This is an optimization exercise on Yosys and OpenROAD, whose aim is a short achievable clock period and few clock cycles, not a production implementation. RTL that was checked went through simulation tests only; none was proved equivalent to the original. The series may have gaps, and a smaller design here may also do less where the tests do not look. No functional check of the RTL was part of runs 2 to 5.

## flow/design.v

```verilog
module ALUCPU #(parameter N = 32) (output[N-1:0] out,
								output zero,
								output reg overflow,
								input signed [N-1:0] inA, inB,
								input [4:0] op);
reg 	[N-1:0] 	out_val;
/*verilator lint_off UNUSED*/
wire 	[N:0]		unsigned_sub;
/*verilator lint_on UNUSED*/
assign unsigned_sub = {({1'b0, inA} - {1'b0, inB})};
reg [8*8-1:0] debug_string;
reg [32:0] result_ext;
always @(*) begin
	case (op)
		5'b00000:    begin {overflow, out_val} = inA + inB; debug_string = "ADD"; end
		5'b00001:    begin
			out_val = inA-inB;
			overflow = (inA[N-1] != inB[N-1]) && (out_val[N-1] != inA[N-1]);
			debug_string = "SUB"; 
		end  
		5'b00010:    begin {overflow, out_val} = {1'b0, inA ^ inB}; debug_string = "XOR"; end
		5'b00011:     begin {overflow, out_val} = {1'b0, inA | inB}; debug_string = "OR"; end
		5'b00100:    begin {overflow, out_val} = {1'b0, inA & inB}; debug_string = "AND"; end
		5'b01110:  begin {overflow, out_val} = {1'b0, (!inA & inB)}; debug_string = "CLEAR"; end
		5'b00101:    begin {overflow, out_val} = {1'b0, inA << inB[4:0]}; debug_string = "SLL"; end
		5'b00110:    begin {overflow, out_val} = {1'b0, inA >> inB[4:0]}; debug_string = "SRL"; end
		5'b00111:    begin {overflow, out_val} = {1'b0, inA >>> inB[4:0]}; debug_string = "SRA"; end
		5'b01000:    begin {overflow, out_val} = {1'b0, (inA < inB) ? 32'b1 : 32'b0}; debug_string = "SLT"; end
		5'b01001:   begin {overflow, out_val} = {1'b0, ($unsigned(inA) < $unsigned(inB)) ? 32'b1 : 32'b0}; debug_string = "SLTU"; end
		5'b01010:   begin {overflow, out_val} = {1'b0, unsigned_sub[32:1]}; debug_string = "SUBU"; end  
		5'b01011:    begin {overflow, out_val} = {1'b0, inB[31:12], 12'b0}; debug_string = "LUI"; end
		5'b01100:  begin {overflow, out_val} = inA + {inB[31:12], 12'b0}; debug_string = "AUIPC"; end
		5'b01111:    begin {overflow, out_val} = inA; debug_string = "PASS"; end
		5'b10000:    begin {overflow, out_val} = inA * inB; debug_string = "MUL"; end
		default: begin {overflow, out_val} = 33'b0; debug_string = "DEFAULT"; end
	endcase
end
assign zero = (out == 0);
assign out 	= {{(N-32){out_val[31]}}, out_val[31:0]};
endmodule
module RegFile (input clock, reset,
				input [4:0] raA, raB, wa,
				input wen,
				input [31:0] wd,
				output [31:0] rdA, rdB);
integer i;
reg [31:0] data[31:0];
always @(posedge clock or negedge reset)
begin
	if (reset == 1'b0) begin
		for (i = 0; i < 32; i = i+1)
			data[i] <= 0;
            data[2] <= 256;
    end
	else begin
		if (wen == 1'b1 && wa != 5'b0)
			data[wa] <=  wd;
	end
end
assign rdA = (wen == 1'b1 && wa == raA && wa != 5'b0) ? wd : data[raA];
assign rdB = (wen == 1'b1 && wa == raB && wa != 5'b0) ? wd : data[raB];
endmodule
module control_alu(	output reg [4:0] ALUOp,
					input [2:0] ALUcntrl,
					input [2:0] funct3,
					input [6:0] funct7);
reg [8*8-1:0] debug_string;
always @(ALUcntrl or funct3 or funct7)
begin
	debug_string = "DEFAULT";
	case (ALUcntrl)
		3'b000: begin
			case (funct3)
				3'b000:
				begin
					case (funct7)
						7'h00:	ALUOp = 5'b00000;
						7'b0100000:	ALUOp = 5'b00001;
						7'h0000001:	ALUOp = 5'b10000;  
						default:		ALUOp = 5'b00000;  
					endcase
				end
				3'b100:		ALUOp = 5'b00010;
				3'b110:			ALUOp = 5'b00011;
				3'b111:		ALUOp = 5'b00100;
				3'b001:		ALUOp = 5'b00101;
				3'b101:begin
					if(funct7 == 7'h00)
						ALUOp = 5'b00110;
					else begin
						ALUOp = (funct7 == 7'h00) ? 5'b00110 : 5'b00111;
					end
				end
				3'b010:		ALUOp = 5'b01000;
				3'b011:		ALUOp = 5'b01001;
				default:			ALUOp = 5'b00000;
			endcase
		end
		3'b001: begin
			ALUOp  = 5'b00000;
		end
		3'b010: begin
			case (funct3)
				3'b000, 3'b001, 3'b100, 3'b101:	ALUOp = 5'b00001;
				3'b110, 3'b111:							ALUOp = 5'b01010;
				default:											ALUOp = 5'b00001;
			endcase
		end
		3'b011: begin
			ALUOp = 5'b01011;
		end
		3'b100: begin
			ALUOp = 5'b01100;
		end
		3'b101: begin
			case (funct3)
				3'b000:	ALUOp = 5'b00000;
				3'b100:	ALUOp = 5'b00010;
				3'b110:	ALUOp = 5'b00011;
				3'b111:	ALUOp = 5'b00100;
				3'b001:	ALUOp = 5'b00101;
				3'b101:	ALUOp = (funct7 == 7'h00) ? 5'b00110 : 5'b00111;
				3'b010:	ALUOp = 5'b01000;
				3'b011:	ALUOp = 5'b01001;
				default:		ALUOp = 5'b00000;
			endcase
		end
		3'b110: begin
			ALUOp = 5'b00000;
		end
		default: begin
			ALUOp = 5'b00000;
		end
	endcase
end
endmodule
module control_branch(	output reg branch_taken,
						input [2:0] funct3,
						input Branch,
						input zero,
						input sign);
always @(*)
begin
	if (Branch) begin
		case (funct3)
			3'b000:	branch_taken = zero;
			3'b001:	branch_taken = ~zero;
			3'b100,
			3'b110:	branch_taken = sign;
			3'b101,
			3'b111:	branch_taken = ~sign;
			default:		branch_taken = 1'b0;
		endcase
	end
	else begin
		branch_taken = 1'b0;
	end
end
endmodule
module control_bypass_ex(
    output reg [31:0] bypassOutA,      
    output reg [31:0] bypassOutB,      
    input [4:0] idex_rs1,              
    input [4:0] idex_rs2,              
    input [31:0] idex_rdA,             
    input [31:0] idex_rdB,             
    input [31:0] wRegData,             
    input [31:0] EXMEM_ALUOut,         
    input [4:0] exmem_rd,              
    input [4:0] memwb_rd,              
    input exmem_regwrite,              
    input memwb_regwrite               
);
reg [1:0] bypassA;  
reg [1:0] bypassB;  
always @(*) begin
	if (exmem_regwrite == 1'b1 && exmem_rd != 5'b0 && exmem_rd == idex_rs1) begin
		bypassA = 2'b10;  
	end
	else if (memwb_regwrite == 1'b1 && memwb_rd != 5'b0 && memwb_rd == idex_rs1) begin
		bypassA = 2'b01;  
	end
	else begin
		bypassA = 2'b00;  
	end
end
always @(*) begin
	if (exmem_regwrite == 1'b1 && exmem_rd != 5'b0 && exmem_rd == idex_rs2) begin
		bypassB = 2'b10;  
	end
	else if (memwb_regwrite == 1'b1 && memwb_rd != 5'b0 && memwb_rd == idex_rs2) begin
		bypassB = 2'b01;  
	end
	else begin
		bypassB = 2'b00;  
	end
end
always @(*) begin
	case (bypassA)
		2'b00: bypassOutA = idex_rdA;			 
		2'b01: bypassOutA = wRegData;			 
		default: bypassOutA = EXMEM_ALUOut;		 
	endcase
end
always @(*) begin
    case (bypassB)
        2'b00: bypassOutB = idex_rdB; 			 
        2'b01: bypassOutB = wRegData; 			 
        default: bypassOutB = EXMEM_ALUOut;		 
    endcase
end
endmodule
module control_main(output reg RegDst,
					output reg Branch,
					output reg MemRead,
					output reg MemWrite,
					output reg MemToReg,
					output reg ALUSrc,
					output reg RegWrite,
					output reg Jump,
					output reg JumpJALR,
					output reg inA_is_PC,
					output reg [2:0] ALUcntrl,
					input [6:0] opcode);
always @(*)
begin
	case (opcode)
		7'b0110011: begin 
			RegDst		= 1'b1;
			MemRead		= 1'b0;
			MemWrite	= 1'b0;
			MemToReg	= 1'b0;
			ALUSrc		= 1'b0;
			RegWrite	= 1'b1;
			Branch		= 1'b0;
			Jump		= 0;
			JumpJALR	= 0;
			inA_is_PC	= 1'b0;
			ALUcntrl	= 3'b000;
		end
		7'b0010011: begin
			RegDst 		= 1'b1;
			MemRead 	= 1'b0;
			MemWrite 	= 1'b0;
			MemToReg 	= 1'b0;
			ALUSrc 		= 1'b1;
			RegWrite 	= 1'b1;
			Branch 		= 1'b0;
			Jump 		= 0;
			JumpJALR 	= 0;
			inA_is_PC 	= 1'b0;
			ALUcntrl 	= 3'b101;
		end
		7'b0000011: begin 
			RegDst		= 1'b1;
			MemRead		= 1'b1;
			MemWrite	= 1'b0;
			MemToReg	= 1'b1;
			ALUSrc		= 1'b1;
			RegWrite	= 1'b1;
			Branch		= 1'b0;
			Jump		= 0;
			JumpJALR	= 0;
			inA_is_PC	= 1'b0;
			ALUcntrl	= 3'b001;
		end
		7'b1100111: begin
			RegDst		= 1'b1;
			MemRead		= 1'b0;
			MemWrite	= 1'b0;
			MemToReg	= 1'b0;
			ALUSrc		= 1'b0;
			RegWrite	= 1'b1;
			Branch		= 1'b0;
			Jump		= 0;
			JumpJALR	= 1;
			inA_is_PC	= 1'b1;
			ALUcntrl	= 3'b110;
		end
		7'b0100011: begin 
			RegDst		= 1'b0;
			MemRead		= 1'b0;
			MemWrite	= 1'b1;
			MemToReg	= 1'b0;
			ALUSrc		= 1'b1;
			RegWrite	= 1'b0;
			Branch		= 1'b0;
			Jump		= 0;
			JumpJALR	= 0;
			inA_is_PC	= 1'b0;
			ALUcntrl	= 3'b001;
		end
		7'b1100011: begin 
			RegDst		= 1'b0;
			MemRead		= 1'b0;
			MemWrite	= 1'b0;
			MemToReg	= 1'b0;
			ALUSrc		= 1'b0;
			RegWrite	= 1'b0;
			Branch		= 1'b1;
			Jump		= 0;
			JumpJALR	= 0;
			inA_is_PC	= 1'b0;
			ALUcntrl	= 3'b010;
		end
		7'b1101111: begin
			RegDst		= 1'b1;
			MemRead		= 1'b0;
			MemWrite	= 1'b0;
			MemToReg	= 1'b0;
			ALUSrc		= 1'b0;
			RegWrite	= 1'b1;
			Branch		= 1'b0;
			Jump		= 1;
			JumpJALR	= 0;
			inA_is_PC	= 1'b1;
			ALUcntrl	= 3'b110;
		end
		7'b0110111: begin
			RegDst		= 1'b1;
			MemRead		= 1'b0;
			MemWrite	= 1'b0;
			MemToReg	= 1'b0;
			ALUSrc		= 1'b1;
			RegWrite	= 1'b1;
			Branch		= 1'b0;
			Jump		= 1'b0;
			JumpJALR	= 0;
			inA_is_PC	= 1'b0;
			ALUcntrl	= 3'b011;
		end
		7'b0010111: begin
			RegDst		= 1'b1;
			MemRead		= 1'b0;
			MemWrite	= 1'b0;
			MemToReg	= 1'b0;
			ALUSrc		= 1'b1;
			RegWrite	= 1'b1;
			Branch		= 1'b0;
			Jump		= 1'b0;
			JumpJALR	= 0;
			inA_is_PC	= 1'b1;
			ALUcntrl	= 3'b100;
		end
		default: begin
			RegDst		= 1'b0;
			MemRead		= 1'b0;
			MemWrite	= 1'b0;
			MemToReg	= 1'b0;
			ALUSrc		= 1'b0;
			RegWrite	= 1'b0;
			Branch		= 0;
			Jump		= 0;
			JumpJALR	= 0;
			inA_is_PC	= 1'b0;
			ALUcntrl	= 3'b000;
		end
	endcase
end  
endmodule
module  control_stall_id(	
	output reg bubble_ifid,
	output reg bubble_idex,
	output reg bubble_exmem,
	output reg bubble_memwb,
	output reg write_ifid,
	output reg write_idex,
	output reg write_exmem,
	output reg write_memwb,
	output reg write_pc,
	input [4:0] ifid_rs,
	input [4:0] ifid_rt,
	input [4:0] idex_rd,
	input memRead,
	input idex_memWrite,
	input idex_memread,
	input memReady,
	input Jump,
	input PCSrc);
always @(*)
begin
	bubble_ifid		= 1'b0;
	bubble_idex		= 1'b0;
	bubble_exmem	= 1'b0;
	bubble_memwb	= 1'b0;
	write_pc		= 1'b1;
	write_ifid		= 1'b1;
	write_idex		= 1'b1;
	write_exmem		= 1'b1;
	write_memwb		= 1'b1;
	if(memReady == 1'b0) begin  
		write_memwb		= 1'b0;
		write_exmem		= 1'b0;
		write_idex		= 1'b0;
		write_ifid		= 1'b0;
		write_pc		= 1'b0;
	end
	else if(memRead==1'b1 && idex_memWrite == 1'b1)begin
		bubble_idex	= 1'b1;
		write_ifid	= 1'b0;
		write_pc	= 1'b0;
	end
	else if ((idex_memread == 1'b1) && ((idex_rd==ifid_rs) || (idex_rd==ifid_rt))) begin  
		bubble_idex	= 1'b1;
		write_ifid	= 1'b0;
		write_pc	= 1'b0;
	end
	else if (Jump == 1'b1) begin  
		bubble_ifid	= 1'b1;
	end
	if (PCSrc == 1'b1) begin  
		bubble_ifid		= 1'b1;
		bubble_idex		= 1'b1;
		bubble_exmem	= 1'b1;
		write_pc	= 1'b1;
	end
end
endmodule
module SignExtendSelector(	output reg [31:0] out,
							input [31:0] imm_i,
							input [31:0] imm_s,
							input [31:0] imm_b,
							input [31:0] imm_u,
							input [31:0] imm_j,
							input [31:0] imm_z,
							input [6:0] opcode);
always @(*)
begin
	case (opcode)
		7'b0010011:	out = imm_i;
		7'b0000011:	out = imm_i;
		7'b1100111:	out = imm_i;
		7'b1110011:  out = imm_z;
		7'b0100011:		out = imm_s;
		7'b1100011:		out = imm_b;
		7'b1101111:		out = imm_j;
		7'b0010111,
		7'b0110111:	out = imm_u;
		default:		out = 32'b0;
	endcase
end
endmodule
module signExtend(	input [24:0] instr,
					output [31:0] imm_i,
					output [31:0] imm_s,
					output [31:0] imm_b,
					output [31:0] imm_u,
					output [31:0] imm_j,
					output [31:0] imm_z
					);
assign imm_i = { {20{{instr[24]}}}, instr[24:13]};
assign imm_s = { {20{instr[24]}}, instr[24:18], instr[4:0]};
assign imm_b = { {20{instr[24]}}, instr[0], instr[23:18], instr[4:1], 1'b0};
assign imm_u = { instr[24:5], {12{1'b0}}};
assign imm_j = { {12{instr[24]}}, instr[12:5], instr[13], instr[23:18], instr[17:14], 1'b0};
assign imm_z = { {27{1'b0}}, instr[19:15] };  
endmodule
module mem_read_selector(	input [2:0] mem_select,
							input [31:0] DMemOut,
							input [1:0] byte_index,
							output reg [31:0] out);
wire [7:0] byte_sel;
wire [15:0] half;
assign byte_sel = (byte_index == 2'b00) ? DMemOut[7:0] :
				(byte_index == 2'b01) ? DMemOut[15:8] :
				(byte_index == 2'b10) ? DMemOut[23:16] : DMemOut[31:24];
assign half = (byte_index[1] == 1'b0) ? DMemOut[15:0] : DMemOut[31:16];
always @(*)
begin
	case (mem_select)
		3'b000:		out = {{24{byte_sel[7]}}, byte_sel};
		3'b001:		out = {{16{half[15]}}, half};
		3'b100:	out = {{24{1'b0}}, byte_sel};
		3'b101:	out = {{16{1'b0}}, half};
		default:		out = DMemOut;
	endcase
end
endmodule
module mem_write_selector(	input [2:0] mem_select,
							input [31:0] ALUin,
							input [1:0] offset,
							output reg [3:0] byte_select_vector,
							output reg [31:0] out);
always @(*)
begin
	case (mem_select)
		3'b000  : byte_select_vector = 4'b0001 << offset; 
		3'b001  : byte_select_vector = (offset[1] == 1'b1) ? 4'b1100 : 4'b0011;
		default: byte_select_vector = 4'b1111;
	endcase
end
always @(*)
begin
	if (mem_select == 3'b000)
		case (offset)
			2'b00: out = ALUin;
			2'b01: out = ALUin << 8;
			2'b10: out = ALUin << 16;
			2'b11: out = ALUin << 24;
		endcase
	else if (mem_select == 3'b001)
		case (offset)
			2'b00:		out = ALUin;
			2'b10:		out = ALUin << 16;
			default:	out = 32'b0;
		endcase
	else
		out = ALUin;
end
endmodule
module cpu(	input clock,
			input reset,
			output 	[31:0] PC_out,
			input  	[31:0] instr_in,
			output 	[31:0] data_addr,
			output ren,
			output wen,
			output 	[31:0] data_out,
			input 	[31:0] data_in,
			output 	[3:0]  byte_select,
			input memReady
			);
reg		[31:0]	IFID_instr;
reg 	[31:0]  PC_IF2;
reg		[31:0]	PC, IFID_PC, IDEX_PC;
wire	[31:0]	JumpAddress;
reg 	[31:0] PC_new;
wire	[31:0]	instr;
reg		[31:0]	IF2_instr;
reg     [31:0]  delayed_instr;
wire			inA_is_PC, branch_taken;
wire	[31:0]	BranchInA;
reg		[31:0]	IDEX_signExtend;
wire	[31:0]	signExtend;
wire	[31:0]	rdA, rdB;
reg		[31:0]	IDEX_rdA, IDEX_rdB;
reg		[2:0]	IDEX_funct3;
reg		[6:0]	IDEX_funct7;
reg		[4:0]	IDEX_instr_rs2, IDEX_instr_rs1, IDEX_instr_rd;
reg				IDEX_RegDst, IDEX_ALUSrc, IDEX_inA_is_PC, IDEX_Jump, IDEX_JumpJALR;
reg		[2:0]	IDEX_ALUcntrl;
reg				IDEX_MemRead, IDEX_MemWrite;
reg				IDEX_MemToReg, IDEX_RegWrite;
reg 	[2:0]	EXMEM_funct3, MEMWB_funct3;
reg 	[4:0]	EXMEM_RegWriteAddr;
reg 	[31:0]	EXMEM_ALUOut;
reg 			EXMEM_overflow;
reg 	[31:0]	EXMEM_BranchALUOut;
reg				EXMEM_Zero, EXMEM_JumpJALR;
wire		[3:0]	byte_select_vector;
reg		[31:0]	EXMEM_MemWriteData;
wire	[31:0]	MemWriteData;
reg				EXMEM_MemRead, EXMEM_MemWrite, EXMEM_RegWrite, EXMEM_MemToReg;
reg		[31:0]	MEMWB_DMemOut;
reg		[4:0]	MEMWB_RegWriteAddr;
reg		[31:0]	MEMWB_ALUOut;
reg				MEMWB_MemToReg, MEMWB_RegWrite;
reg 	[31:0] 	ALUInA, ALUInB;
wire 	[31:0] 	bypassOutA, bypassOutB;
wire	[31:0]	ALUOut, BranchALUOut, DMemOut, MemOut;
reg     [31:0]  wRegData;
wire			Zero, RegDst, MemRead, MemWrite, MemToReg, ALUSrc, PCSrc, RegWrite, Jump, JumpJALR;
wire			overflow;
wire			Branch;
reg				IDEX_Branch, EXMEM_Branch;
wire			bubble_ifid, bubble_idex, bubble_exmem, bubble_memwb;    
wire			write_ifid, write_idex, write_exmem, write_memwb, write_pc;   
wire	[6:0]	opcode;
wire	[2:0]	funct3, ALUcntrl; 
wire	[6:0]	funct7;
wire	[4:0]	instr_rs1, instr_rs2, instr_rd, RegWriteAddr;
wire	[4:0]	ALUOp;
wire	[31:0]	imm_i, imm_s, imm_b, imm_u, imm_j, imm_z;
reg keepDelayInstr;
assign PC_out = PC;
assign instr = instr_in;
assign data_addr = (ren==1'b1)?ALUOut:EXMEM_ALUOut;
assign ren = IDEX_MemRead&(~branch_taken);
assign wen = EXMEM_MemWrite;
assign data_out = MemWriteData;
assign DMemOut = data_in;
assign byte_select = byte_select_vector;
always @(posedge clock or negedge reset)
begin 
	if (reset == 1'b0)
	begin
		PC <= 32'h00000000;
	end
	else if (write_pc == 1'b1)
	begin
		PC <= PC_new;
	end
end
reg bubble_ifid_delayed;
always @(posedge clock or negedge reset)
begin
	if(reset == 1'b0)begin
		PC_IF2 <= 32'b0;
		bubble_ifid_delayed <= 1'b1;
		delayed_instr <= 32'b0;
		keepDelayInstr <= 1'b0;
	end
	else begin
		if(write_pc == 1'b1)begin
			if(bubble_ifid == 1'b1)begin
				PC_IF2 <= 32'hffffffff;
			end
			else begin
				PC_IF2 <= PC;
			end
			bubble_ifid_delayed <= bubble_ifid;
			delayed_instr <= 0;
			keepDelayInstr <= 0;
		end
		else begin
			if(bubble_ifid == 1'b1||bubble_ifid_delayed == 1'b1)begin
				PC_IF2 <= 32'hffffffff;
			end
			if(keepDelayInstr ==1'b0)
			begin
				keepDelayInstr <= 1;
				delayed_instr <= (PCSrc)?32'hffffffff: instr;
			end
		end
	end
end
always@(*)
begin
	if(delayed_instr == 0) begin
		IF2_instr = instr;
	end
	else begin
		if(bubble_ifid_delayed == 1'b1||bubble_ifid==1'b1) begin
			IF2_instr = 32'b0;
		end
		else begin
			IF2_instr = delayed_instr;
		end
	end
end
always @(*) begin
	if (PCSrc == 1'b0) begin
		if (Jump == 1'b0) begin
			PC_new = PC + 32'd4;
		end
		else begin
			PC_new = JumpAddress;
		end
	end
	else begin
		PC_new = EXMEM_BranchALUOut;
	end
end
assign JumpAddress = ((IFID_PC!=32'hffffffff)?IFID_PC:(PC_IF2!=32'hffffffff)?PC_IF2:PC) + signExtend;
always @(posedge clock or negedge reset)
begin 
	if((reset == 1'b0))
	begin
		IFID_PC			<= 32'b0;
		IFID_instr		<= 32'b0;
	end
	else begin
		if (bubble_ifid_delayed||bubble_ifid == 1'b1) begin
			IFID_instr		<= 32'h13;
			IFID_PC			<= 32'hffffffff;
		end 
		else if (write_ifid == 1'b1) begin
			IFID_PC			<= PC_IF2;
			IFID_instr		<= IF2_instr;
		end
	end
end
assign opcode		= IFID_instr[6:0];
assign funct3		= IFID_instr[14:12];
assign funct7		= IFID_instr[31:25];
assign instr_rs1	= IFID_instr[19:15];
assign instr_rs2	= IFID_instr[24:20];
assign instr_rd		= IFID_instr[11:7];
signExtend signExtendUnit (
	.instr(IFID_instr[31:7]),
	.imm_i(imm_i),
	.imm_s(imm_s),
	.imm_b(imm_b),
	.imm_u(imm_u),
	.imm_j(imm_j),
	.imm_z(imm_z)
);
RegFile cpu_regs (
	.clock(clock),
	.reset(reset),
	.raA(instr_rs1),
	.raB(instr_rs2),
	.wa(MEMWB_RegWriteAddr),
	.wen(MEMWB_RegWrite),
	.wd(wRegData),
	.rdA(rdA),
	.rdB(rdB)
);
SignExtendSelector SignExtendSelector (
	.out(signExtend),
	.imm_i(imm_i),
	.imm_s(imm_s),
	.imm_b(imm_b),
	.imm_u(imm_u),
	.imm_j(imm_j),
	.imm_z(imm_z),
	.opcode(opcode)
);
always @(posedge clock or negedge reset)
begin 
	if ((reset == 1'b0)) begin
		IDEX_inA_is_PC	<= 1'b0;
		IDEX_Jump		<= 1'b0;
		IDEX_JumpJALR	<= 1'b0;
		IDEX_signExtend	<= 32'b0;
		IDEX_instr_rd	<= 5'b0;
		IDEX_instr_rs1	<= 5'b0;
		IDEX_instr_rs2	<= 5'b0;
		IDEX_RegDst		<= 1'b0;
		IDEX_ALUcntrl	<= 3'b0;
		IDEX_ALUSrc		<= 1'b0;
		IDEX_Branch		<= 1'b0;
		IDEX_MemRead	<= 1'b0;
		IDEX_MemWrite	<= 1'b0;
		IDEX_MemToReg	<= 1'b0;
		IDEX_RegWrite	<= 1'b0;
		IDEX_funct3		<= 3'b0;
		IDEX_funct7		<= 7'b0;
		IDEX_PC			<= 32'b0;
		IDEX_rdA		<= 32'b0;
		IDEX_rdB		<= 32'b0;
	end
	else
	begin
		if ((bubble_idex == 1'b1)) begin
			IDEX_inA_is_PC	<= 1'b0;
			IDEX_Jump		<= 1'b0;
			IDEX_JumpJALR	<= 1'b0;
			IDEX_signExtend	<= 32'b0;
			IDEX_instr_rd	<= 5'b0;
			IDEX_instr_rs1	<= 5'b0;
			IDEX_instr_rs2	<= 5'b0;
			IDEX_RegDst		<= 1'b0;
			IDEX_ALUcntrl	<= 3'b0;
			IDEX_ALUSrc		<= 1'b0;
			IDEX_Branch		<= 1'b0;
			IDEX_MemRead	<= 1'b0;
			IDEX_MemWrite	<= 1'b0;
			IDEX_MemToReg	<= 1'b0;
			IDEX_RegWrite	<= 1'b0;
			IDEX_funct3		<= 3'b0;
			IDEX_funct7		<= 7'b0;
			IDEX_rdA		<= 32'b0;
			IDEX_rdB		<= 32'b0;
			IDEX_PC			<= 32'hffffffff;
		end
		else if (write_idex == 1'b1) begin
			IDEX_inA_is_PC	<= inA_is_PC;
			IDEX_Jump		<= Jump;
			IDEX_JumpJALR	<= JumpJALR;
			IDEX_signExtend	<= signExtend;
			IDEX_instr_rd	<= instr_rd;
			IDEX_instr_rs1	<= instr_rs1;
			IDEX_instr_rs2	<= instr_rs2;
			IDEX_RegDst		<= RegDst;
			IDEX_ALUcntrl	<= ALUcntrl;
			IDEX_ALUSrc		<= ALUSrc;
			IDEX_Branch		<= Branch;
			IDEX_MemRead	<= MemRead;
			IDEX_MemWrite	<= MemWrite;
			IDEX_MemToReg	<= MemToReg;
			IDEX_RegWrite	<= RegWrite;
			IDEX_funct3		<= funct3;
			IDEX_funct7		<= funct7;
			IDEX_PC			<= IFID_PC;
			IDEX_rdA		<= rdA;
			IDEX_rdB		<= rdB;
		end
	end
end
control_main control_main (
	.RegDst(RegDst),
	.Branch(Branch),
	.MemRead(MemRead),
	.MemWrite(MemWrite),
	.MemToReg(MemToReg),
	.ALUSrc(ALUSrc),
	.RegWrite(RegWrite),
	.Jump(Jump),
	.JumpJALR(JumpJALR),
	.inA_is_PC(inA_is_PC),
	.ALUcntrl(ALUcntrl),
	.opcode(opcode)
);
control_stall_id control_stall_id (
	.bubble_ifid	(bubble_ifid),
	.bubble_idex	(bubble_idex),
	.bubble_exmem	(bubble_exmem),
	.bubble_memwb	(bubble_memwb),
	.write_ifid		(write_ifid),
	.write_idex		(write_idex),
	.write_exmem	(write_exmem),
	.write_memwb	(write_memwb),
	.write_pc		(write_pc),
	.ifid_rs		(instr_rs1),
	.ifid_rt		(instr_rs2),
	.idex_rd		(IDEX_instr_rd),
	.memRead		(MemRead),
	.idex_memWrite	(IDEX_MemWrite),
	.idex_memread	(IDEX_MemRead),
	.Jump			(Jump),
	.memReady		(memReady),
	.PCSrc			(PCSrc));
always @(*) begin
    if (IDEX_inA_is_PC == 1'b1) begin
        ALUInA = IDEX_PC;
    end else begin
        ALUInA = bypassOutA;
    end
end
always @(*) begin
    if (IDEX_Jump == 1'b1 || IDEX_JumpJALR == 1'b1) begin
        ALUInB = 32'd4;
    end else if (IDEX_ALUSrc == 1'b0) begin
        ALUInB = bypassOutB;
    end else begin
        ALUInB = IDEX_signExtend;
    end
end
assign BranchInA = (IDEX_JumpJALR == 1'b1) ? bypassOutA : IDEX_PC;
assign BranchALUOut = BranchInA + IDEX_signExtend;
ALUCPU cpu_alu(.out(ALUOut),
			.zero(Zero),	
			.overflow(overflow),
			.inA(ALUInA),
			.inB(ALUInB),
			.op(ALUOp));
assign RegWriteAddr = (IDEX_RegDst==1'b0) ? IDEX_instr_rs2 : IDEX_instr_rd;
always @(posedge clock or negedge reset)
begin
	if ((reset == 1'b0)) begin
		EXMEM_ALUOut		<= 32'b0;
		EXMEM_overflow		<= 1'b0;
		EXMEM_JumpJALR 		<= 1'b0;
		EXMEM_BranchALUOut	<= 32'b0;
		EXMEM_RegWriteAddr	<= 5'b0;
		EXMEM_MemWriteData	<= 32'b0;
		EXMEM_Zero			<= 1'b0;
		EXMEM_Branch		<= 1'b0;
		EXMEM_MemRead		<= 1'b0;
		EXMEM_MemWrite		<= 1'b0;
		EXMEM_MemToReg		<= 1'b0;
		EXMEM_RegWrite		<= 1'b0;
		EXMEM_funct3		<= 3'b0;
	end 
	else
	begin
		if ((bubble_exmem == 1'b1)) begin
			EXMEM_overflow		<= 1'b0;
			EXMEM_ALUOut		<= 32'b0;
			EXMEM_JumpJALR 		<= 1'b0;
			EXMEM_BranchALUOut	<= 32'b0;
			EXMEM_RegWriteAddr	<= 5'b0;
			EXMEM_MemWriteData	<= 32'b0;
			EXMEM_Zero			<= 1'b0;
			EXMEM_Branch		<= 1'b0;
			EXMEM_MemRead		<= 1'b0;
			EXMEM_MemWrite		<= 1'b0;
			EXMEM_MemToReg		<= 1'b0;
			EXMEM_RegWrite		<= 1'b0;
			EXMEM_funct3		<= 3'b0;
		end 
		else if (write_exmem == 1'b1) begin
			EXMEM_ALUOut		<= ALUOut;
			EXMEM_JumpJALR		<= IDEX_JumpJALR;
			EXMEM_BranchALUOut	<= BranchALUOut;
			EXMEM_RegWriteAddr	<= RegWriteAddr;
			EXMEM_MemWriteData	<= bypassOutB;
			EXMEM_Zero			<= Zero;
			EXMEM_Branch		<= IDEX_Branch;
			EXMEM_MemRead		<= IDEX_MemRead;
			EXMEM_MemWrite		<= IDEX_MemWrite;
			EXMEM_MemToReg		<= IDEX_MemToReg;
			EXMEM_RegWrite		<= IDEX_RegWrite;
			EXMEM_funct3		<= IDEX_funct3;
			EXMEM_overflow		<= overflow;
		end
	end
end
control_alu control_alu(
	.ALUOp(ALUOp), 
	.ALUcntrl(IDEX_ALUcntrl), 
	.funct3(IDEX_funct3), 
	.funct7(IDEX_funct7)
);
control_bypass_ex control_bypass_ex(
	.bypassOutA(bypassOutA),
	.bypassOutB(bypassOutB),
	.idex_rs1(IDEX_instr_rs1), 
	.idex_rs2(IDEX_instr_rs2),
	.idex_rdA(IDEX_rdA),
	.idex_rdB(IDEX_rdB),
	.wRegData(wRegData),
	.EXMEM_ALUOut(EXMEM_ALUOut),
	.exmem_rd(EXMEM_RegWriteAddr), 
	.memwb_rd(MEMWB_RegWriteAddr),
	.exmem_regwrite(EXMEM_RegWrite), 
	.memwb_regwrite(MEMWB_RegWrite)
);
mem_write_selector mem_write_selector(
	.mem_select(EXMEM_funct3),
	.ALUin(EXMEM_MemWriteData),
	.offset(EXMEM_ALUOut[1:0]),
	.byte_select_vector(byte_select_vector),
	.out(MemWriteData)
);
always @(posedge clock or negedge reset)
begin 
	if (reset == 1'b0) begin
		MEMWB_DMemOut		<= 32'b0;
		MEMWB_ALUOut		<= 32'b0;
		MEMWB_RegWriteAddr	<= 5'b0;
		MEMWB_MemToReg		<= 1'b0;
		MEMWB_RegWrite		<= 1'b0;
		MEMWB_funct3		<= 3'b0;
	end 
	else 
	begin
		if(bubble_memwb == 1'b1) begin
			MEMWB_DMemOut		<= 32'b0;
			MEMWB_ALUOut		<= 32'b0;
			MEMWB_RegWriteAddr	<= 5'b0;
			MEMWB_MemToReg		<= 1'b0;
			MEMWB_RegWrite		<= 1'b0;
			MEMWB_funct3		<= 3'b0;
		end 
		else if (write_memwb == 1'b1) begin
			MEMWB_DMemOut		<= DMemOut;
			MEMWB_ALUOut		<= EXMEM_ALUOut;
			MEMWB_RegWriteAddr	<= EXMEM_RegWriteAddr;
			MEMWB_MemToReg		<= EXMEM_MemToReg;
			MEMWB_RegWrite		<= EXMEM_RegWrite;
			MEMWB_funct3		<= EXMEM_funct3;
		end
	end
end
control_branch control_branch (
	.branch_taken(branch_taken),
	.funct3(EXMEM_funct3),
	.Branch(EXMEM_Branch),
	.zero(EXMEM_Zero),
	.sign(EXMEM_ALUOut[31]^EXMEM_overflow)
);
assign PCSrc = (EXMEM_JumpJALR) ? 1'b1 : branch_taken;
mem_read_selector mem_read_selector(
	.mem_select(MEMWB_funct3),
	.DMemOut(MEMWB_DMemOut),
	.byte_index(MEMWB_ALUOut[1:0]),
	.out(MemOut)
);
always @(*) begin
	if (MEMWB_MemToReg == 1'b0) begin
		wRegData = MEMWB_ALUOut;
	end else begin
		wRegData = MemOut;
	end
end
endmodule
```

## flow/run.sh

```bash
#!/bin/bash
# synth_recipe.tcl (not shown) runs the flow's synth.tcl, then flattens the netlist and writes it again
# the make line also repeats each setting of config.mk as NAME=value (left out here)
make -C /OpenROAD-flow-scripts/flow DESIGN_CONFIG=/design/flow/config.mk WORK_HOME=/design/flow/orfs CLKGATE_MAP_FILE= SYNTH_SCRIPT=/design/flow/synth_recipe.tcl finish
```

## flow/config.mk

```make
export PLATFORM = sky130hd
export DESIGN_NAME = cpu
export DESIGN_NICKNAME = cpu
export VERILOG_FILES = /design/flow/design.v
export SDC_FILE = /design/flow/constraint.sdc
export NUM_CORES = 8
export LEC_CHECK = 0
export CAP_MARGIN = 20
export CORE_MARGIN = 2
export CORE_UTILIZATION = 40
export SLEW_MARGIN = 20
```

## flow/constraint.sdc

```tcl
create_clock -name core_clock -period 20.0 [get_ports {clock}]
set_input_delay 4.0000 -clock core_clock [delete_from_list [all_inputs] [get_ports {clock}]]
set_output_delay 4.0000 -clock core_clock [all_outputs]
set_load 0.01 [all_outputs]
```

Figure 1. Routing congestion map (run 1).
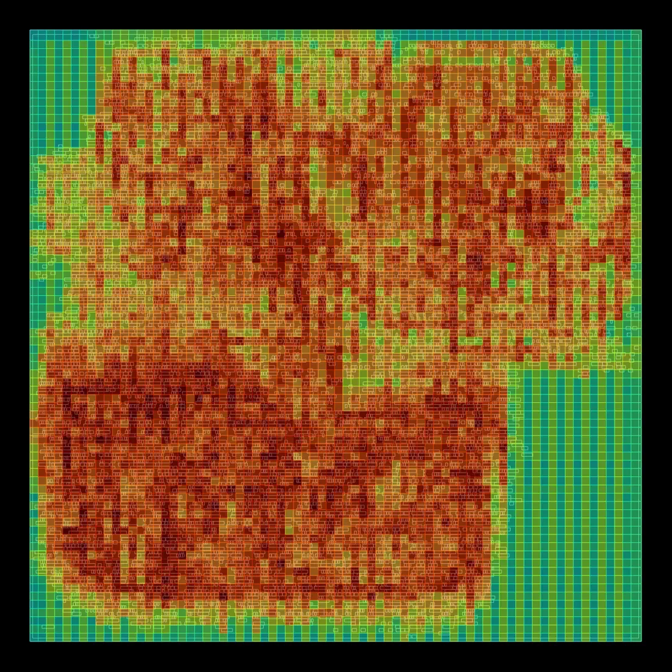
met2 GRT Util: 0.564
Finished Core Util: 0.450
DR WL/cell: 36.7 µm
M3 GR Usage: 0.156
GRT met1 Usage: 0.527

Figure 2. M4 wires (run 1).
Drawn at 1 px/µm.
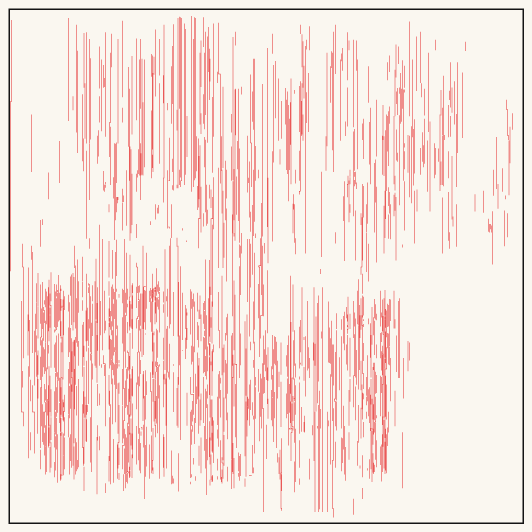
nets with wire on the layer	587
wire length on this layer	47.1 mm
longest straight run	224 µm
Via Count: 104220
Routed WL: 552000 µm

==> results.yml, run 1 <==
global_routing:
  grt_pass1_wl_um: 771000
  overflow: 0
  antenna_found_initial: 30
  grt_max_degree: 166
  grt_pass1_vias: 99873
  grt.busiest_layer: "met2"
  grt_use_total: 0.409
timing:
  clock_skew_ns: 0.114
  timing.hold.ws_ns: 0.409
  worst-slew-pin-transition_ns: 1.31
  fin_setup_tns_ns: 0
  max_slew_margin: 0.125
  fin_crit_sh: 0.853
  setup_viol: 0
  setup_ws_ns: 2.95
  hold_viol_final: 0
  fin_crit_ns: 17.05
  slew_violations: 0
  grt_setup_unrepaired: "false"
  fmax_ghz: 0.0586
floorplanning:
  die_y_um: 512
  core_mm2: 0.257
  fp.dieW_um: 512
  initial_utilization: 0.402
  std_cell_rows: 186
  ios: 169
  die_area_mm2: 0.263
yosys:
  postSynth.asyncResetShare: 1.00
  synthAdderAreaFrac: 0.124
  yosys_warnings: 12
  synth_compound_area_frac: 0.259
  syn_area_per_cell_um2: 8.78
  synth_edf_count: 0
  yosysTopAreaCellShare: 0.371
  post-synth-top-area-cell: "dfrtp_1"
  synthMuxAreaShare: 0.0280
  synth_nets: 12600
  ys_ff_latch: 1535
  synth-xor-area-share: 0.0202
  synthSimpleGateAreaFrac: 0.138
  synth_flop_cell: "dfrtp_1"
  synth_area_leaders: "dfrtp_1 37%, fa_1 8.6%, o21ai_0 7.3%"
  ys_seq_area_frac: 0.372
  synthCells: 11778
  synth_top_family_by_area: "compound AO/OA/AOI/OAI gates"
  synthesis.area_mm2: 0.103
  yosysUniqueCellTypes: 102
job:
  maxCapViolCount: 0
route:
  drt-met1-wl_um: 207000
  dr_wl_met3_um: 78500
  ant_nets: 0
  highest_layer: "met5"
  remaining_drc_errors: 0
  met2WireLength_um: 219000
  drtPass1Iterations: 10
  drtIter0Drc: 17199
  viasPerCell: 6.93
worst_setup_path:
  critPathMaxStageDelay_ns: 0.92
  worst_ep_required_time_ns: 16.00
  critPathKind: "flip-flop to primary output"
  cp_top_family: "adder cells"
  start_kind: "flip-flop"
  slowest_stage: "dfrtp_1"
  cp-end-kind: "primary output"
  crit_buf_inv: 8
  crit_path_max_fanout: 34
  crit_arrival_ns: 13.05
layout:
  final_cell_mix: "1631 x nand2_1, 1528 x dfrtp_1, 1512 x o21ai_0"
  largest-register: "cpu_regs.data"
  final_common_cell: "nand2_1"
  largest_reg_flops: 1024
  drive_gt1_frac: 0.0859
  areaGrowthSynthToFinish_pct: 11.7
  nets: 12286
clock_network:
  cts_root_buffer: "clkbuf_16"
  cts_setup_buffers: 0
  cts_tree: "done"
  cts-htree-levels: 4
  cts.clk_slew.worst_paths_ns: 0.06
  cts_hold_buffers: 0
  cts.path.max_buffers: 3
  numCtsBuffers: 174
  clock_sinks: 1535
  cts.repair.resized: 0
  clk_latency_ns: 0.91
place:
  pre_cts_ws_ns: 3.88
  hpwl_um: 364000
  gp_congestion: 1.05
  port_buffers: 168
worst_hold_path:
  hold_class: "flip-flop to flip-flop"
status:
  status: "timing/DRC/antenna clean"
Testbench counts for the RTL of run 1, summed over its fixed seeds: cycles 159,265.
Figure 3. M3 wires (run 1).
Drawn at 1 px/µm.
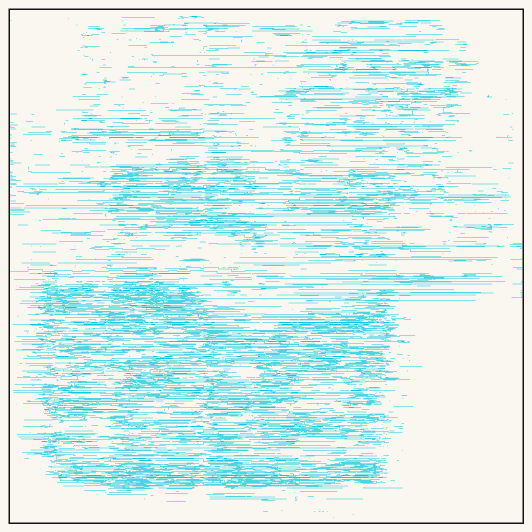
nets with wire on the layer	1692
share of all routed wire	14%
main direction	horizontal
longest straight run	219 µm
wire length on this layer	78.5 mm

## run 1: cell usage after synthesis (18+ instances only)
cell      instances
o221ai_1         42
dfrtp_1        1533
a221oi_1        341
nand4_1         163
nand2b_1         44
o21ai_1          21
buf_2            37
ha_1            311
a22oi_1         404
nor2b_1          38
o21a_1           54
or4_1            18
clkbuf_1        886
xnor2_1         177
inv_1           576
mux2_2          108
mux2i_1         166
o32a_1           57
nor4_1           35
nor3_1          108
fa_1            444
a22o_1          433
nand2_1        1659
o21ai_0        1513
and2_1           48
and3_1           38
a21oi_1         421
or2_2            24
buf_1            84
o22ai_1          83
o211ai_1         79
nor2_1          927
o31ai_1          22
or3_1            31
a31oi_1          65
o22a_1           85
xor2_1           61
o21bai_1         31
a211oi_1        119
a21o_1           56
nand3_1         147
## run 1: worst paths after layout
check / start / endpoint / slack (ns) / cells after the start
max: MEMWB_funct3[1]$_DFFE_PN0P_ / data_addr[28] / 2.95 / 37
min: cpu_regs.data[0][22]$_DFFE_PN0P_ / cpu_regs.data[0][22]$_DFFE_PN0P_ / 0.41 / 0
max reg2reg: MEMWB_RegWriteAddr[1]$_DFFE_PN0P_ / EXMEM_Zero$_DFFE_PN0P_ / 7.50 / 35
min reg2reg: cpu_regs.data[0][22]$_DFFE_PN0P_ / cpu_regs.data[0][22]$_DFFE_PN0P_ / 0.41 / 0
max in group asynchronous: reset / EXMEM_ALUOut[0]$_DFFE_PN0P_ / 12.73 / 5
min in group asynchronous: reset / cpu_regs.data[14][27]$_DFFE_PN0P_ / 3.03 / 1
## run 1: final cells by class
cell class	instances	area, µm²
Fill cell	24952	141000
Antenna cell	40	100
Inverter	599	2250
Timing Repair Buffer	527	4500
Clock inverter	76	1140
Multi-Input combinational cell	8627	59800
Clock buffer	247	5030
Tap cell	3384	4230
Sequential cell	1535	38400
## run 1: through the flow
step / util / std cells / area [µm²]
6_report: 0.450 / 15035 / 116000
5_1_grt: 0.449 / 14996 / 115000
4_1_cts: 0.449 / 14989 / 115000
3_5_place_dp: 0.425 / 14666 / 109000
3_3_place_gp: 0.425 / 14666 / 109000
2_1_floorplan: - / 11778 / 103000
Figure 4. Metal 2 (run 1).
Drawn at 1 px/µm.
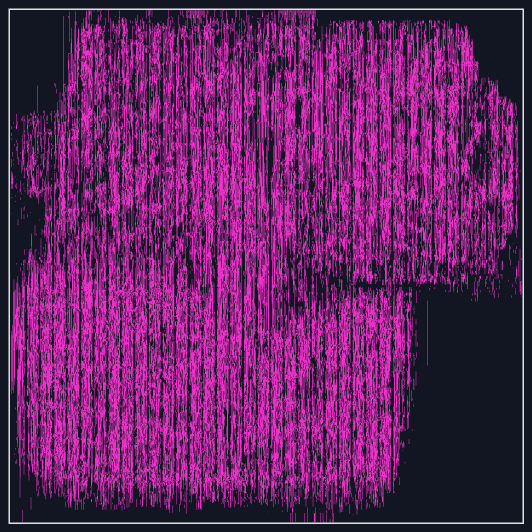

==> run 2: too many edits to list; what changed since run 1 <==
flow/design.v: 968 -> 2126 lines; modules unchanged: 0
  mul_csa: new, 1462 lines
  cpu: edited, 458 -> 664 lines
  removed: ALUCPU, RegFile, control_alu, control_branch, control_bypass_ex, control_main, control_stall_id, SignExtendSelector, signExtend, mem_read_selector, mem_write_selector
==> flow/flow/run.sh (new file) <==
#!/bin/bash
# Own layout flow: the standard synthesis unchanged, then ORFS from floorplan to
# finish with a tighter setup repair target (the design's SDC is unchanged; only
# repair_timing's margin is raised) and buf_4 cells as the port buffers.
set -euo pipefail
bash standard.sh synth > synth_make.log 2>&1
bash standard.sh finish SETUP_SLACK_MARGIN=14 TNS_END_PERCENT=100 \
  "BUFFER_PORTS_ARGS=-buffer_cell sky130_fd_sc_hd__buf_4" > layout_make.log 2>&1
==> flow/standard.sh (new file) <==
#!/bin/bash
# synth_recipe.tcl (not shown) runs the flow's synth.tcl, then flattens the netlist and writes it again
# the make line also repeats each setting of config.mk as NAME=value (left out here)
make -C /OpenROAD-flow-scripts/flow DESIGN_CONFIG=/design/flow/config.mk WORK_HOME=/design/flow/orfs CLKGATE_MAP_FILE= SYNTH_SCRIPT=/design/flow/synth_recipe.tcl "${@:-finish}"
--- a/flow/config.mk
+++ b/flow/config.mk
@@ -6,6 +6,7 @@
 export NUM_CORES = 8
 export LEC_CHECK = 0
+export ABC_CLOCK_PERIOD_IN_PS = 5000
 export CAP_MARGIN = 20
 export CORE_MARGIN = 2
-export CORE_UTILIZATION = 40
+export CORE_UTILIZATION = 30
 export SLEW_MARGIN = 20
removed: flow/run.sh
Figure 5. Metal 2 (run 2).
Drawn at 0.5 px/µm.
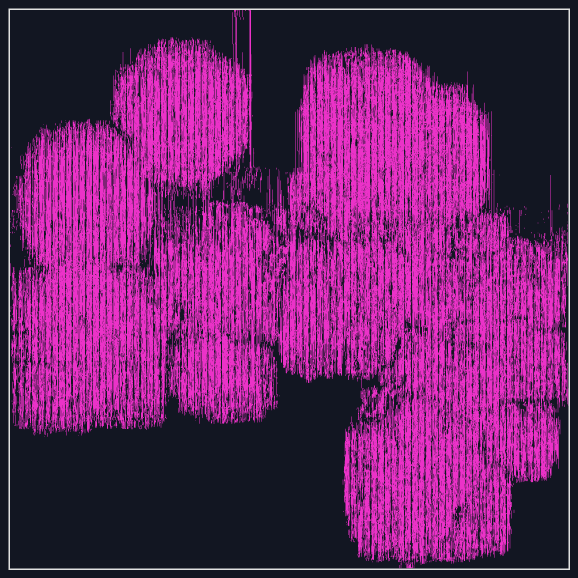
wire length on this layer	783 mm
longest straight run	322 µm
nets with wire on the layer	27124
main direction	vertical

Figure 6. Routing congestion map (run 2).
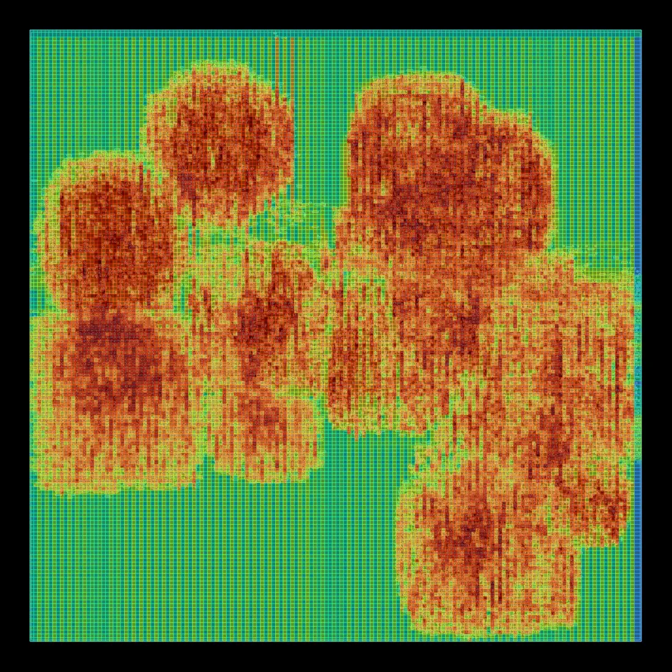
GRT met1 Usage: 0.352
M3 GR Usage: 0.0987

Figure 7. M3 wires (run 2).
Drawn at 0.5 px/µm.
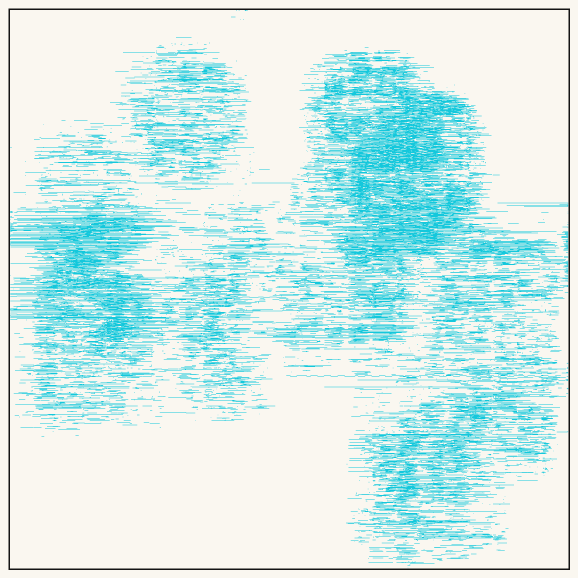
nets with wire on the layer	5403
share of all routed wire	14%
Via Count: 296467
Routed WL: 1870000 µm

Figure 8. The metal 1 layer (run 2).
Drawn at 0.5 px/µm.
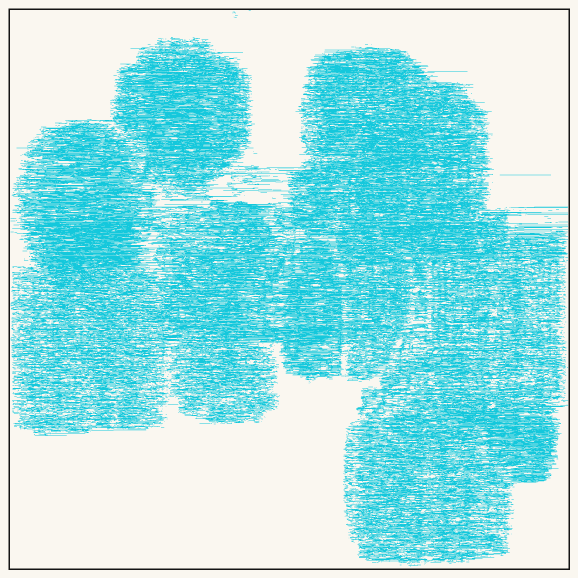
main direction	horizontal
nets with wire on the layer	30206

==> run 2 against run 1 <==
  * Maximum frequency increased by 140%
  * Critical path type is now flip-flop to flip-flop
  * Routed wire length increased to 3.4 times the previous value
  * Cell count increased to 3.2 times the previous value
==> results.yml, run 2 <==
status:
  status: "timing/DRC/antenna clean"
layout:
  largest-register: "dc_data"
  areaGrowthSynthToFinish_pct: 21.7
  seq-cell-share: 0.457
  final_common_cell: "edfxtp_1"
  multi_input_area_share: 0.361
  drive_gt1_frac: 0.291
  biggestRegsByFlops: "dc_data (1024), rf (992), btb_tgt (896)"
  register_area_mm2: 0.207
  buffer_area_frac: 0.0729
  area_dominant_class: "flip-flops and latches"
  fillers: 116791
  clockBufferCount: 1023
  nNonClkInverters: 718
  numSequentialCells: 7107
  buffers_excl_clock: 2567
  clk_share: 0.0575
  num_antenna_cells: 111
  largest_reg_flops: 1024
  nets: 31556
  final_cell_mix: "5765 x edfxtp_1, 4018 x nand2_1, 2070 x mux2_2"
  multi_input_gates: 19574
  multi_input_area_mm2: 0.163
route:
  drtIter0Drc: 51678
  met2WireLength_um: 783000
  highest_layer: "met5"
  routedWlPerCell_um: 38.9
  drt-met1-wl_um: 658000
  drtPass1Iterations: 14
  dr_wl_met3_um: 256000
  viasPerCell: 6.19
  ant_nets: 0
  remaining_drc_errors: 0
worst_setup_path:
  worst_ep_required_time_ns: 20.96
  cp-end-kind: "flip-flop"
  crit_arrival_ns: 8.01
  reg2reg_to: "x_addr[30]$_DFFE_PN_"
  r2r_start: "d_ir[15]$_DFFE_PN_"
  critPathMaxStageDelay_ns: 0.64
  crit_path_max_fanout: 24
  reg2reg_slack_ns: 12.94
  start_kind: "flip-flop"
  critPathKind: "flip-flop to flip-flop"
  slowest_stage: "buf_4"
  reg2reg_depth: 33
global_routing:
  grt_use_total: 0.283
  overflow: 0
  grt_pass1_vias: 279189
  antenna_found_initial: 198
  grt_pass1_wl_um: 2450000
  grt_max_degree: 159
worst_hold_path:
  hold_class: "flip-flop to flip-flop"
  holdPathStages: 0
  worstHoldStart: "o_w[20]$_DFFE_PP_"
  holdPathEnd: "ld_w[20]$_DFF_P_"
place:
  port_buffers: 168
  gp_congestion: 1.01
  pre_cts_ws_ns: 9.98
  hpwl_um: 1140000
yosys:
  postSynth.asyncResetShare: 0.173
  yosysUniqueCellTypes: 125
  synth_flop_cell: "edfxtp_1"
  synthCells: 29819
  yosysTopAreaCellShare: 0.466
  synth_area_leaders: "edfxtp_1 47%, mux4_2 8.3%, dfrtp_1 6.4%"
  synthesis.area_mm2: 0.372
  synth_most_common_cell: "edfxtp_1"
  synth_nets: 30622
  yosys_warnings: 39
  post-synth-top-area-cell: "edfxtp_1"
  synth_edf_count: 5765
  ys_seq_area_frac: 0.556
  ys_ff_latch: 7107
  ys_top_cells_by_count: "5765 x edfxtp_1, 4221 x nand2_1, 2119 x mux2_2"
  syn_area_per_cell_um2: 12.5
clock_network:
  cts_tree: "done"
  clk_latency_ns: 1.35
  clock_sinks: 7107
  cts-htree-levels: 6
  numCtsBuffers: 785
  cts.path.max_buffers: 5
  cts_root_buffer: "clkbuf_16"
  cts.clk_slew.worst_paths_ns: 0.06
timing:
  fmax_ghz: 0.142
  fin_crit_sh: 0.353
  slew_violations: 0
  fin_crit_ns: 7.06
  setup_ws_ns: 12.94
  fin_setup_tns_ns: 0
  max_slew_margin: 0.0671
  clock_skew_ns: 0.214
  setup_viol: 0
  worst-slew-pin-transition_ns: 1.40
  hold_viol_final: 0
  grt_setup_unrepaired: "true"
job:
  maxCapViolCount: 0
floorplanning:
  fp.dieW_um: 1120
  die_y_um: 1120
  core_mm2: 1.23
  ios: 169
  die_area_mm2: 1.25
  initial_utilization: 0.301
  nWellTaps: 16400
  std_cell_rows: 408
==> run 2: repair_timing <==
item | 4_1_cts | 5_1_grt
hold buffers | 0 | 0
cloned | 262 | 78
pin swaps | 338 | 226
setup endpoints to repair | 8652 | 4259
buffers inserted | 718 | 249
gates resized for setup | 1853 | 824
==> run 2: worst max path at each step <==
stage	startpoint	depth (start not counted)	endpoint	slack [ns]
after CTS	d_ir[15]$_DFFE_PN_	33	x_pw[28]$_DFFE_PN_	13.04
after global routing	d_ir[15]$_DFFE_PN_	39	x_addr[30]$_DFFE_PN_	12.74
after detailed placement	pc_bt[6]$_DFFE_PN1P_	22	pc_f1[29]$_DFFE_PN0P_	9.98
after floorplan	d_ir[16]$_DFFE_PN_	36	x_pw[28]$_DFFE_PN_	12.50
final	d_ir[15]$_DFFE_PN_	33	x_addr[30]$_DFFE_PN_	12.94
after global placement	pc_bt[6]$_DFFE_PN1P_	22	pc_f1[29]$_DFFE_PN0P_	10.05
==> run 2: critical path, delay by kind of cell, from the launching register on <==
kind,cells,cell delay (ns)
AO/OA/AOI/OAI,16,2.77
XOR/XNOR,1,0.12
adder cells (fa/ha/maj),3,1.10
buffers and inverters,5,1.15
flip-flops,1,0.39
AND/OR/NAND/NOR,8,1.20
==> run 2: per-stage QoR <==
| step | std cells | utilization | instance area, µm² | hold WS [ns] |
|---|---|---|---|---|
| 6_report | 47921 | 0.366 | 452000 | 0.287 |
| 2_1_floorplan | 29819 | - | 372000 | 0.367 |
| 3_5_place_dp | 45057 | 0.321 | 396000 | 0.378 |
| 3_3_place_gp | 45054 | 0.321 | 396000 | 0.370 |
| 5_1_grt | 47825 | 0.366 | 452000 | 0.299 |
| 4_1_cts | 47481 | 0.360 | 444000 | 0.287 |
==> run 2: layer usage <==
layer,vias up,GRT usage
met5,-,0.00126
met4,82,0.197
li1,114508,-
met2,24987,0.412
met1,150328,0.352
met3,6562,0.0987
==> run 2: kinds of logic after synthesis <==
logic type,synth area share
simple gates,0.103
fa+ha+maj,0.0332
buf+inv,0.0329
flops,0.556
xor+xnor,0.0186
mux,0.156
compound gates,0.100
Figure 9. M4 wires (run 2).
Drawn at 0.5 px/µm.
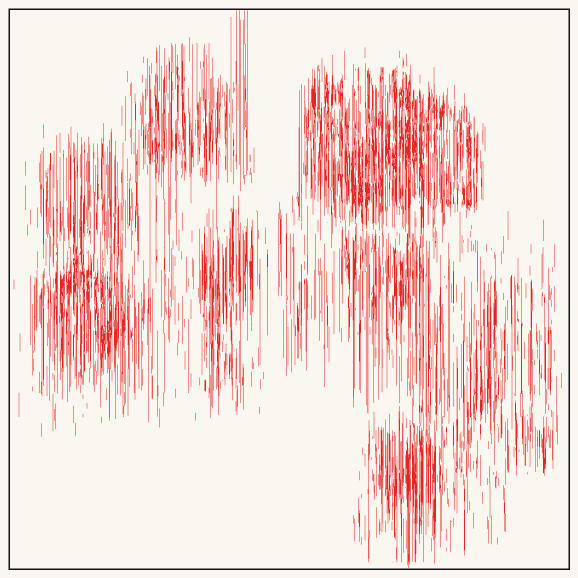

==> inputs of run 3 (changes only) <==
--- a/flow/design.v
+++ b/flow/design.v
@@ -1481,4 +1481,5 @@
 reg [1:0]  f2_bctr;
 reg [7:0]  f2_phi;
+reg        f2_ptk;      
 reg        s_v;
 reg [31:0] s_ir, s_pc, s_pnpc;
@@ -1506,4 +1507,7 @@
 reg [31:0] rf [1:31];
 reg [31:1] rf_ok;            
+reg        w_v;
+reg [4:0]  w_rd;
+reg [31:0] w_res;
 reg [31:0] ld_pend;
 reg        q0_v, q0_ld, q0_st, q0_dp;
@@ -1530,5 +1534,4 @@
 reg        q0_fill, q1_fill, o_fill, ld_fill;    
 reg [29:0] o_w, ld_w;
-reg [29:0] x_pw;             
 reg        pf_v;             
 reg [29:0] pf_w;
@@ -1603,10 +1606,16 @@
 wire        xm1 = x_wen & (x_rd == d_rs1);
 wire        xm2 = x_wen & (x_rd == d_rs2);
-wire [31:0] rs1_nox = ldm1 ? ldr : rf1;
-wire [31:0] rs2_nox = ldm2 ? ldr : rf2;
+wire        wm1   = w_v & (w_rd == d_rs1);
+wire        wm2   = w_v & (w_rd == d_rs2);
+wire [31:0] rs1_nox = wm1 ? w_res : (ldm1 ? ldr : rf1);
+wire [31:0] rs2_nox = wm2 ? w_res : (ldm2 ? ldr : rf2);
 wire [31:0] d_a = xm1 ? x_res : rs1_nox;
 wire [31:0] d_b = xm2 ? x_res : rs2_nox;
-wire [31:0] d_addr = rs1_nox + d_aimm;
-wire [31:0] d_paddr = rs1_nox + (d_aimm + 32'd4);
+wire [12:0] d_alo   = {1'b0, rs1_nox[11:0]} + {1'b0, d_aimm[11:0]};
+wire [19:0] d_ahi0  = rs1_nox[31:12];
+wire [19:0] d_ahip  = rs1_nox[31:12] + 20'd1;
+wire [19:0] d_ahim  = rs1_nox[31:12] - 20'd1;
+wire [19:0] d_ahi   = d_aimm[11] ? (d_alo[12] ? d_ahi0 : d_ahim) : (d_alo[12] ? d_ahip : d_ahi0);
+wire [31:0] d_addr  = {d_ahi, d_alo[11:0]};
 reg  [3:0]  d_bsel;
 always @(*) begin
@@ -1674,4 +1683,5 @@
 wire   x_push  = x_done & (x_st | (x_ld & ~x_hit));
 wire   st_upd  = x_done & x_st;
+wire [29:0] x_pw    = x_w + 30'd1;     
 wire [4:0]  x_pidx  = x_pw[4:0] ^ x_pw[9:5] ^ x_pw[14:10];
 wire        x_pin   = (dc_tag[x_pidx] == x_pw[29:5]) & (dc_bv[x_pidx] == 4'hf);
@@ -1701,5 +1711,7 @@
 wire [31:0] mul_res = x_ms + x_mc;
 assign x_res = x_ld ? dc_al : (x_mul ? mul_res : ((x_jal | x_jalr) ? x_link : alu));
-wire beq = (xa == xb);
+wire beq  = (xa == xb);
+wire bltu = (xa < xb);
+wire blt  = (xa[31] ^ xb[31]) ? xa[31] : bltu;
 reg  btaken;
 always @(*) begin
@@ -1707,8 +1719,8 @@
 		3'd0: btaken = beq;
 		3'd1: btaken = ~beq;
-		3'd4: btaken = lt;
-		3'd5: btaken = ~lt;
-		3'd6: btaken = ltu;
-		3'd7: btaken = ~ltu;
+		3'd4: btaken = blt;
+		3'd5: btaken = ~blt;
+		3'd6: btaken = bltu;
+		3'd7: btaken = ~bltu;
 		default: btaken = 1'b0;
 	endcase
@@ -1781,4 +1793,8 @@
 wire        q_shift = ~q0_v | q_acc;    
 wire d_take   = ~d_v | d_adv;
+wire        f2_isjal = (instr_in[6:0] == 7'b1101111);
+wire [31:0] f2_jt    = f2_pc + {{11{instr_in[31]}}, instr_in[31], instr_in[19:12], instr_in[20], instr_in[30:21], 1'b0};
+wire        f2_redir = f2_v & f2_isjal & ~f2_ptk;
+wire [31:0] f2_pn    = f2_redir ? f2_jt : f2_pnpc;
 wire d_take_p = ~d_v | ~d_stall;      
 wire s_v_nx_p = (s_v & ~d_take_p) | (f2_v & (s_v | ~d_take_p));
@@ -1806,4 +1822,11 @@
 		if (d_adv)
 			d_v <= 1'b0;
+	end else if (f2_redir) begin
+		pc_f1 <= f2_jt;
+		pc_bt <= f2_jt[15:2];
+		f2_v  <= 1'b0;
+		if (d_take)
+			d_v <= s_v | f2_v;
+		s_v  <= s_v_next;
 	end else begin
 		if (d_take)
@@ -1829,5 +1852,5 @@
 			d_ir   <= instr_in;
 			d_pc   <= f2_pc;
-			d_pnpc <= f2_pnpc;
+			d_pnpc <= f2_pn;
 			d_bhit <= f2_bhit;
 			d_bctr <= f2_bctr;
@@ -1840,5 +1863,5 @@
 		s_ir   <= instr_in;
 		s_pc   <= f2_pc;
-		s_pnpc <= f2_pnpc;
+		s_pnpc <= f2_pn;
 		s_bhit <= f2_bhit;
 		s_bctr <= f2_bctr;
@@ -1851,4 +1874,5 @@
 		f2_bctr <= f1_bctr;
 		f2_phi  <= f1_phi;
+		f2_ptk  <= f1_take;
 	end
 end
@@ -1900,5 +1924,4 @@
 		x_st    <= d_st;
 		x_addr  <= d_addr;
-		x_pw    <= d_paddr[31:2];
 		x_bsel  <= d_bsel;
 		x_lf3   <= d_f3;
@@ -1921,9 +1944,19 @@
 	end
 end
+always @(posedge clock or negedge reset) begin
+	if (reset == 1'b0)
+		w_v <= 1'b0;
+	else
+		w_v <= x_wen;
+end
+always @(posedge clock) begin
+	w_rd  <= x_rd;
+	w_res <= x_res;
+end
 integer ri;
 always @(posedge clock) begin
 	for (ri = 1; ri < 32; ri = ri + 1) begin
-		if (x_wen & (x_rd == ri))
-			rf[ri] <= x_res;
+		if (w_v & (w_rd == ri))
+			rf[ri] <= w_res;
 		else if (ld_v & (ld_rd == ri))
 			rf[ri] <= ldr;
@@ -1936,5 +1969,5 @@
 	end else begin
 		for (vi = 1; vi < 32; vi = vi + 1)
-			if ((x_wen & (x_rd == vi)) | (ld_v & (ld_rd == vi)))
+			if ((w_v & (w_rd == vi)) | (ld_v & (ld_rd == vi)))
 				rf_ok[vi] <= 1'b1;
 	end
--- a/flow/config.mk
+++ b/flow/config.mk
@@ -6,5 +6,5 @@
 export NUM_CORES = 8
 export LEC_CHECK = 0
-export ABC_CLOCK_PERIOD_IN_PS = 5000
+export ABC_CLOCK_PERIOD_IN_PS = 2500
 export CAP_MARGIN = 20
 export CORE_MARGIN = 2
Figure 10. M4 wires (run 3).
Drawn at 0.5 px/µm.
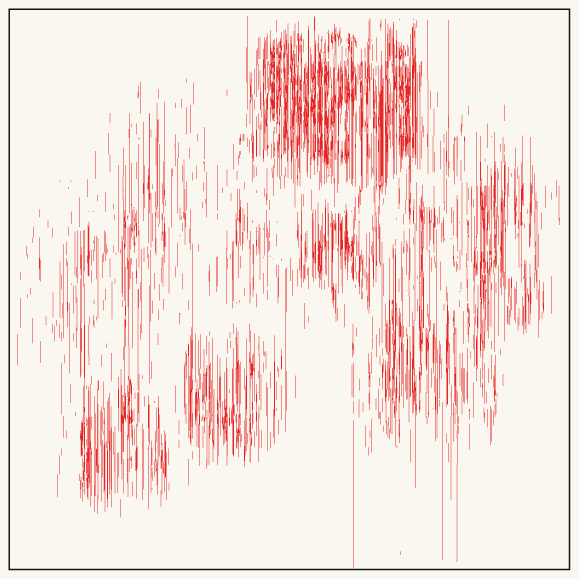
wire length on this layer	121 mm
longest straight run	326 µm
Via Count: 289749
Routed WL: 1750000 µm

Figure 11. M3 wires (run 3).
Drawn at 0.5 px/µm.
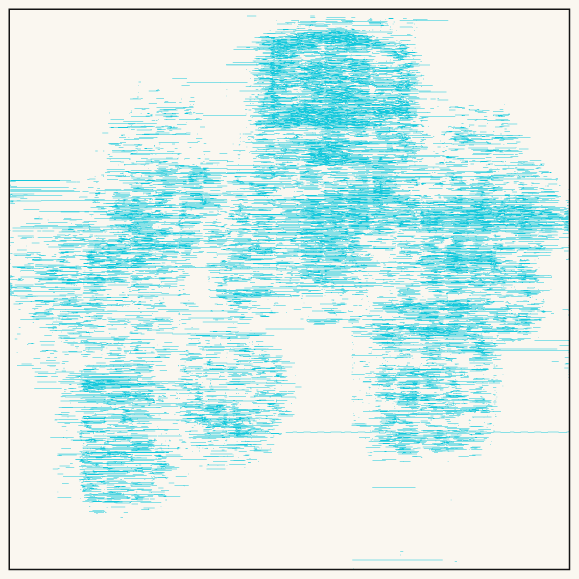
main direction	horizontal
longest straight run	280 µm
share of all routed wire	13%
nets with wire on the layer	5046
wire length on this layer	233 mm

Figure 12. The metal 1 layer (run 3).
Drawn at 0.5 px/µm.
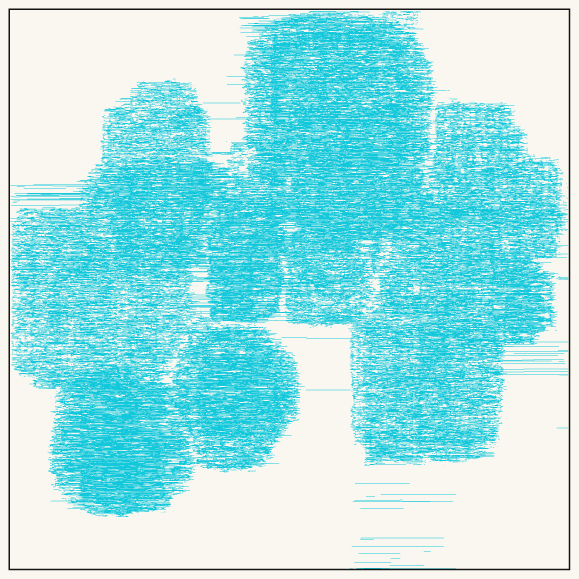
main direction	horizontal
wire length on this layer	650 mm

Figure 13. Metal 2 (run 3).
Drawn at 0.5 px/µm.
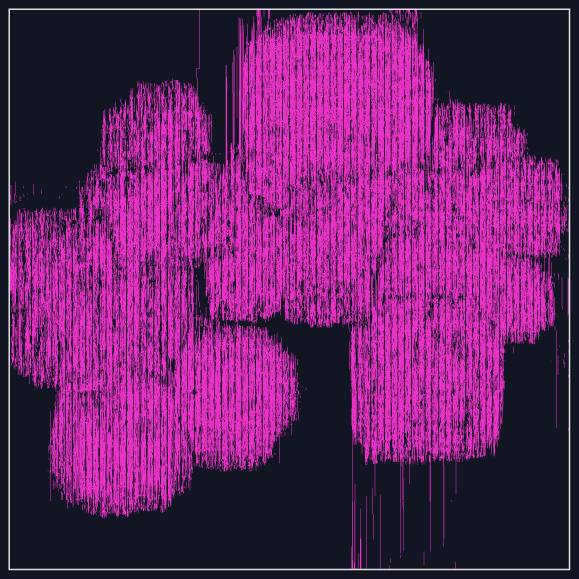
share of all routed wire	43%
nets with wire on the layer	26535
main direction	vertical
longest straight run	290 µm
met2 GRT Util: 0.397

==> run 3 against run 2 <==
  * Still clean
  * Register-to-register slack worse by 0.05 ns
  * Worst setup slack worse by 0.051 ns
  * Non-clock buffer count is 491 lower
  * Utilization is 1.1 points lower
  * Clock skew is 0.068 ns lower
  * Hold slack better by 0.10 ns
  * Die area is 0.13% higher
  * Via count is 2.3% lower
  * Maximum frequency is 0.72% lower
  * First-iteration DRC count is 3.6% higher
  * Cell count is 1.7% lower
  * Critical path type unchanged
==> results.yml, run 3 <==
yosys:
  ys_ff_latch: 7116
  synthSimpleGateAreaFrac: 0.0930
  yosysTopAreaCellShare: 0.463
  yosysUniqueCellTypes: 108
  post-synth-top-area-cell: "edfxtp_1"
  syn_area_per_cell_um2: 12.6
  postSynth.asyncResetShare: 0.172
  synthMuxAreaShare: 0.165
  synth_top_family_by_area: "multiplexers"
  ys_top_cells_by_count: "5736 x edfxtp_1, 3334 x nand2_1, 2365 x mux2_2"
  synthesis.area_mm2: 0.372
  synth_flop_cell: "edfxtp_1"
  synth_nets: 30278
  synth_most_common_cell: "edfxtp_1"
  yosys_warnings: 39
  synth_edf_count: 5736
  synth_compound_area_frac: 0.102
  synthAdderAreaFrac: 0.0337
  synth_area_leaders: "edfxtp_1 46%, mux4_2 8.3%, mux2_2 7.2%"
worst_setup_path:
  critPathKind: "flip-flop to flip-flop"
  cp-end-kind: "flip-flop"
  crit_arrival_ns: 8.01
  start_kind: "flip-flop"
  slowest_stage: "nor2_4"
  crit_path_max_fanout: 13
  critPathMaxStageDelay_ns: 0.60
layout:
  nets: 30680
  areaGrowthSynthToFinish_pct: 18.3
  final_area_mm2: 0.440
  largest-register: "dc_data"
  biggestRegsByFlops: "dc_data (1024), rf (992), btb_tgt (896)"
  final_common_cell: "edfxtp_1"
  final_cell_mix: "5736 x edfxtp_1, 3181 x nand2_1, 2360 x mux2_2"
  largest_reg_flops: 1024
  drive_gt1_frac: 0.289
place:
  placed_cell_area_mm2: 0.397
  port_buffers: 168
  gp_congestion: 1.04
  pre_cts_ws_ns: 10.03
timing:
  max_slew_margin: 0.0776
  setup_viol: 0
  clock_skew_ns: 0.146
  grt_setup_unrepaired: "true"
  setup_ws_ns: 12.89
  fin_setup_tns_ns: 0
  fmax_ghz: 0.141
  hold_viol_final: 0
  slew_violations: 0
  worst-slew-pin-transition_ns: 1.37
global_routing:
  grt_max_degree: 172
  grt_use_total: 0.269
  grt_pass1_vias: 272617
  overflow: 0
  antenna_found_initial: 210
clock_network:
  cts_root_buffer: "clkbuf_16"
  cts.clk_slew.worst_paths_ns: 0.06
  cts_tree: "done"
  cts.path.max_buffers: 5
  clk_latency_ns: 1.27
  numCtsBuffers: 775
  cts-htree-levels: 6
status:
  status: "timing/DRC/antenna clean"
route:
  remaining_drc_errors: 0
  drtIter0Drc: 53528
  met2WireLength_um: 747000
  dr_wl_met3_um: 233000
  highest_layer: "met5"
  ant_nets: 0
floorplanning:
  initial_utilization: 0.300
  std_cell_rows: 409
  die_y_um: 1120
  fp.dieW_um: 1120
  core_mm2: 1.24
  ios: 169
  die_area_mm2: 1.25
worst_hold_path:
  hold_class: "flip-flop to flip-flop"
run 3: cell types whose count changed in the layout (fill, tap and decap cells not counted), moves of 103 or more:
cell	previous run	this run
buf_12	400	156
buf_16	232	49
mux2_2	2070	2360
nand2_1	4018	3181
nor3_1	181	284
o21ai_0	1709	1820
run 3: worst max-delay path: cells and delay by family, from the launching register on:
family,cells,cell delay (ns)
flip-flops,1,0.41
XOR/XNOR,1,0.10
multiplexers,2,0.49
AND/OR/NAND/NOR,9,2.30
adder cells (fa/ha/maj),2,0.63
buffers and inverters,4,1.23
AO/OA/AOI/OAI,8,1.60
run 3: stage by stage:
step	hold slack (ns)	instances
floorplan	0.346	29458
global placement	0.371	44779
detailed placement	0.376	44788
CTS	0.387	46708
global route	0.393	46996
finish	0.389	47086
run 3: final timing paths:
check | startpoint | endpoint | slack, ns | cells after the start
min reg2reg | o_w[4]$_DFFE_PP_ | ld_w[4]$_DFF_P_ | 0.39 | 0
min in group asynchronous | reset | dc_bv[16][3]$_DFF_PN0_ | 2.66 | 1
min | o_w[4]$_DFFE_PP_ | ld_w[4]$_DFF_P_ | 0.39 | 0
max | d_ir[15]$_DFFE_PN_ | x_addr[29]$_DFFE_PN_ | 12.89 | 26
max in group asynchronous | reset | pc_f1[12]$_DFFE_PN0P_ | 14.34 | 4
max reg2reg | d_ir[15]$_DFFE_PN_ | x_addr[29]$_DFFE_PN_ | 12.89 | 26
run 3: routing by layer:
layer | GRT usage | up-vias
li1 | - | 112508
met1 | 0.352 | 148188
met2 | 0.397 | 23691
met3 | 0.0826 | 5278
met4 | 0.145 | 84
met5 | 0 | -
run 3: layout make-up:
type | count | area (µm²)
Timing Repair Buffer | 2076 | 21000
Clock inverter | 453 | 5540
Multi-Input combinational cell | 19087 | 162000
Fill cell | 118885 | 798000
Clock buffer | 982 | 20700
Sequential cell | 7116 | 206000
Tap cell | 16440 | 20600
Antenna cell | 128 | 320
Inverter | 801 | 3100
Timing Repair inverter | 3 | 33.8
run 3: what timing repair did:
item,in CTS,in global routing
pin swaps,287,247
buffers inserted,431,214
hold buffers,0,0
gates resized for setup,1358,520
cloned,54,27
endpoints found under the setup margin,6219,1442
hold endpoints to repair,0,0
==> inputs of run 4 (changes only) <==
--- a/flow/config.mk
+++ b/flow/config.mk
@@ -6,5 +6,5 @@
 export NUM_CORES = 8
 export LEC_CHECK = 0
-export ABC_CLOCK_PERIOD_IN_PS = 2500
+export ABC_CLOCK_PERIOD_IN_PS = 5000
 export CAP_MARGIN = 20
 export CORE_MARGIN = 2
Figure 14. Routing congestion map (run 4).
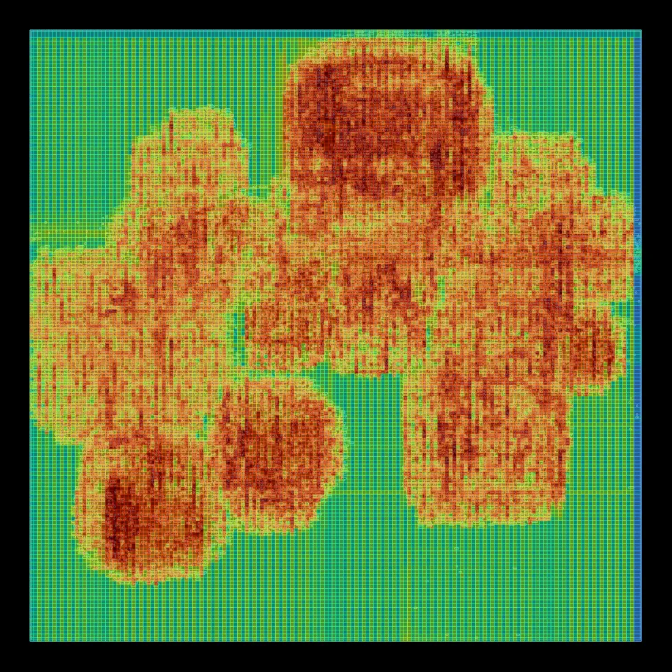
GRT met1 Usage: 0.352
Finished Core Util: 0.355
GRT Util Overall: 0.269
most used routing layer: met2
M3 GR Usage: 0.0826

==> run 4 against run 3 <==
  * Largest cell class unchanged
  * Critical path type unchanged
  * Cell count unchanged
  * Synthesized cell count stayed put
  * Sequential share of layout area unchanged
  * Flip-flop and latch count unchanged
==> results.yml, run 4 <==
timing:
  setup_viol: 0
  fin_setup_tns_ns: 0
  fin_crit_sh: 0.355
  fmax_ghz: 0.141
  grt_setup_unrepaired: "true"
  fin_crit_ns: 7.11
  timing.hold.ws_ns: 0.389
  slew_violations: 0
  worst-slew-pin-transition_ns: 1.37
  clock_skew_ns: 0.146
  max_slew_margin: 0.0776
  hold_viol_final: 0
clock_network:
  clk_latency_ns: 1.27
  cts_tree: "done"
  cts-htree-levels: 6
  clock_sinks: 7116
  cts.clk_slew.worst_paths_ns: 0.06
  numCtsBuffers: 775
  cts_root_buffer: "clkbuf_16"
  cts.path.max_buffers: 5
route:
  drtIter0Drc: 53528
  remaining_drc_errors: 0
  routedWlPerCell_um: 37.2
  vias: 289749
  drtPass1Iterations: 9
  viasPerCell: 6.15
  ant_nets: 0
  drt-total-wl_um: 1750000
floorplanning:
  fp.dieW_um: 1120
  std_cell_rows: 409
  die_y_um: 1120
  core_mm2: 1.24
  ios: 169
  die_area_mm2: 1.25
  initial_utilization: 0.300
worst_setup_path:
  critPathMaxStageDelay_ns: 0.60
  critPathKind: "flip-flop to flip-flop"
  crit_path_max_fanout: 13
  cp-end-kind: "flip-flop"
  reg2reg_depth: 26
  worst_ep_required_time_ns: 20.91
  crit_buf_inv: 4
  cp-endpoint: "x_addr[29]$_DFFE_PN_"
  startpoint: "d_ir[15]$_DFFE_PN_"
  reg2reg_to: "x_addr[29]$_DFFE_PN_"
  crit_arrival_ns: 8.01
  worst_path_most_repeated_cell: "buf_4"
  cp_top_family: "simple AND/OR/NAND/NOR gates"
  r2r_start: "d_ir[15]$_DFFE_PN_"
  crit_cells: 26
  start_kind: "flip-flop"
  reg2reg_slack_ns: 12.89
  slowest_stage: "nor2_4"
layout:
  nets: 30680
  fillers: 118885
  register_area_mm2: 0.206
  areaGrowthSynthToFinish_pct: 18.3
  final_common_cell: "edfxtp_1"
  multi_input_area_mm2: 0.162
  largest-register: "dc_data"
  final_cell_mix: "5736 x edfxtp_1, 3181 x nand2_1, 2360 x mux2_2"
  biggestRegsByFlops: "dc_data (1024), rf (992), btb_tgt (896)"
  fin_cells: 47086
  drive_gt1_frac: 0.289
  final_area_mm2: 0.440
  largest_reg_flops: 1024
yosys:
  post-synth-top-area-cell: "edfxtp_1"
  ys_seq_area_frac: 0.555
  postSynth.asyncResetShare: 0.172
  syn_area_per_cell_um2: 12.6
  yosysUniqueCellTypes: 108
  yosysTopAreaCellShare: 0.463
  synth_area_leaders: "edfxtp_1 46%, mux4_2 8.3%, mux2_2 7.2%"
  synth_edf_count: 5736
  yosys_warnings: 39
  synthCells: 29458
  synth_nets: 30278
  synthesis.area_mm2: 0.372
  ys_ff_latch: 7116
  ys_top_cells_by_count: "5736 x edfxtp_1, 3334 x nand2_1, 2365 x mux2_2"
  synth_flop_cell: "edfxtp_1"
  synth_most_common_cell: "edfxtp_1"
global_routing:
  grt_pass1_vias: 272617
  grt_max_degree: 172
  overflow: 0
  grt_pass1_wl_um: 2340000
  antenna_found_initial: 210
worst_hold_path:
  hold_class: "flip-flop to flip-flop"
  worstHoldStart: "o_w[4]$_DFFE_PP_"
place:
  port_buffers: 168
  hpwl_um: 1120000
  placedCellCount: 44788
  gp_congestion: 1.04
  placed_cell_area_mm2: 0.397
job:
  maxCapViolCount: 0
status:
  status: "timing/DRC/antenna clean"
run 4: cell counts in the layout (fill, tap and decap cells not counted):
Identical to the previous run, type by type.
run 4: area by class of cell:
type                    count  area share
diodes                    128    0.000728
inverters                 801     0.00705
clock buffers             982      0.0471
clock inverters           453      0.0126
multi-input cells       19087       0.369
flip-flops and latches   7116       0.469
repair buffers           2076      0.0478
well taps               16440      0.0468
repair inverters            3   0.0000768
run 4: logic make-up (layout without fill, tap and decap cells):
kind of cell,after synthesis,count (layout),share of synthesized area
AND/OR/NAND/NOR,7624,7629,0.0930
flip-flops,7116,7116,0.555
AO/OA/AOI/OAI,5816,5816,0.102
multiplexers,4108,4108,0.165
buffers and inverters,3261,4315,0.0333
XOR/XNOR,778,779,0.0190
adder cells (fa/ha/maj),755,755,0.0337
other,0,128,0
run 4: repair_timing:
item,in CTS,in global routing
resized for setup,1358,520
pin swaps,287,247
hold buffers,0,0
cloned,54,27
setup endpoints to repair,6219,1442
setup buffers,431,214
run 4: how the worst min path moves through the flow:
| stage | slack (ns) | to | cells past startpoint |
|---|---|---|---|
| after detailed placement | 0.38 | ld_w[4]$_DFF_P_ | 0 |
| after CTS | 0.39 | ld_w[4]$_DFF_P_ | 0 |
| after global routing | 0.39 | ld_w[17]$_DFF_P_ | 0 |
| after floorplan | 0.35 | w_rd[2]$_DFF_P_ | 0 |
| after global placement | 0.37 | ld_w[15]$_DFF_P_ | 0 |
| final | 0.39 | ld_w[4]$_DFF_P_ | 0 |
run 4: per-stage QoR:
stage / utilization / setup slack, ns
6_report: 0.355 / 12.89
5_1_grt: 0.355 / 12.86
4_1_cts: 0.351 / 13.05
3_5_place_dp: 0.321 / 10.03
3_3_place_gp: 0.321 / 9.96
2_1_floorplan: - / 11.16
run 4: routing by layer:
metal  share of wire  global-route usage
met3            0.13              0.0826
met1            0.37               0.352
met2            0.43               0.397
met5         0.00036                   0
met4           0.069               0.145
==> inputs of run 5 (changes only) <==
--- a/flow/design.v
+++ b/flow/design.v
@@ -1480,16 +1480,12 @@
 reg        f2_bhit;
 reg [1:0]  f2_bctr;
-reg [7:0]  f2_phi;
-reg        f2_ptk;      
 reg        s_v;
 reg [31:0] s_ir, s_pc, s_pnpc;
 reg        s_bhit;
 reg [1:0]  s_bctr;
-reg [7:0]  s_phi;
 reg        d_v;
 reg [31:0] d_ir, d_pc, d_pnpc;
 reg        d_bhit;
 reg [1:0]  d_bctr;
-reg [7:0]  d_phi;
 reg        x_v;
 reg [31:0] x_pc, x_a, x_b, x_imm, x_link, x_btgt, x_pnpc;
@@ -1502,12 +1498,8 @@
 reg        x_ptaken, x_tgtok, x_bhit, x_ret;
 reg [1:0]  x_bctr;
-reg [7:0]  x_phi;
 reg [31:0] x_ms, x_mc;
 reg        x_l1, x_l2;       
 reg [31:0] rf [1:31];
 reg [31:1] rf_ok;            
-reg        w_v;
-reg [4:0]  w_rd;
-reg [31:0] w_res;
 reg [31:0] ld_pend;
 reg        q0_v, q0_ld, q0_st, q0_dp;
@@ -1534,6 +1526,4 @@
 reg        q0_fill, q1_fill, o_fill, ld_fill;    
 reg [29:0] o_w, ld_w;
-reg        pf_v;             
-reg [29:0] pf_w;
 reg [31:0] ld_raw;
 reg        ld_v;
@@ -1543,7 +1533,5 @@
 reg [7:0]  btb_tag [0:BTB_N-1];
 reg [13:0] btb_tgt [0:BTB_N-1];    
-reg        btb_br  [0:BTB_N-1];    
-reg [5:0]  lh  [0:63];
-reg [1:0]  pht [0:255];
+reg [1:0]  btb_ctr [0:BTB_N-1];
 reg        btb_ret [0:BTB_N-1];
 reg [31:0] ras   [0:15];
@@ -1560,11 +1548,8 @@
 wire [5:0]  f1_idx  = pc_bt[7:2];
 wire        f1_bhit = btb_v[f1_idx] & (btb_tag[f1_idx] == pc_bt[15:8]);
-wire [5:0]  f1_hist = lh[pc_bt[7:2]];
-wire [7:0]  f1_phi  = {f1_hist, 2'b00} ^ pc_bt[9:2];
-wire [1:0]  f1_bctr = pht[f1_phi];
-wire        f1_take = f1_bhit & (~btb_br[f1_idx] | f1_bctr[1]);
+wire [1:0]  f1_bctr = btb_ctr[f1_idx];
 wire [31:0] f1_seq  = pc_f1 + 32'd4;
 wire        f1_useras = btb_ret[f1_idx] & ras_topv;
-wire [31:0] f1_pnpc = f1_take ? (f1_useras ? ras_top : {pc_f1[31:16], btb_tgt[f1_idx], 2'b00}) : f1_seq;
+wire [31:0] f1_pnpc = (f1_bhit & f1_bctr[1]) ? (f1_useras ? ras_top : {pc_f1[31:16], btb_tgt[f1_idx], 2'b00}) : f1_seq;
 wire [6:0] d_op  = d_ir[6:0];
 wire [2:0] d_f3  = d_ir[14:12];
@@ -1606,16 +1591,9 @@
 wire        xm1 = x_wen & (x_rd == d_rs1);
 wire        xm2 = x_wen & (x_rd == d_rs2);
-wire        wm1   = w_v & (w_rd == d_rs1);
-wire        wm2   = w_v & (w_rd == d_rs2);
-wire [31:0] rs1_nox = wm1 ? w_res : (ldm1 ? ldr : rf1);
-wire [31:0] rs2_nox = wm2 ? w_res : (ldm2 ? ldr : rf2);
+wire [31:0] rs1_nox = ldm1 ? ldr : rf1;
+wire [31:0] rs2_nox = ldm2 ? ldr : rf2;
 wire [31:0] d_a = xm1 ? x_res : rs1_nox;
 wire [31:0] d_b = xm2 ? x_res : rs2_nox;
-wire [12:0] d_alo   = {1'b0, rs1_nox[11:0]} + {1'b0, d_aimm[11:0]};
-wire [19:0] d_ahi0  = rs1_nox[31:12];
-wire [19:0] d_ahip  = rs1_nox[31:12] + 20'd1;
-wire [19:0] d_ahim  = rs1_nox[31:12] - 20'd1;
-wire [19:0] d_ahi   = d_aimm[11] ? (d_alo[12] ? d_ahi0 : d_ahim) : (d_alo[12] ? d_ahip : d_ahi0);
-wire [31:0] d_addr  = {d_ahi, d_alo[11:0]};
+wire [31:0] d_addr = rs1_nox + d_aimm;
 reg  [3:0]  d_bsel;
 always @(*) begin
@@ -1680,11 +1658,7 @@
 	endcase
 end
-assign x_wen   = x_done & x_wr;
+assign x_wen   = x_done & x_wr & (~x_ld | x_hit);
 wire   x_push  = x_done & (x_st | (x_ld & ~x_hit));
 wire   st_upd  = x_done & x_st;
-wire [29:0] x_pw    = x_w + 30'd1;     
-wire [4:0]  x_pidx  = x_pw[4:0] ^ x_pw[9:5] ^ x_pw[14:10];
-wire        x_pin   = (dc_tag[x_pidx] == x_pw[29:5]) & (dc_bv[x_pidx] == 4'hf);
-wire        pf_req  = x_done & x_ld & ~x_pin;
 wire [31:0] inA = x_selpc ? x_pc : (x_zeroa ? 32'd0 : xa);
 wire [31:0] inB = x_selimm ? x_imm : xb;
@@ -1711,7 +1685,5 @@
 wire [31:0] mul_res = x_ms + x_mc;
 assign x_res = x_ld ? dc_al : (x_mul ? mul_res : ((x_jal | x_jalr) ? x_link : alu));
-wire beq  = (xa == xb);
-wire bltu = (xa < xb);
-wire blt  = (xa[31] ^ xb[31]) ? xa[31] : bltu;
+wire beq = (xa == xb);
 reg  btaken;
 always @(*) begin
@@ -1719,8 +1691,8 @@
 		3'd0: btaken = beq;
 		3'd1: btaken = ~beq;
-		3'd4: btaken = blt;
-		3'd5: btaken = ~blt;
-		3'd6: btaken = bltu;
-		3'd7: btaken = ~bltu;
+		3'd4: btaken = lt;
+		3'd5: btaken = ~lt;
+		3'd6: btaken = ltu;
+		3'd7: btaken = ~ltu;
 		default: btaken = 1'b0;
 	endcase
@@ -1737,5 +1709,6 @@
 reg  [1:0]  bt_ctr;
 always @(*) begin
-	if (btaken)              bt_ctr = (x_bctr == 2'd3) ? 2'd3 : x_bctr + 2'd1;
+	if (x_jal | x_jalr)      bt_ctr = 2'd3;
+	else if (btaken)         bt_ctr = x_bhit ? ((x_bctr == 2'd3) ? 2'd3 : x_bctr + 2'd1) : 2'd2;
 	else                     bt_ctr = (x_bctr == 2'd0) ? 2'd0 : x_bctr - 2'd1;
 end
@@ -1793,8 +1766,4 @@
 wire        q_shift = ~q0_v | q_acc;    
 wire d_take   = ~d_v | d_adv;
-wire        f2_isjal = (instr_in[6:0] == 7'b1101111);
-wire [31:0] f2_jt    = f2_pc + {{11{instr_in[31]}}, instr_in[31], instr_in[19:12], instr_in[20], instr_in[30:21], 1'b0};
-wire        f2_redir = f2_v & f2_isjal & ~f2_ptk;
-wire [31:0] f2_pn    = f2_redir ? f2_jt : f2_pnpc;
 wire d_take_p = ~d_v | ~d_stall;      
 wire s_v_nx_p = (s_v & ~d_take_p) | (f2_v & (s_v | ~d_take_p));
@@ -1822,11 +1791,4 @@
 		if (d_adv)
 			d_v <= 1'b0;
-	end else if (f2_redir) begin
-		pc_f1 <= f2_jt;
-		pc_bt <= f2_jt[15:2];
-		f2_v  <= 1'b0;
-		if (d_take)
-			d_v <= s_v | f2_v;
-		s_v  <= s_v_next;
 	end else begin
 		if (d_take)
@@ -1848,12 +1810,10 @@
 			d_bhit <= s_bhit;
 			d_bctr <= s_bctr;
-			d_phi  <= s_phi;
 		end else begin
 			d_ir   <= instr_in;
 			d_pc   <= f2_pc;
-			d_pnpc <= f2_pn;
+			d_pnpc <= f2_pnpc;
 			d_bhit <= f2_bhit;
 			d_bctr <= f2_bctr;
-			d_phi  <= f2_phi;
 		end
 	end else if (d_redirect) begin
@@ -1863,8 +1823,7 @@
 		s_ir   <= instr_in;
 		s_pc   <= f2_pc;
-		s_pnpc <= f2_pn;
+		s_pnpc <= f2_pnpc;
 		s_bhit <= f2_bhit;
 		s_bctr <= f2_bctr;
-		s_phi  <= f2_phi;
 	end
 	if (~s_v_nx_p) begin
@@ -1873,6 +1832,4 @@
 		f2_bhit <= f1_bhit;
 		f2_bctr <= f1_bctr;
-		f2_phi  <= f1_phi;
-		f2_ptk  <= f1_take;
 	end
 end
@@ -1940,23 +1897,12 @@
 		x_bhit  <= d_bhit;
 		x_bctr  <= d_bctr;
-		x_phi   <= d_phi;
 		x_ret   <= d_ret;
 	end
 end
-always @(posedge clock or negedge reset) begin
-	if (reset == 1'b0)
-		w_v <= 1'b0;
-	else
-		w_v <= x_wen;
-end
-always @(posedge clock) begin
-	w_rd  <= x_rd;
-	w_res <= x_res;
-end
 integer ri;
 always @(posedge clock) begin
 	for (ri = 1; ri < 32; ri = ri + 1) begin
-		if (w_v & (w_rd == ri))
-			rf[ri] <= w_res;
+		if (x_wen & (x_rd == ri))
+			rf[ri] <= x_res;
 		else if (ld_v & (ld_rd == ri))
 			rf[ri] <= ldr;
@@ -1969,5 +1915,5 @@
 	end else begin
 		for (vi = 1; vi < 32; vi = vi + 1)
-			if ((w_v & (w_rd == vi)) | (ld_v & (ld_rd == vi)))
+			if ((x_wen & (x_rd == vi)) | (ld_v & (ld_rd == vi)))
 				rf_ok[vi] <= 1'b1;
 	end
@@ -1992,6 +1938,6 @@
 		q1_v <= 1'b0;
 	end else if (q_shift) begin
-		q0_v <= q1_v | x_push | pf_v;
-		q1_v <= (q1_v | pf_v) & x_push;
+		q0_v <= q1_v | x_push;
+		q1_v <= q1_v & x_push;
 	end else if (x_push) begin
 		q1_v <= 1'b1;
@@ -2001,19 +1947,7 @@
 wire q1_fill_c = q1_fill & ~(st_upd & (q1_addr[31:2] == x_w));
 wire o_fill_c  = o_fill  & ~(st_upd & (o_w == x_w));
-wire pf_take = q_shift & ~q1_v & pf_v;
-always @(posedge clock or negedge reset) begin
-	if (reset == 1'b0)
-		pf_v <= 1'b0;
-	else if (pf_req)
-		pf_v <= 1'b1;
-	else if (pf_take | (st_upd & (x_w == pf_w)))
-		pf_v <= 1'b0;
-end
-always @(posedge clock)
-	if (pf_req)
-		pf_w <= x_pw;
 always @(posedge clock) begin
 	if (q_shift) begin
-		q0_fill <= q1_v ? q1_fill_c : ~(pf_v & st_upd & (pf_w == x_w));
+		q0_fill <= q1_v ? q1_fill_c : 1'b1;
 		q1_fill <= 1'b1;
 	end else begin
@@ -2027,12 +1961,7 @@
 			q1_ld <= x_ld; q1_st <= x_st; q1_addr <= x_addr; q1_data <= x_sd;
 			q1_bsel <= x_bsel; q1_rd <= n_rd; q1_f3 <= x_lf3; q1_dp <= n_dp;
-		end else if (~pf_v) begin
+		end else begin
 			q0_ld <= x_ld; q0_st <= x_st; q0_addr <= x_addr; q0_data <= x_sd;
 			q0_bsel <= x_bsel; q0_rd <= n_rd; q0_f3 <= x_lf3; q0_dp <= n_dp;
-		end else begin
-			q0_ld <= 1'b1; q0_st <= 1'b0; q0_addr <= {pf_w, 2'b00};
-			q0_rd <= 5'd0; q0_f3 <= 3'd2; q0_dp <= 1'b0;
-			q1_ld <= x_ld; q1_st <= x_st; q1_addr <= x_addr; q1_data <= x_sd;
-			q1_bsel <= x_bsel; q1_rd <= n_rd; q1_f3 <= x_lf3; q1_dp <= n_dp;
 		end
 	end else begin
@@ -2126,16 +2055,4 @@
 		ras[ras_sp + 4'd1] <= d_link;
 end
-integer hi;
-always @(posedge clock or negedge reset) begin
-	if (reset == 1'b0) begin
-		for (hi = 0; hi < 64; hi = hi + 1)
-			lh[hi] <= 6'd0;
-		for (hi = 0; hi < 256; hi = hi + 1)
-			pht[hi] <= 2'd2;
-	end else if (x_done & x_br) begin
-		lh[x_pc[7:2]] <= {lh[x_pc[7:2]][4:0], btaken};
-		pht[x_phi]    <= bt_ctr;
-	end
-end
 integer bi;
 always @(posedge clock or negedge reset) begin
@@ -2152,6 +2069,8 @@
 			btb_tag[bt_idx] <= x_pc[15:8];
 			btb_tgt[bt_idx] <= bt_tgt[15:2];
-			btb_br[bt_idx]  <= x_br;
+			btb_ctr[bt_idx] <= bt_ctr;
 			btb_ret[bt_idx] <= x_ret;
+		end else if (x_bhit) begin
+			btb_ctr[bt_idx] <= bt_ctr;
 		end
 	end
--- a/flow/config.mk
+++ b/flow/config.mk
@@ -9,4 +9,4 @@
 export CAP_MARGIN = 20
 export CORE_MARGIN = 2
-export CORE_UTILIZATION = 30
+export CORE_UTILIZATION = 40
 export SLEW_MARGIN = 20
==> run 5 against run 4 <==
  * The run now fails in global routing (5_1_grt)
  * Synthesized cell count is 17% lower
  * Synthesized area is 14% lower
==> results.yml, run 5 <==
yosys:
  synth_flop_cell: "edfxtp_1"
  yosysUniqueCellTypes: 105
  synth_nets: 25298
  ys_ff_latch: 6186
  post-synth-top-area-cell: "edfxtp_1"
  synth_area_leaders: "edfxtp_1 54%, mux4_2 8.0%, mux2_2 4.7%"
  synth_most_common_cell: "edfxtp_1"
  yosys_warnings: 37
  postSynth.asyncResetShare: 0.0532
  synthCells: 24525
  synth_edf_count: 5741
  synthesis.area_mm2: 0.319
  ys_top_cells_by_count: "5741 x edfxtp_1, 2838 x nand2_1, 1957 x o21ai_0"
  yosysTopAreaCellShare: 0.541
  ys_seq_area_frac: 0.574
  syn_area_per_cell_um2: 13.0
place:
  gp_congestion: 1.06
  hpwl_um: 858000
  pre_cts_ws_ns: 10.10
  port_buffers: 168
floorplanning:
  die_y_um: 897
  fp.dieW_um: 897
  initial_utilization: 0.402
  ios: 169
  std_cell_rows: 327
clock_network:
  cts-htree-levels: 6
  clock_sinks: 6186
  numCtsBuffers: 662
  cts.path.max_buffers: 4
  cts_root_buffer: "clkbuf_16"
status:
  lastStage: "global routing (5_1_grt)"
  error: "[ERROR GRT-0232] Routing congestion too high. Check the congestion heatmap in the GUI."
  status: "did not finish"
global_routing:
  grt_use_total: 0.386
  grt_max_degree: 122
  overflow: 6
## run 5: timing repair
action,4_1_cts
setup buffers,636
hold buffers,0
endpoints found under the setup margin,6824
pin swaps,358
resized for setup,2405
cloned,326
## run 5: layer usage
layer	overflow	GRT usage
met2	0	0.518
met4	1	0.261
met3	5	0.219
met5	0	0.121
met1	0	0.457
## run 5: cells by family after synthesis
kind of cell / Yosys count / share of synthesized area
XOR/XNOR: 633 / 0.0181
multiplexers: 3179 / 0.150
buffers and inverters: 2810 / 0.0344
flip-flops: 6186 / 0.574
AND/OR/NAND/NOR: 5951 / 0.0840
adder cells (fa/ha/maj): 707 / 0.0375
AO/OA/AOI/OAI: 5059 / 0.102
## run 5: per-stage QoR
| step | hold WS [ns] | std cells | utilization | cell area [µm²] |
|---|---|---|---|---|
| after floorplan | 0.346 | 24525 | - | 319000 |
| after global placement | 0.371 | 33986 | 0.422 | 335000 |
| after detailed placement | 0.377 | 33995 | 0.422 | 335000 |
| after CTS | 0.391 | 36170 | 0.476 | 378000 |
## run 5: worst max-delay path by stage
stage,start,endpoint,slack [ns],cells past startpoint
after floorplan,x_addr[2]$_DFFE_PN_,rf[12][0]$_DFFE_PP_,13.35,17
after global placement,x_addr[7]$_DFFE_PN_,rf[19][1]$_DFFE_PP_,10.11,18
after detailed placement,x_addr[7]$_DFFE_PN_,rf[19][1]$_DFFE_PP_,10.10,18
after CTS,x_addr[12]$_DFFE_PN_,rf[21][3]$_DFFE_PP_,13.49,21
==> inputs of run 6 (changes only) <==
--- a/flow/design.v
+++ b/flow/design.v
@@ -1461,4 +1461,33 @@
 assign c = {c1456, c1454, c1452, c1450, c1448, c1446, c1444, c1442, c1440, c1438, c1436, c1434, c1432, c1430, c1428, c1426, c1424, c1422, c1420, c1418, c1416, c1414, c1412, c1410, c1408, c1406, c1404, c1402, c1400, p6, p3, 1'b0};
 endmodule
+module pfx_add #(parameter W = 32, parameter L = 5) (
+	input  [W-1:0] a,
+	input  [W-1:0] b,
+	input          cin,
+	output [W-1:0] s,
+	output         co
+);
+wire [W*(L+1)-1:0] g, p;
+wire [W-1:0] x = a ^ b;
+assign g[W-1:0] = (a & b) | {{(W-1){1'b0}}, x[0] & cin};
+assign p[W-1:0] = x;
+genvar l, i;
+generate
+	for (l = 1; l <= L; l = l + 1) begin : lvl
+		for (i = 0; i < W; i = i + 1) begin : bt
+			if (i >= (1 << (l - 1))) begin : cmb
+				assign g[l*W+i] = g[(l-1)*W+i] | (p[(l-1)*W+i] & g[(l-1)*W+i-(1<<(l-1))]);
+				assign p[l*W+i] = p[(l-1)*W+i] & p[(l-1)*W+i-(1<<(l-1))];
+			end else begin : cpy
+				assign g[l*W+i] = g[(l-1)*W+i];
+				assign p[l*W+i] = p[(l-1)*W+i];
+			end
+		end
+	end
+endgenerate
+wire [W-1:0] c = {g[L*W+W-2:L*W], cin};
+assign s  = x ^ c;
+assign co = g[L*W+W-1];
+endmodule
 module cpu(	input clock,
 			input reset,
@@ -1480,10 +1509,15 @@
 reg        f2_bhit;
 reg [1:0]  f2_bctr;
+reg        f2_ptk;      
 reg        s_v;
 reg [31:0] s_ir, s_pc, s_pnpc;
+reg [31:1] s_s1oh, s_s2oh;
 reg        s_bhit;
 reg [1:0]  s_bctr;
 reg        d_v;
 reg [31:0] d_ir, d_pc, d_pnpc;
+reg [31:1] d_s1oh, d_s2oh;   
+reg        d_w1, d_w2;       
+reg        d_l1, d_l2;       
 reg        d_bhit;
 reg [1:0]  d_bctr;
@@ -1502,4 +1536,7 @@
 reg [31:0] rf [1:31];
 reg [31:1] rf_ok;            
+reg        w_v;
+reg [4:0]  w_rd;
+reg [31:0] w_res;
 reg [31:0] ld_pend;
 reg        q0_v, q0_ld, q0_st, q0_dp;
@@ -1526,4 +1563,6 @@
 reg        q0_fill, q1_fill, o_fill, ld_fill;    
 reg [29:0] o_w, ld_w;
+reg        pf_v;             
+reg [29:0] pf_w;
 reg [31:0] ld_raw;
 reg        ld_v;
@@ -1549,7 +1588,10 @@
 wire        f1_bhit = btb_v[f1_idx] & (btb_tag[f1_idx] == pc_bt[15:8]);
 wire [1:0]  f1_bctr = btb_ctr[f1_idx];
-wire [31:0] f1_seq  = pc_f1 + 32'd4;
+wire        f1_take = f1_bhit & f1_bctr[1];
+wire [31:0] f1_seq;
+wire        f1_seq_co;
+pfx_add add_f1seq(.a(pc_f1), .b(32'd4), .cin(1'b0), .s(f1_seq), .co(f1_seq_co));
 wire        f1_useras = btb_ret[f1_idx] & ras_topv;
-wire [31:0] f1_pnpc = (f1_bhit & f1_bctr[1]) ? (f1_useras ? ras_top : {pc_f1[31:16], btb_tgt[f1_idx], 2'b00}) : f1_seq;
+wire [31:0] f1_pnpc = f1_take ? (f1_useras ? ras_top : {pc_f1[31:16], btb_tgt[f1_idx], 2'b00}) : f1_seq;
 wire [6:0] d_op  = d_ir[6:0];
 wire [2:0] d_f3  = d_ir[14:12];
@@ -1578,12 +1620,24 @@
 wire [31:0] d_imm  = (d_lui | d_auipc) ? imm_u : imm_i;
 wire [31:0] d_aimm = d_st ? imm_s : imm_i;
-wire [31:0] d_link = d_pc + 32'd4;
-wire [31:0] d_btgt = d_pc + imm_b;
-wire [31:0] d_jtgt = d_pc + imm_j;
-wire [31:0] rf1 = (d_rs1 == 5'd0) ? 32'd0 : (rf_ok[d_rs1] ? rf[d_rs1] : ((d_rs1 == 5'd2) ? 32'd256 : 32'd0));
-wire [31:0] rf2 = (d_rs2 == 5'd0) ? 32'd0 : (rf_ok[d_rs2] ? rf[d_rs2] : ((d_rs2 == 5'd2) ? 32'd256 : 32'd0));
+wire [31:0] d_link, d_btgt, d_jtgt;
+wire        d_link_co, d_btgt_co, d_jtgt_co;
+pfx_add add_dlink(.a(d_pc), .b(32'd4), .cin(1'b0), .s(d_link), .co(d_link_co));
+pfx_add add_dbtgt(.a(d_pc), .b(imm_b), .cin(1'b0), .s(d_btgt), .co(d_btgt_co));
+pfx_add add_djtgt(.a(d_pc), .b(imm_j), .cin(1'b0), .s(d_jtgt), .co(d_jtgt_co));
+reg [31:0] rf1, rf2;
+integer ki;
+always @(*) begin
+	rf1 = 32'd0;
+	rf2 = 32'd0;
+	for (ki = 1; ki < 32; ki = ki + 1) begin
+		rf1 = rf1 | ({32{d_s1oh[ki] & rf_ok[ki]}} & rf[ki]);
+		rf2 = rf2 | ({32{d_s2oh[ki] & rf_ok[ki]}} & rf[ki]);
+	end
+	rf1[8] = rf1[8] | (d_s1oh[2] & ~rf_ok[2]);
+	rf2[8] = rf2[8] | (d_s2oh[2] & ~rf_ok[2]);
+end
 wire        ld_wr = ld_v & (ld_rd != 5'd0);
-wire        ldm1  = ld_wr & (ld_rd == d_rs1);
-wire        ldm2  = ld_wr & (ld_rd == d_rs2);
+wire        ldm1  = ld_v & d_l1;
+wire        ldm2  = ld_v & d_l2;
 wire        x_done;         
 wire        x_wen;          
@@ -1591,9 +1645,13 @@
 wire        xm1 = x_wen & (x_rd == d_rs1);
 wire        xm2 = x_wen & (x_rd == d_rs2);
-wire [31:0] rs1_nox = ldm1 ? ldr : rf1;
-wire [31:0] rs2_nox = ldm2 ? ldr : rf2;
+wire        wm1   = w_v & d_w1;
+wire        wm2   = w_v & d_w2;
+wire [31:0] rs1_nox = wm1 ? w_res : (ldm1 ? ldr : rf1);
+wire [31:0] rs2_nox = wm2 ? w_res : (ldm2 ? ldr : rf2);
 wire [31:0] d_a = xm1 ? x_res : rs1_nox;
 wire [31:0] d_b = xm2 ? x_res : rs2_nox;
-wire [31:0] d_addr = rs1_nox + d_aimm;
+wire [31:0] d_addr;
+wire        d_addr_co;
+pfx_add add_agu(.a(rs1_nox), .b(d_aimm), .cin(1'b0), .s(d_addr), .co(d_addr_co));
 reg  [3:0]  d_bsel;
 always @(*) begin
@@ -1658,11 +1716,20 @@
 	endcase
 end
-assign x_wen   = x_done & x_wr & (~x_ld | x_hit);
+assign x_wen   = x_done & x_wr;
 wire   x_push  = x_done & (x_st | (x_ld & ~x_hit));
 wire   st_upd  = x_done & x_st;
+wire [29:0] x_pw;                       
+wire        x_pw_co;
+pfx_add #(30, 5) add_pw(.a(x_w), .b(30'd0), .cin(1'b1), .s(x_pw), .co(x_pw_co));
+wire [4:0]  x_pidx  = x_pw[4:0] ^ x_pw[9:5] ^ x_pw[14:10];
+wire        x_pin   = (dc_tag[x_pidx] == x_pw[29:5]) & (dc_bv[x_pidx] == 4'hf);
+wire        pf_req  = x_done & x_ld & ~x_pin;
 wire [31:0] inA = x_selpc ? x_pc : (x_zeroa ? 32'd0 : xa);
 wire [31:0] inB = x_selimm ? x_imm : xb;
-wire [31:0] sum  = x_sub ? (inA - inB) : (inA + inB);
-wire        ltu  = (inA < inB);
+wire [31:0] sum, cmp_d;
+wire        sum_co, cmp_co;
+pfx_add add_alu(.a(inA), .b(x_sub ? ~inB : inB), .cin(x_sub), .s(sum), .co(sum_co));
+pfx_add add_cmp(.a(inA), .b(~inB), .cin(1'b1), .s(cmp_d), .co(cmp_co));
+wire        ltu  = ~cmp_co;
 wire        lt   = (inA[31] ^ inB[31]) ? inA[31] : ltu;
 wire [31:0] sll  = inA << inB[4:0];
@@ -1683,7 +1750,14 @@
 wire [31:0] ms, mc;
 mul_csa mul_tree(.a(xa), .b(xb), .s(ms), .c(mc));
-wire [31:0] mul_res = x_ms + x_mc;
+wire [31:0] mul_res;
+wire        mul_co;
+pfx_add add_mul(.a(x_ms), .b(x_mc), .cin(1'b0), .s(mul_res), .co(mul_co));
 assign x_res = x_ld ? dc_al : (x_mul ? mul_res : ((x_jal | x_jalr) ? x_link : alu));
-wire beq = (xa == xb);
+wire beq  = (xa == xb);
+wire [31:0] bcmp_d;
+wire        bcmp_co;
+pfx_add add_bcmp(.a(xa), .b(~xb), .cin(1'b1), .s(bcmp_d), .co(bcmp_co));
+wire bltu = ~bcmp_co;
+wire blt  = (xa[31] ^ xb[31]) ? xa[31] : bltu;
 reg  btaken;
 always @(*) begin
@@ -1691,12 +1765,15 @@
 		3'd0: btaken = beq;
 		3'd1: btaken = ~beq;
-		3'd4: btaken = lt;
-		3'd5: btaken = ~lt;
-		3'd6: btaken = ltu;
-		3'd7: btaken = ~ltu;
+		3'd4: btaken = blt;
+		3'd5: btaken = ~blt;
+		3'd6: btaken = bltu;
+		3'd7: btaken = ~bltu;
 		default: btaken = 1'b0;
 	endcase
 end
-wire [31:0] jalr_t = (xa + x_imm) & 32'hfffffffe;
+wire [31:0] jalr_s;
+wire        jalr_co;
+pfx_add add_jalr(.a(xa), .b(x_imm), .cin(1'b0), .s(jalr_s), .co(jalr_co));
+wire [31:0] jalr_t = jalr_s & 32'hfffffffe;
 wire br_mis   = x_br & (btaken ? ~(x_ptaken & x_tgtok) : x_ptaken);
 wire jalr_mis = x_jalr & (jalr_t != x_pnpc);
@@ -1766,5 +1843,23 @@
 wire        q_shift = ~q0_v | q_acc;    
 wire d_take   = ~d_v | d_adv;
-wire d_take_p = ~d_v | ~d_stall;      
+wire        f2_isjal = (instr_in[6:0] == 7'b1101111);
+wire [31:0] f2_jt;
+wire        f2_jt_co;
+pfx_add add_f2jt(.a(f2_pc), .b({{11{instr_in[31]}}, instr_in[31], instr_in[19:12], instr_in[20], instr_in[30:21], 1'b0}), .cin(1'b0), .s(f2_jt), .co(f2_jt_co));
+wire        f2_redir = f2_v & f2_isjal & ~f2_ptk;
+wire [31:0] f2_pn    = f2_redir ? f2_jt : f2_pnpc;
+wire d_take_p = ~d_v | ~d_stall;
+wire [31:0] in_d1   = 32'd1 << instr_in[19:15];
+wire [31:0] in_d2   = 32'd1 << instr_in[24:20];
+wire [31:1] in_s1oh = in_d1[31:1];
+wire [31:1] in_s2oh = in_d2[31:1];
+wire [4:0]  n_rs1   = d_take_p ? (s_v ? s_ir[19:15] : instr_in[19:15]) : d_rs1;
+wire [4:0]  n_rs2   = d_take_p ? (s_v ? s_ir[24:20] : instr_in[24:20]) : d_rs2;
+always @(posedge clock) begin
+	d_w1 <= (n_rs1 == x_rd);
+	d_w2 <= (n_rs2 == x_rd);
+	d_l1 <= (n_rs1 == o_rd) & (o_rd != 5'd0);
+	d_l2 <= (n_rs2 == o_rd) & (o_rd != 5'd0);
+end      
 wire s_v_nx_p = (s_v & ~d_take_p) | (f2_v & (s_v | ~d_take_p));
 wire s_v_next = (s_v & ~d_take) | (f2_v & (s_v | ~d_take));
@@ -1791,4 +1886,11 @@
 		if (d_adv)
 			d_v <= 1'b0;
+	end else if (f2_redir) begin
+		pc_f1 <= f2_jt;
+		pc_bt <= f2_jt[15:2];
+		f2_v  <= 1'b0;
+		if (d_take)
+			d_v <= s_v | f2_v;
+		s_v  <= s_v_next;
 	end else begin
 		if (d_take)
@@ -1806,4 +1908,6 @@
 		if (s_v) begin
 			d_ir   <= s_ir;
+			d_s1oh <= s_s1oh;
+			d_s2oh <= s_s2oh;
 			d_pc   <= s_pc;
 			d_pnpc <= s_pnpc;
@@ -1812,6 +1916,8 @@
 		end else begin
 			d_ir   <= instr_in;
+			d_s1oh <= in_s1oh;
+			d_s2oh <= in_s2oh;
 			d_pc   <= f2_pc;
-			d_pnpc <= f2_pnpc;
+			d_pnpc <= f2_pn;
 			d_bhit <= f2_bhit;
 			d_bctr <= f2_bctr;
@@ -1822,6 +1928,8 @@
 	if (f2_v & ((d_take_p & s_v) | ~d_take_p)) begin
 		s_ir   <= instr_in;
+		s_s1oh <= in_s1oh;
+		s_s2oh <= in_s2oh;
 		s_pc   <= f2_pc;
-		s_pnpc <= f2_pnpc;
+		s_pnpc <= f2_pn;
 		s_bhit <= f2_bhit;
 		s_bctr <= f2_bctr;
@@ -1832,4 +1940,5 @@
 		f2_bhit <= f1_bhit;
 		f2_bctr <= f1_bctr;
+		f2_ptk  <= f1_take;
 	end
 end
@@ -1900,9 +2009,19 @@
 	end
 end
+always @(posedge clock or negedge reset) begin
+	if (reset == 1'b0)
+		w_v <= 1'b0;
+	else
+		w_v <= x_wen;
+end
+always @(posedge clock) begin
+	w_rd  <= x_rd;
+	w_res <= x_res;
+end
 integer ri;
 always @(posedge clock) begin
 	for (ri = 1; ri < 32; ri = ri + 1) begin
-		if (x_wen & (x_rd == ri))
-			rf[ri] <= x_res;
+		if (w_v & (w_rd == ri))
+			rf[ri] <= w_res;
 		else if (ld_v & (ld_rd == ri))
 			rf[ri] <= ldr;
@@ -1915,5 +2034,5 @@
 	end else begin
 		for (vi = 1; vi < 32; vi = vi + 1)
-			if ((x_wen & (x_rd == vi)) | (ld_v & (ld_rd == vi)))
+			if ((w_v & (w_rd == vi)) | (ld_v & (ld_rd == vi)))
 				rf_ok[vi] <= 1'b1;
 	end
@@ -1938,6 +2057,6 @@
 		q1_v <= 1'b0;
 	end else if (q_shift) begin
-		q0_v <= q1_v | x_push;
-		q1_v <= q1_v & x_push;
+		q0_v <= q1_v | x_push | pf_v;
+		q1_v <= (q1_v | pf_v) & x_push;
 	end else if (x_push) begin
 		q1_v <= 1'b1;
@@ -1947,7 +2066,19 @@
 wire q1_fill_c = q1_fill & ~(st_upd & (q1_addr[31:2] == x_w));
 wire o_fill_c  = o_fill  & ~(st_upd & (o_w == x_w));
+wire pf_take = q_shift & ~q1_v & pf_v;
+always @(posedge clock or negedge reset) begin
+	if (reset == 1'b0)
+		pf_v <= 1'b0;
+	else if (pf_req)
+		pf_v <= 1'b1;
+	else if (pf_take | (st_upd & (x_w == pf_w)))
+		pf_v <= 1'b0;
+end
+always @(posedge clock)
+	if (pf_req)
+		pf_w <= x_pw;
 always @(posedge clock) begin
 	if (q_shift) begin
-		q0_fill <= q1_v ? q1_fill_c : 1'b1;
+		q0_fill <= q1_v ? q1_fill_c : ~(pf_v & st_upd & (pf_w == x_w));
 		q1_fill <= 1'b1;
 	end else begin
@@ -1961,7 +2092,12 @@
 			q1_ld <= x_ld; q1_st <= x_st; q1_addr <= x_addr; q1_data <= x_sd;
 			q1_bsel <= x_bsel; q1_rd <= n_rd; q1_f3 <= x_lf3; q1_dp <= n_dp;
-		end else begin
+		end else if (~pf_v) begin
 			q0_ld <= x_ld; q0_st <= x_st; q0_addr <= x_addr; q0_data <= x_sd;
 			q0_bsel <= x_bsel; q0_rd <= n_rd; q0_f3 <= x_lf3; q0_dp <= n_dp;
+		end else begin
+			q0_ld <= 1'b1; q0_st <= 1'b0; q0_addr <= {pf_w, 2'b00};
+			q0_rd <= 5'd0; q0_f3 <= 3'd2; q0_dp <= 1'b0;
+			q1_ld <= x_ld; q1_st <= x_st; q1_addr <= x_addr; q1_data <= x_sd;
+			q1_bsel <= x_bsel; q1_rd <= n_rd; q1_f3 <= x_lf3; q1_dp <= n_dp;
 		end
 	end else begin
--- a/flow/config.mk
+++ b/flow/config.mk
@@ -9,4 +9,4 @@
 export CAP_MARGIN = 20
 export CORE_MARGIN = 2
-export CORE_UTILIZATION = 40
+export CORE_UTILIZATION = 30
 export SLEW_MARGIN = 20
Figure 15. The metal 1 layer (run 6).
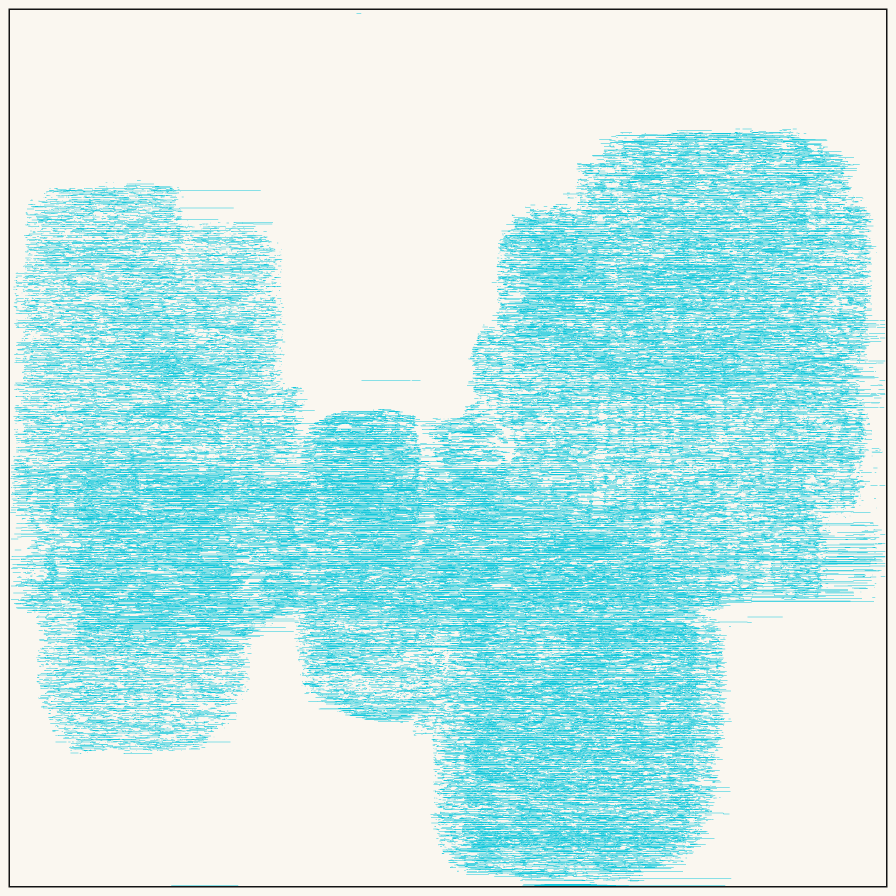
wire length on this layer	554 mm
nets with wire on the layer	25958
share of all routed wire	36%
main direction	horizontal

Figure 16. M4 wires (run 6).
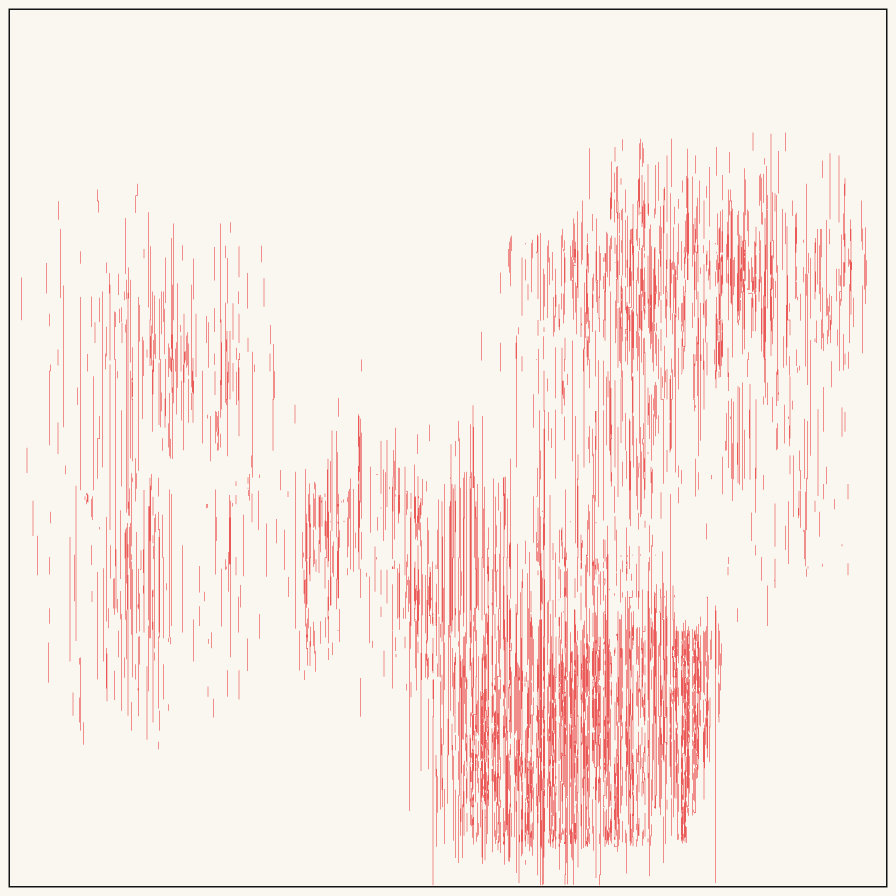
nets with wire on the layer	1195
share of all routed wire	7.5%
Via Count: 259490
Routed WL: 1530000 µm

==> run 6 against run 5 <==
  * Synthesized area rose by 6.6%
  * Now clean on timing, DRC and antenna
  * Synthesized cell count grew 8.0%
==> results.yml, run 6 <==
status:
  status: "timing/DRC/antenna clean"
layout:
  final_common_cell: "edfxtp_1"
  largest_reg_flops: 1024
route:
  drtIter0Drc: 48660
  viasPerCell: 6.17
  highest_layer: "met5"
global_routing:
  grt_pass1_vias: 243670
  grt_use_total: 0.257
  gr-usage-met1: 0.332
  use_met2: 0.362
  grt_max_degree: 134
  overflow: 0
  grt.busiest_layer: "met2"
yosys:
  synth_nets: 27341
  post-synth-top-area-cell: "edfxtp_1"
  yosysUniqueCellTypes: 113
  postSynth.asyncResetShare: 0.0518
  synth_edf_count: 5896
  synth_flop_cell: "edfxtp_1"
  synth_most_common_cell: "edfxtp_1"
  ys_seq_area_frac: 0.555
  ys_top_cells_by_count: "5896 x edfxtp_1, 3486 x nand2_1, 1870 x mux2_2"
  yosys_warnings: 5
  yosysTopAreaCellShare: 0.521
  synthCells: 26485
  ys_ff_latch: 6384
  synth_area_leaders: "edfxtp_1 52%, mux4_2 8.0%, mux2_2 6.2%"
  syn_area_per_cell_um2: 12.8
place:
  gp_congestion: 1.01
  hpwl_um: 946000
  placed_cell_area_mm2: 0.360
  port_buffers: 168
  placedCellCount: 40372
clock_network:
  cts_hold_buffers: 0
  cts-htree-levels: 6
  numCtsBuffers: 696
  cts_root_buffer: "clkbuf_16"
  cts.path.max_buffers: 5
  clock_sinks: 6384
floorplanning:
  ios: 169
  initial_utilization: 0.301
  fp.dieW_um: 1070
  std_cell_rows: 390
  die_y_um: 1070
timing:
  fmax_ghz: 0.161
  hold_viol_final: 0
worst_hold_path:
  worstHoldStart: "s_s1oh[19]$_DFFE_PP_"
  hold_class: "flip-flop to flip-flop"
worst_setup_path:
  crit_buf_inv: 3
  slowest_stage: "o21ai_0"
  worst_ep_required_time_ns: 20.92
  start_kind: "flip-flop"
Testbench counts for the RTL of run 6, summed over its fixed seeds: cycles 97,283.
Figure 17. Metal 2 (run 6).
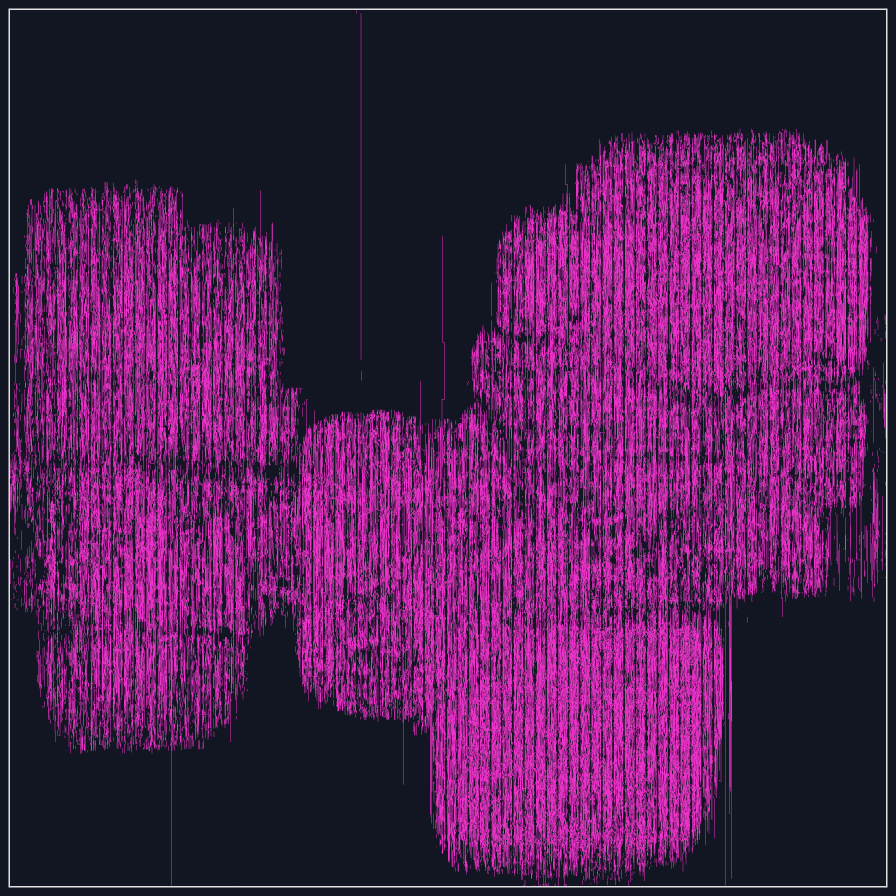
longest straight run	422 µm
nets with wire on the layer	23215
main direction	vertical
wire length on this layer	625 mm

Figure 18. M3 wires (run 6).
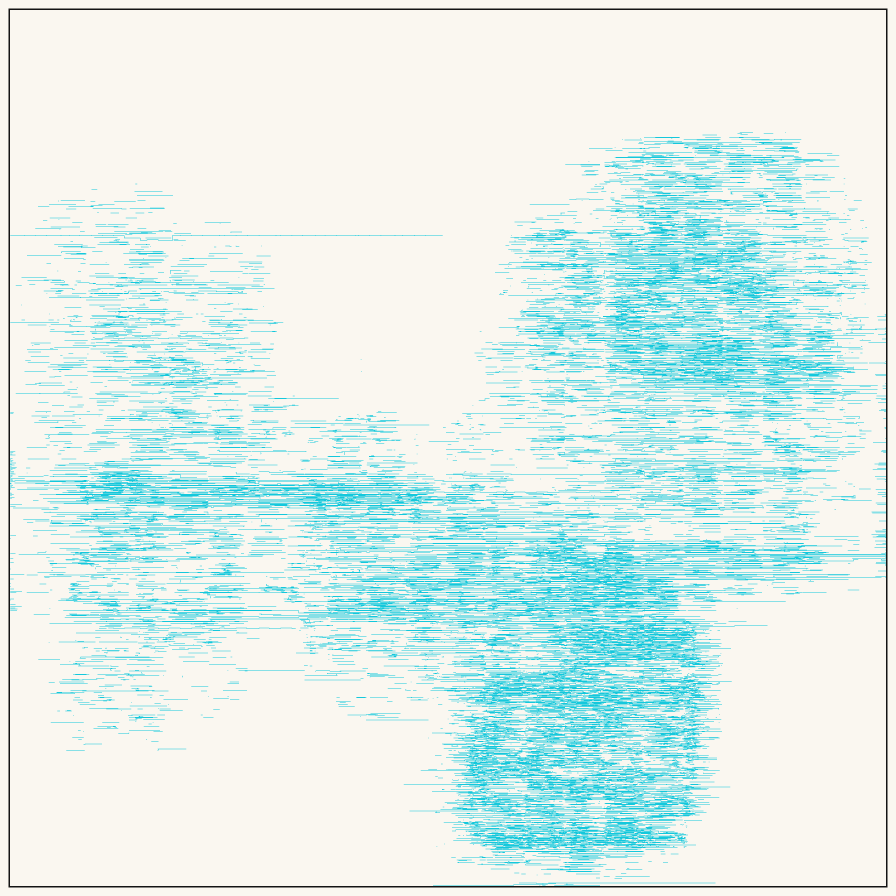
nets with wire on the layer	4237
main direction	horizontal
longest straight run	358 µm
share of all routed wire	15%
M3 GR Usage: 0.0997

[run 6: cell types whose count changed after synthesis, moves of 155 or more]
cell / before / now
edfxtp_1: 5741 / 5896
nand3_1: 305 / 484
nor2_1: 1206 / 963
nand2_1: 2838 / 3486
nor3_1: 181 / 343
mux2_2: 1321 / 1870
o21ai_0: 1957 / 1586
[run 6: cell families (layout without fill, tap and decap cells)]
| group | after synthesis | count (layout) | share of synthesized area |
|---|---|---|---|
| xor gates and xnor gates | 761 | 765 | 0.0205 |
| buffers and inverters | 3036 | 3307 | 0.0352 |
| and+or+nand+nor | 6820 | 6862 | 0.0906 |
| muxes | 3869 | 3869 | 0.165 |
| other | 0 | 133 | 0 |
| DFF | 6384 | 6384 | 0.555 |
| AOI/OAI and AO/OA | 4825 | 4826 | 0.0949 |
| adders and majority gates | 790 | 790 | 0.0382 |
[run 6: worst max path at each step]
| stage | start | to | cells past startpoint |
|---|---|---|---|
| 3_3_place_gp | pc_bt[2]$_DFFE_PN1P_ | pc_f1[23]$_DFFE_PN0P_ | 16 |
| 3_5_place_dp | x_addr[12]$_DFFE_PN_ | x_b[20]$_DFFE_PP_ | 18 |
| 4_1_cts | instr_in[21] | pc_f1[23]$_DFFE_PN0P_ | 17 |
| 6_report | ld_v$_DFF_PN0_ | x_addr[31]$_DFFE_PN_ | 20 |
| 5_1_grt | instr_in[21] | pc_f1[23]$_DFFE_PN0P_ | 17 |
| 2_1_floorplan | instr_in[21] | d_pnpc[29]$_DFFE_PP_ | 16 |
[run 6: cell type report]
cell class                      instances  area [µm²]  area share
Timing Repair Buffer                 1359       12600      0.0323
Clock buffer                          892       18900      0.0485
Clock inverter                        364        3550     0.00911
Tap cell                            15092       18900      0.0485
Antenna cell                          133         333    0.000855
Multi-Input combinational cell      17112      144000       0.369
Sequential cell                      6384      189000       0.484
Inverter                              692        2640     0.00677
[run 6: what timing repair did]
item	4_1_cts	5_1_grt
setup endpoints to repair	4463	2251
cloned	52	20
resized for setup	411	235
buffers inserted	139	51
pin swaps	84	49
[run 6: metrics by stage]
stage	hold slack [ns]	worst slack [ns]
floorplan	0.346	13.15
global placement	0.371	11.45
detailed placement	0.376	11.57
CTS	0.389	13.88
global route	0.395	13.78
finish	0.360	13.80

port drivers added, routing unchanged:
How much do the figures lean on ideal ports? The routed layouts below were timed once more, with nothing changed but the port constraints.
Step 1, drivers: a clkbuf_16 drives clock and a buf_2 each remaining input, both assumed.
Step 2 also shifts input and output timing later by t, the mid clock arrival at the registers, as if the neighbouring blocks saw the same clock.
Slacks: ideal ports / drivers / drivers and shift; pairs: ideal ports / drivers.
run	shift t [ns]	setup WS [ns]	worst data-port slew with drivers (ns)
run 1	0.946	2.946 / 2.849 / 3.795	0.09
run 2	1.397	12.942 / 12.942 / 12.942	0.28
run 3	1.339	12.891 / 12.891 / 11.721	0.29
run 4	1.339	12.891 / 12.891 / 11.721	0.29
run 6	1.238	13.802 / 13.685 / 12.447	0.55
After both steps every run listed still meets setup and hold. For run 6, which loses most, drivers alone change the setup slack by -0.117 ns; drivers and shift together by -1.355 ns.
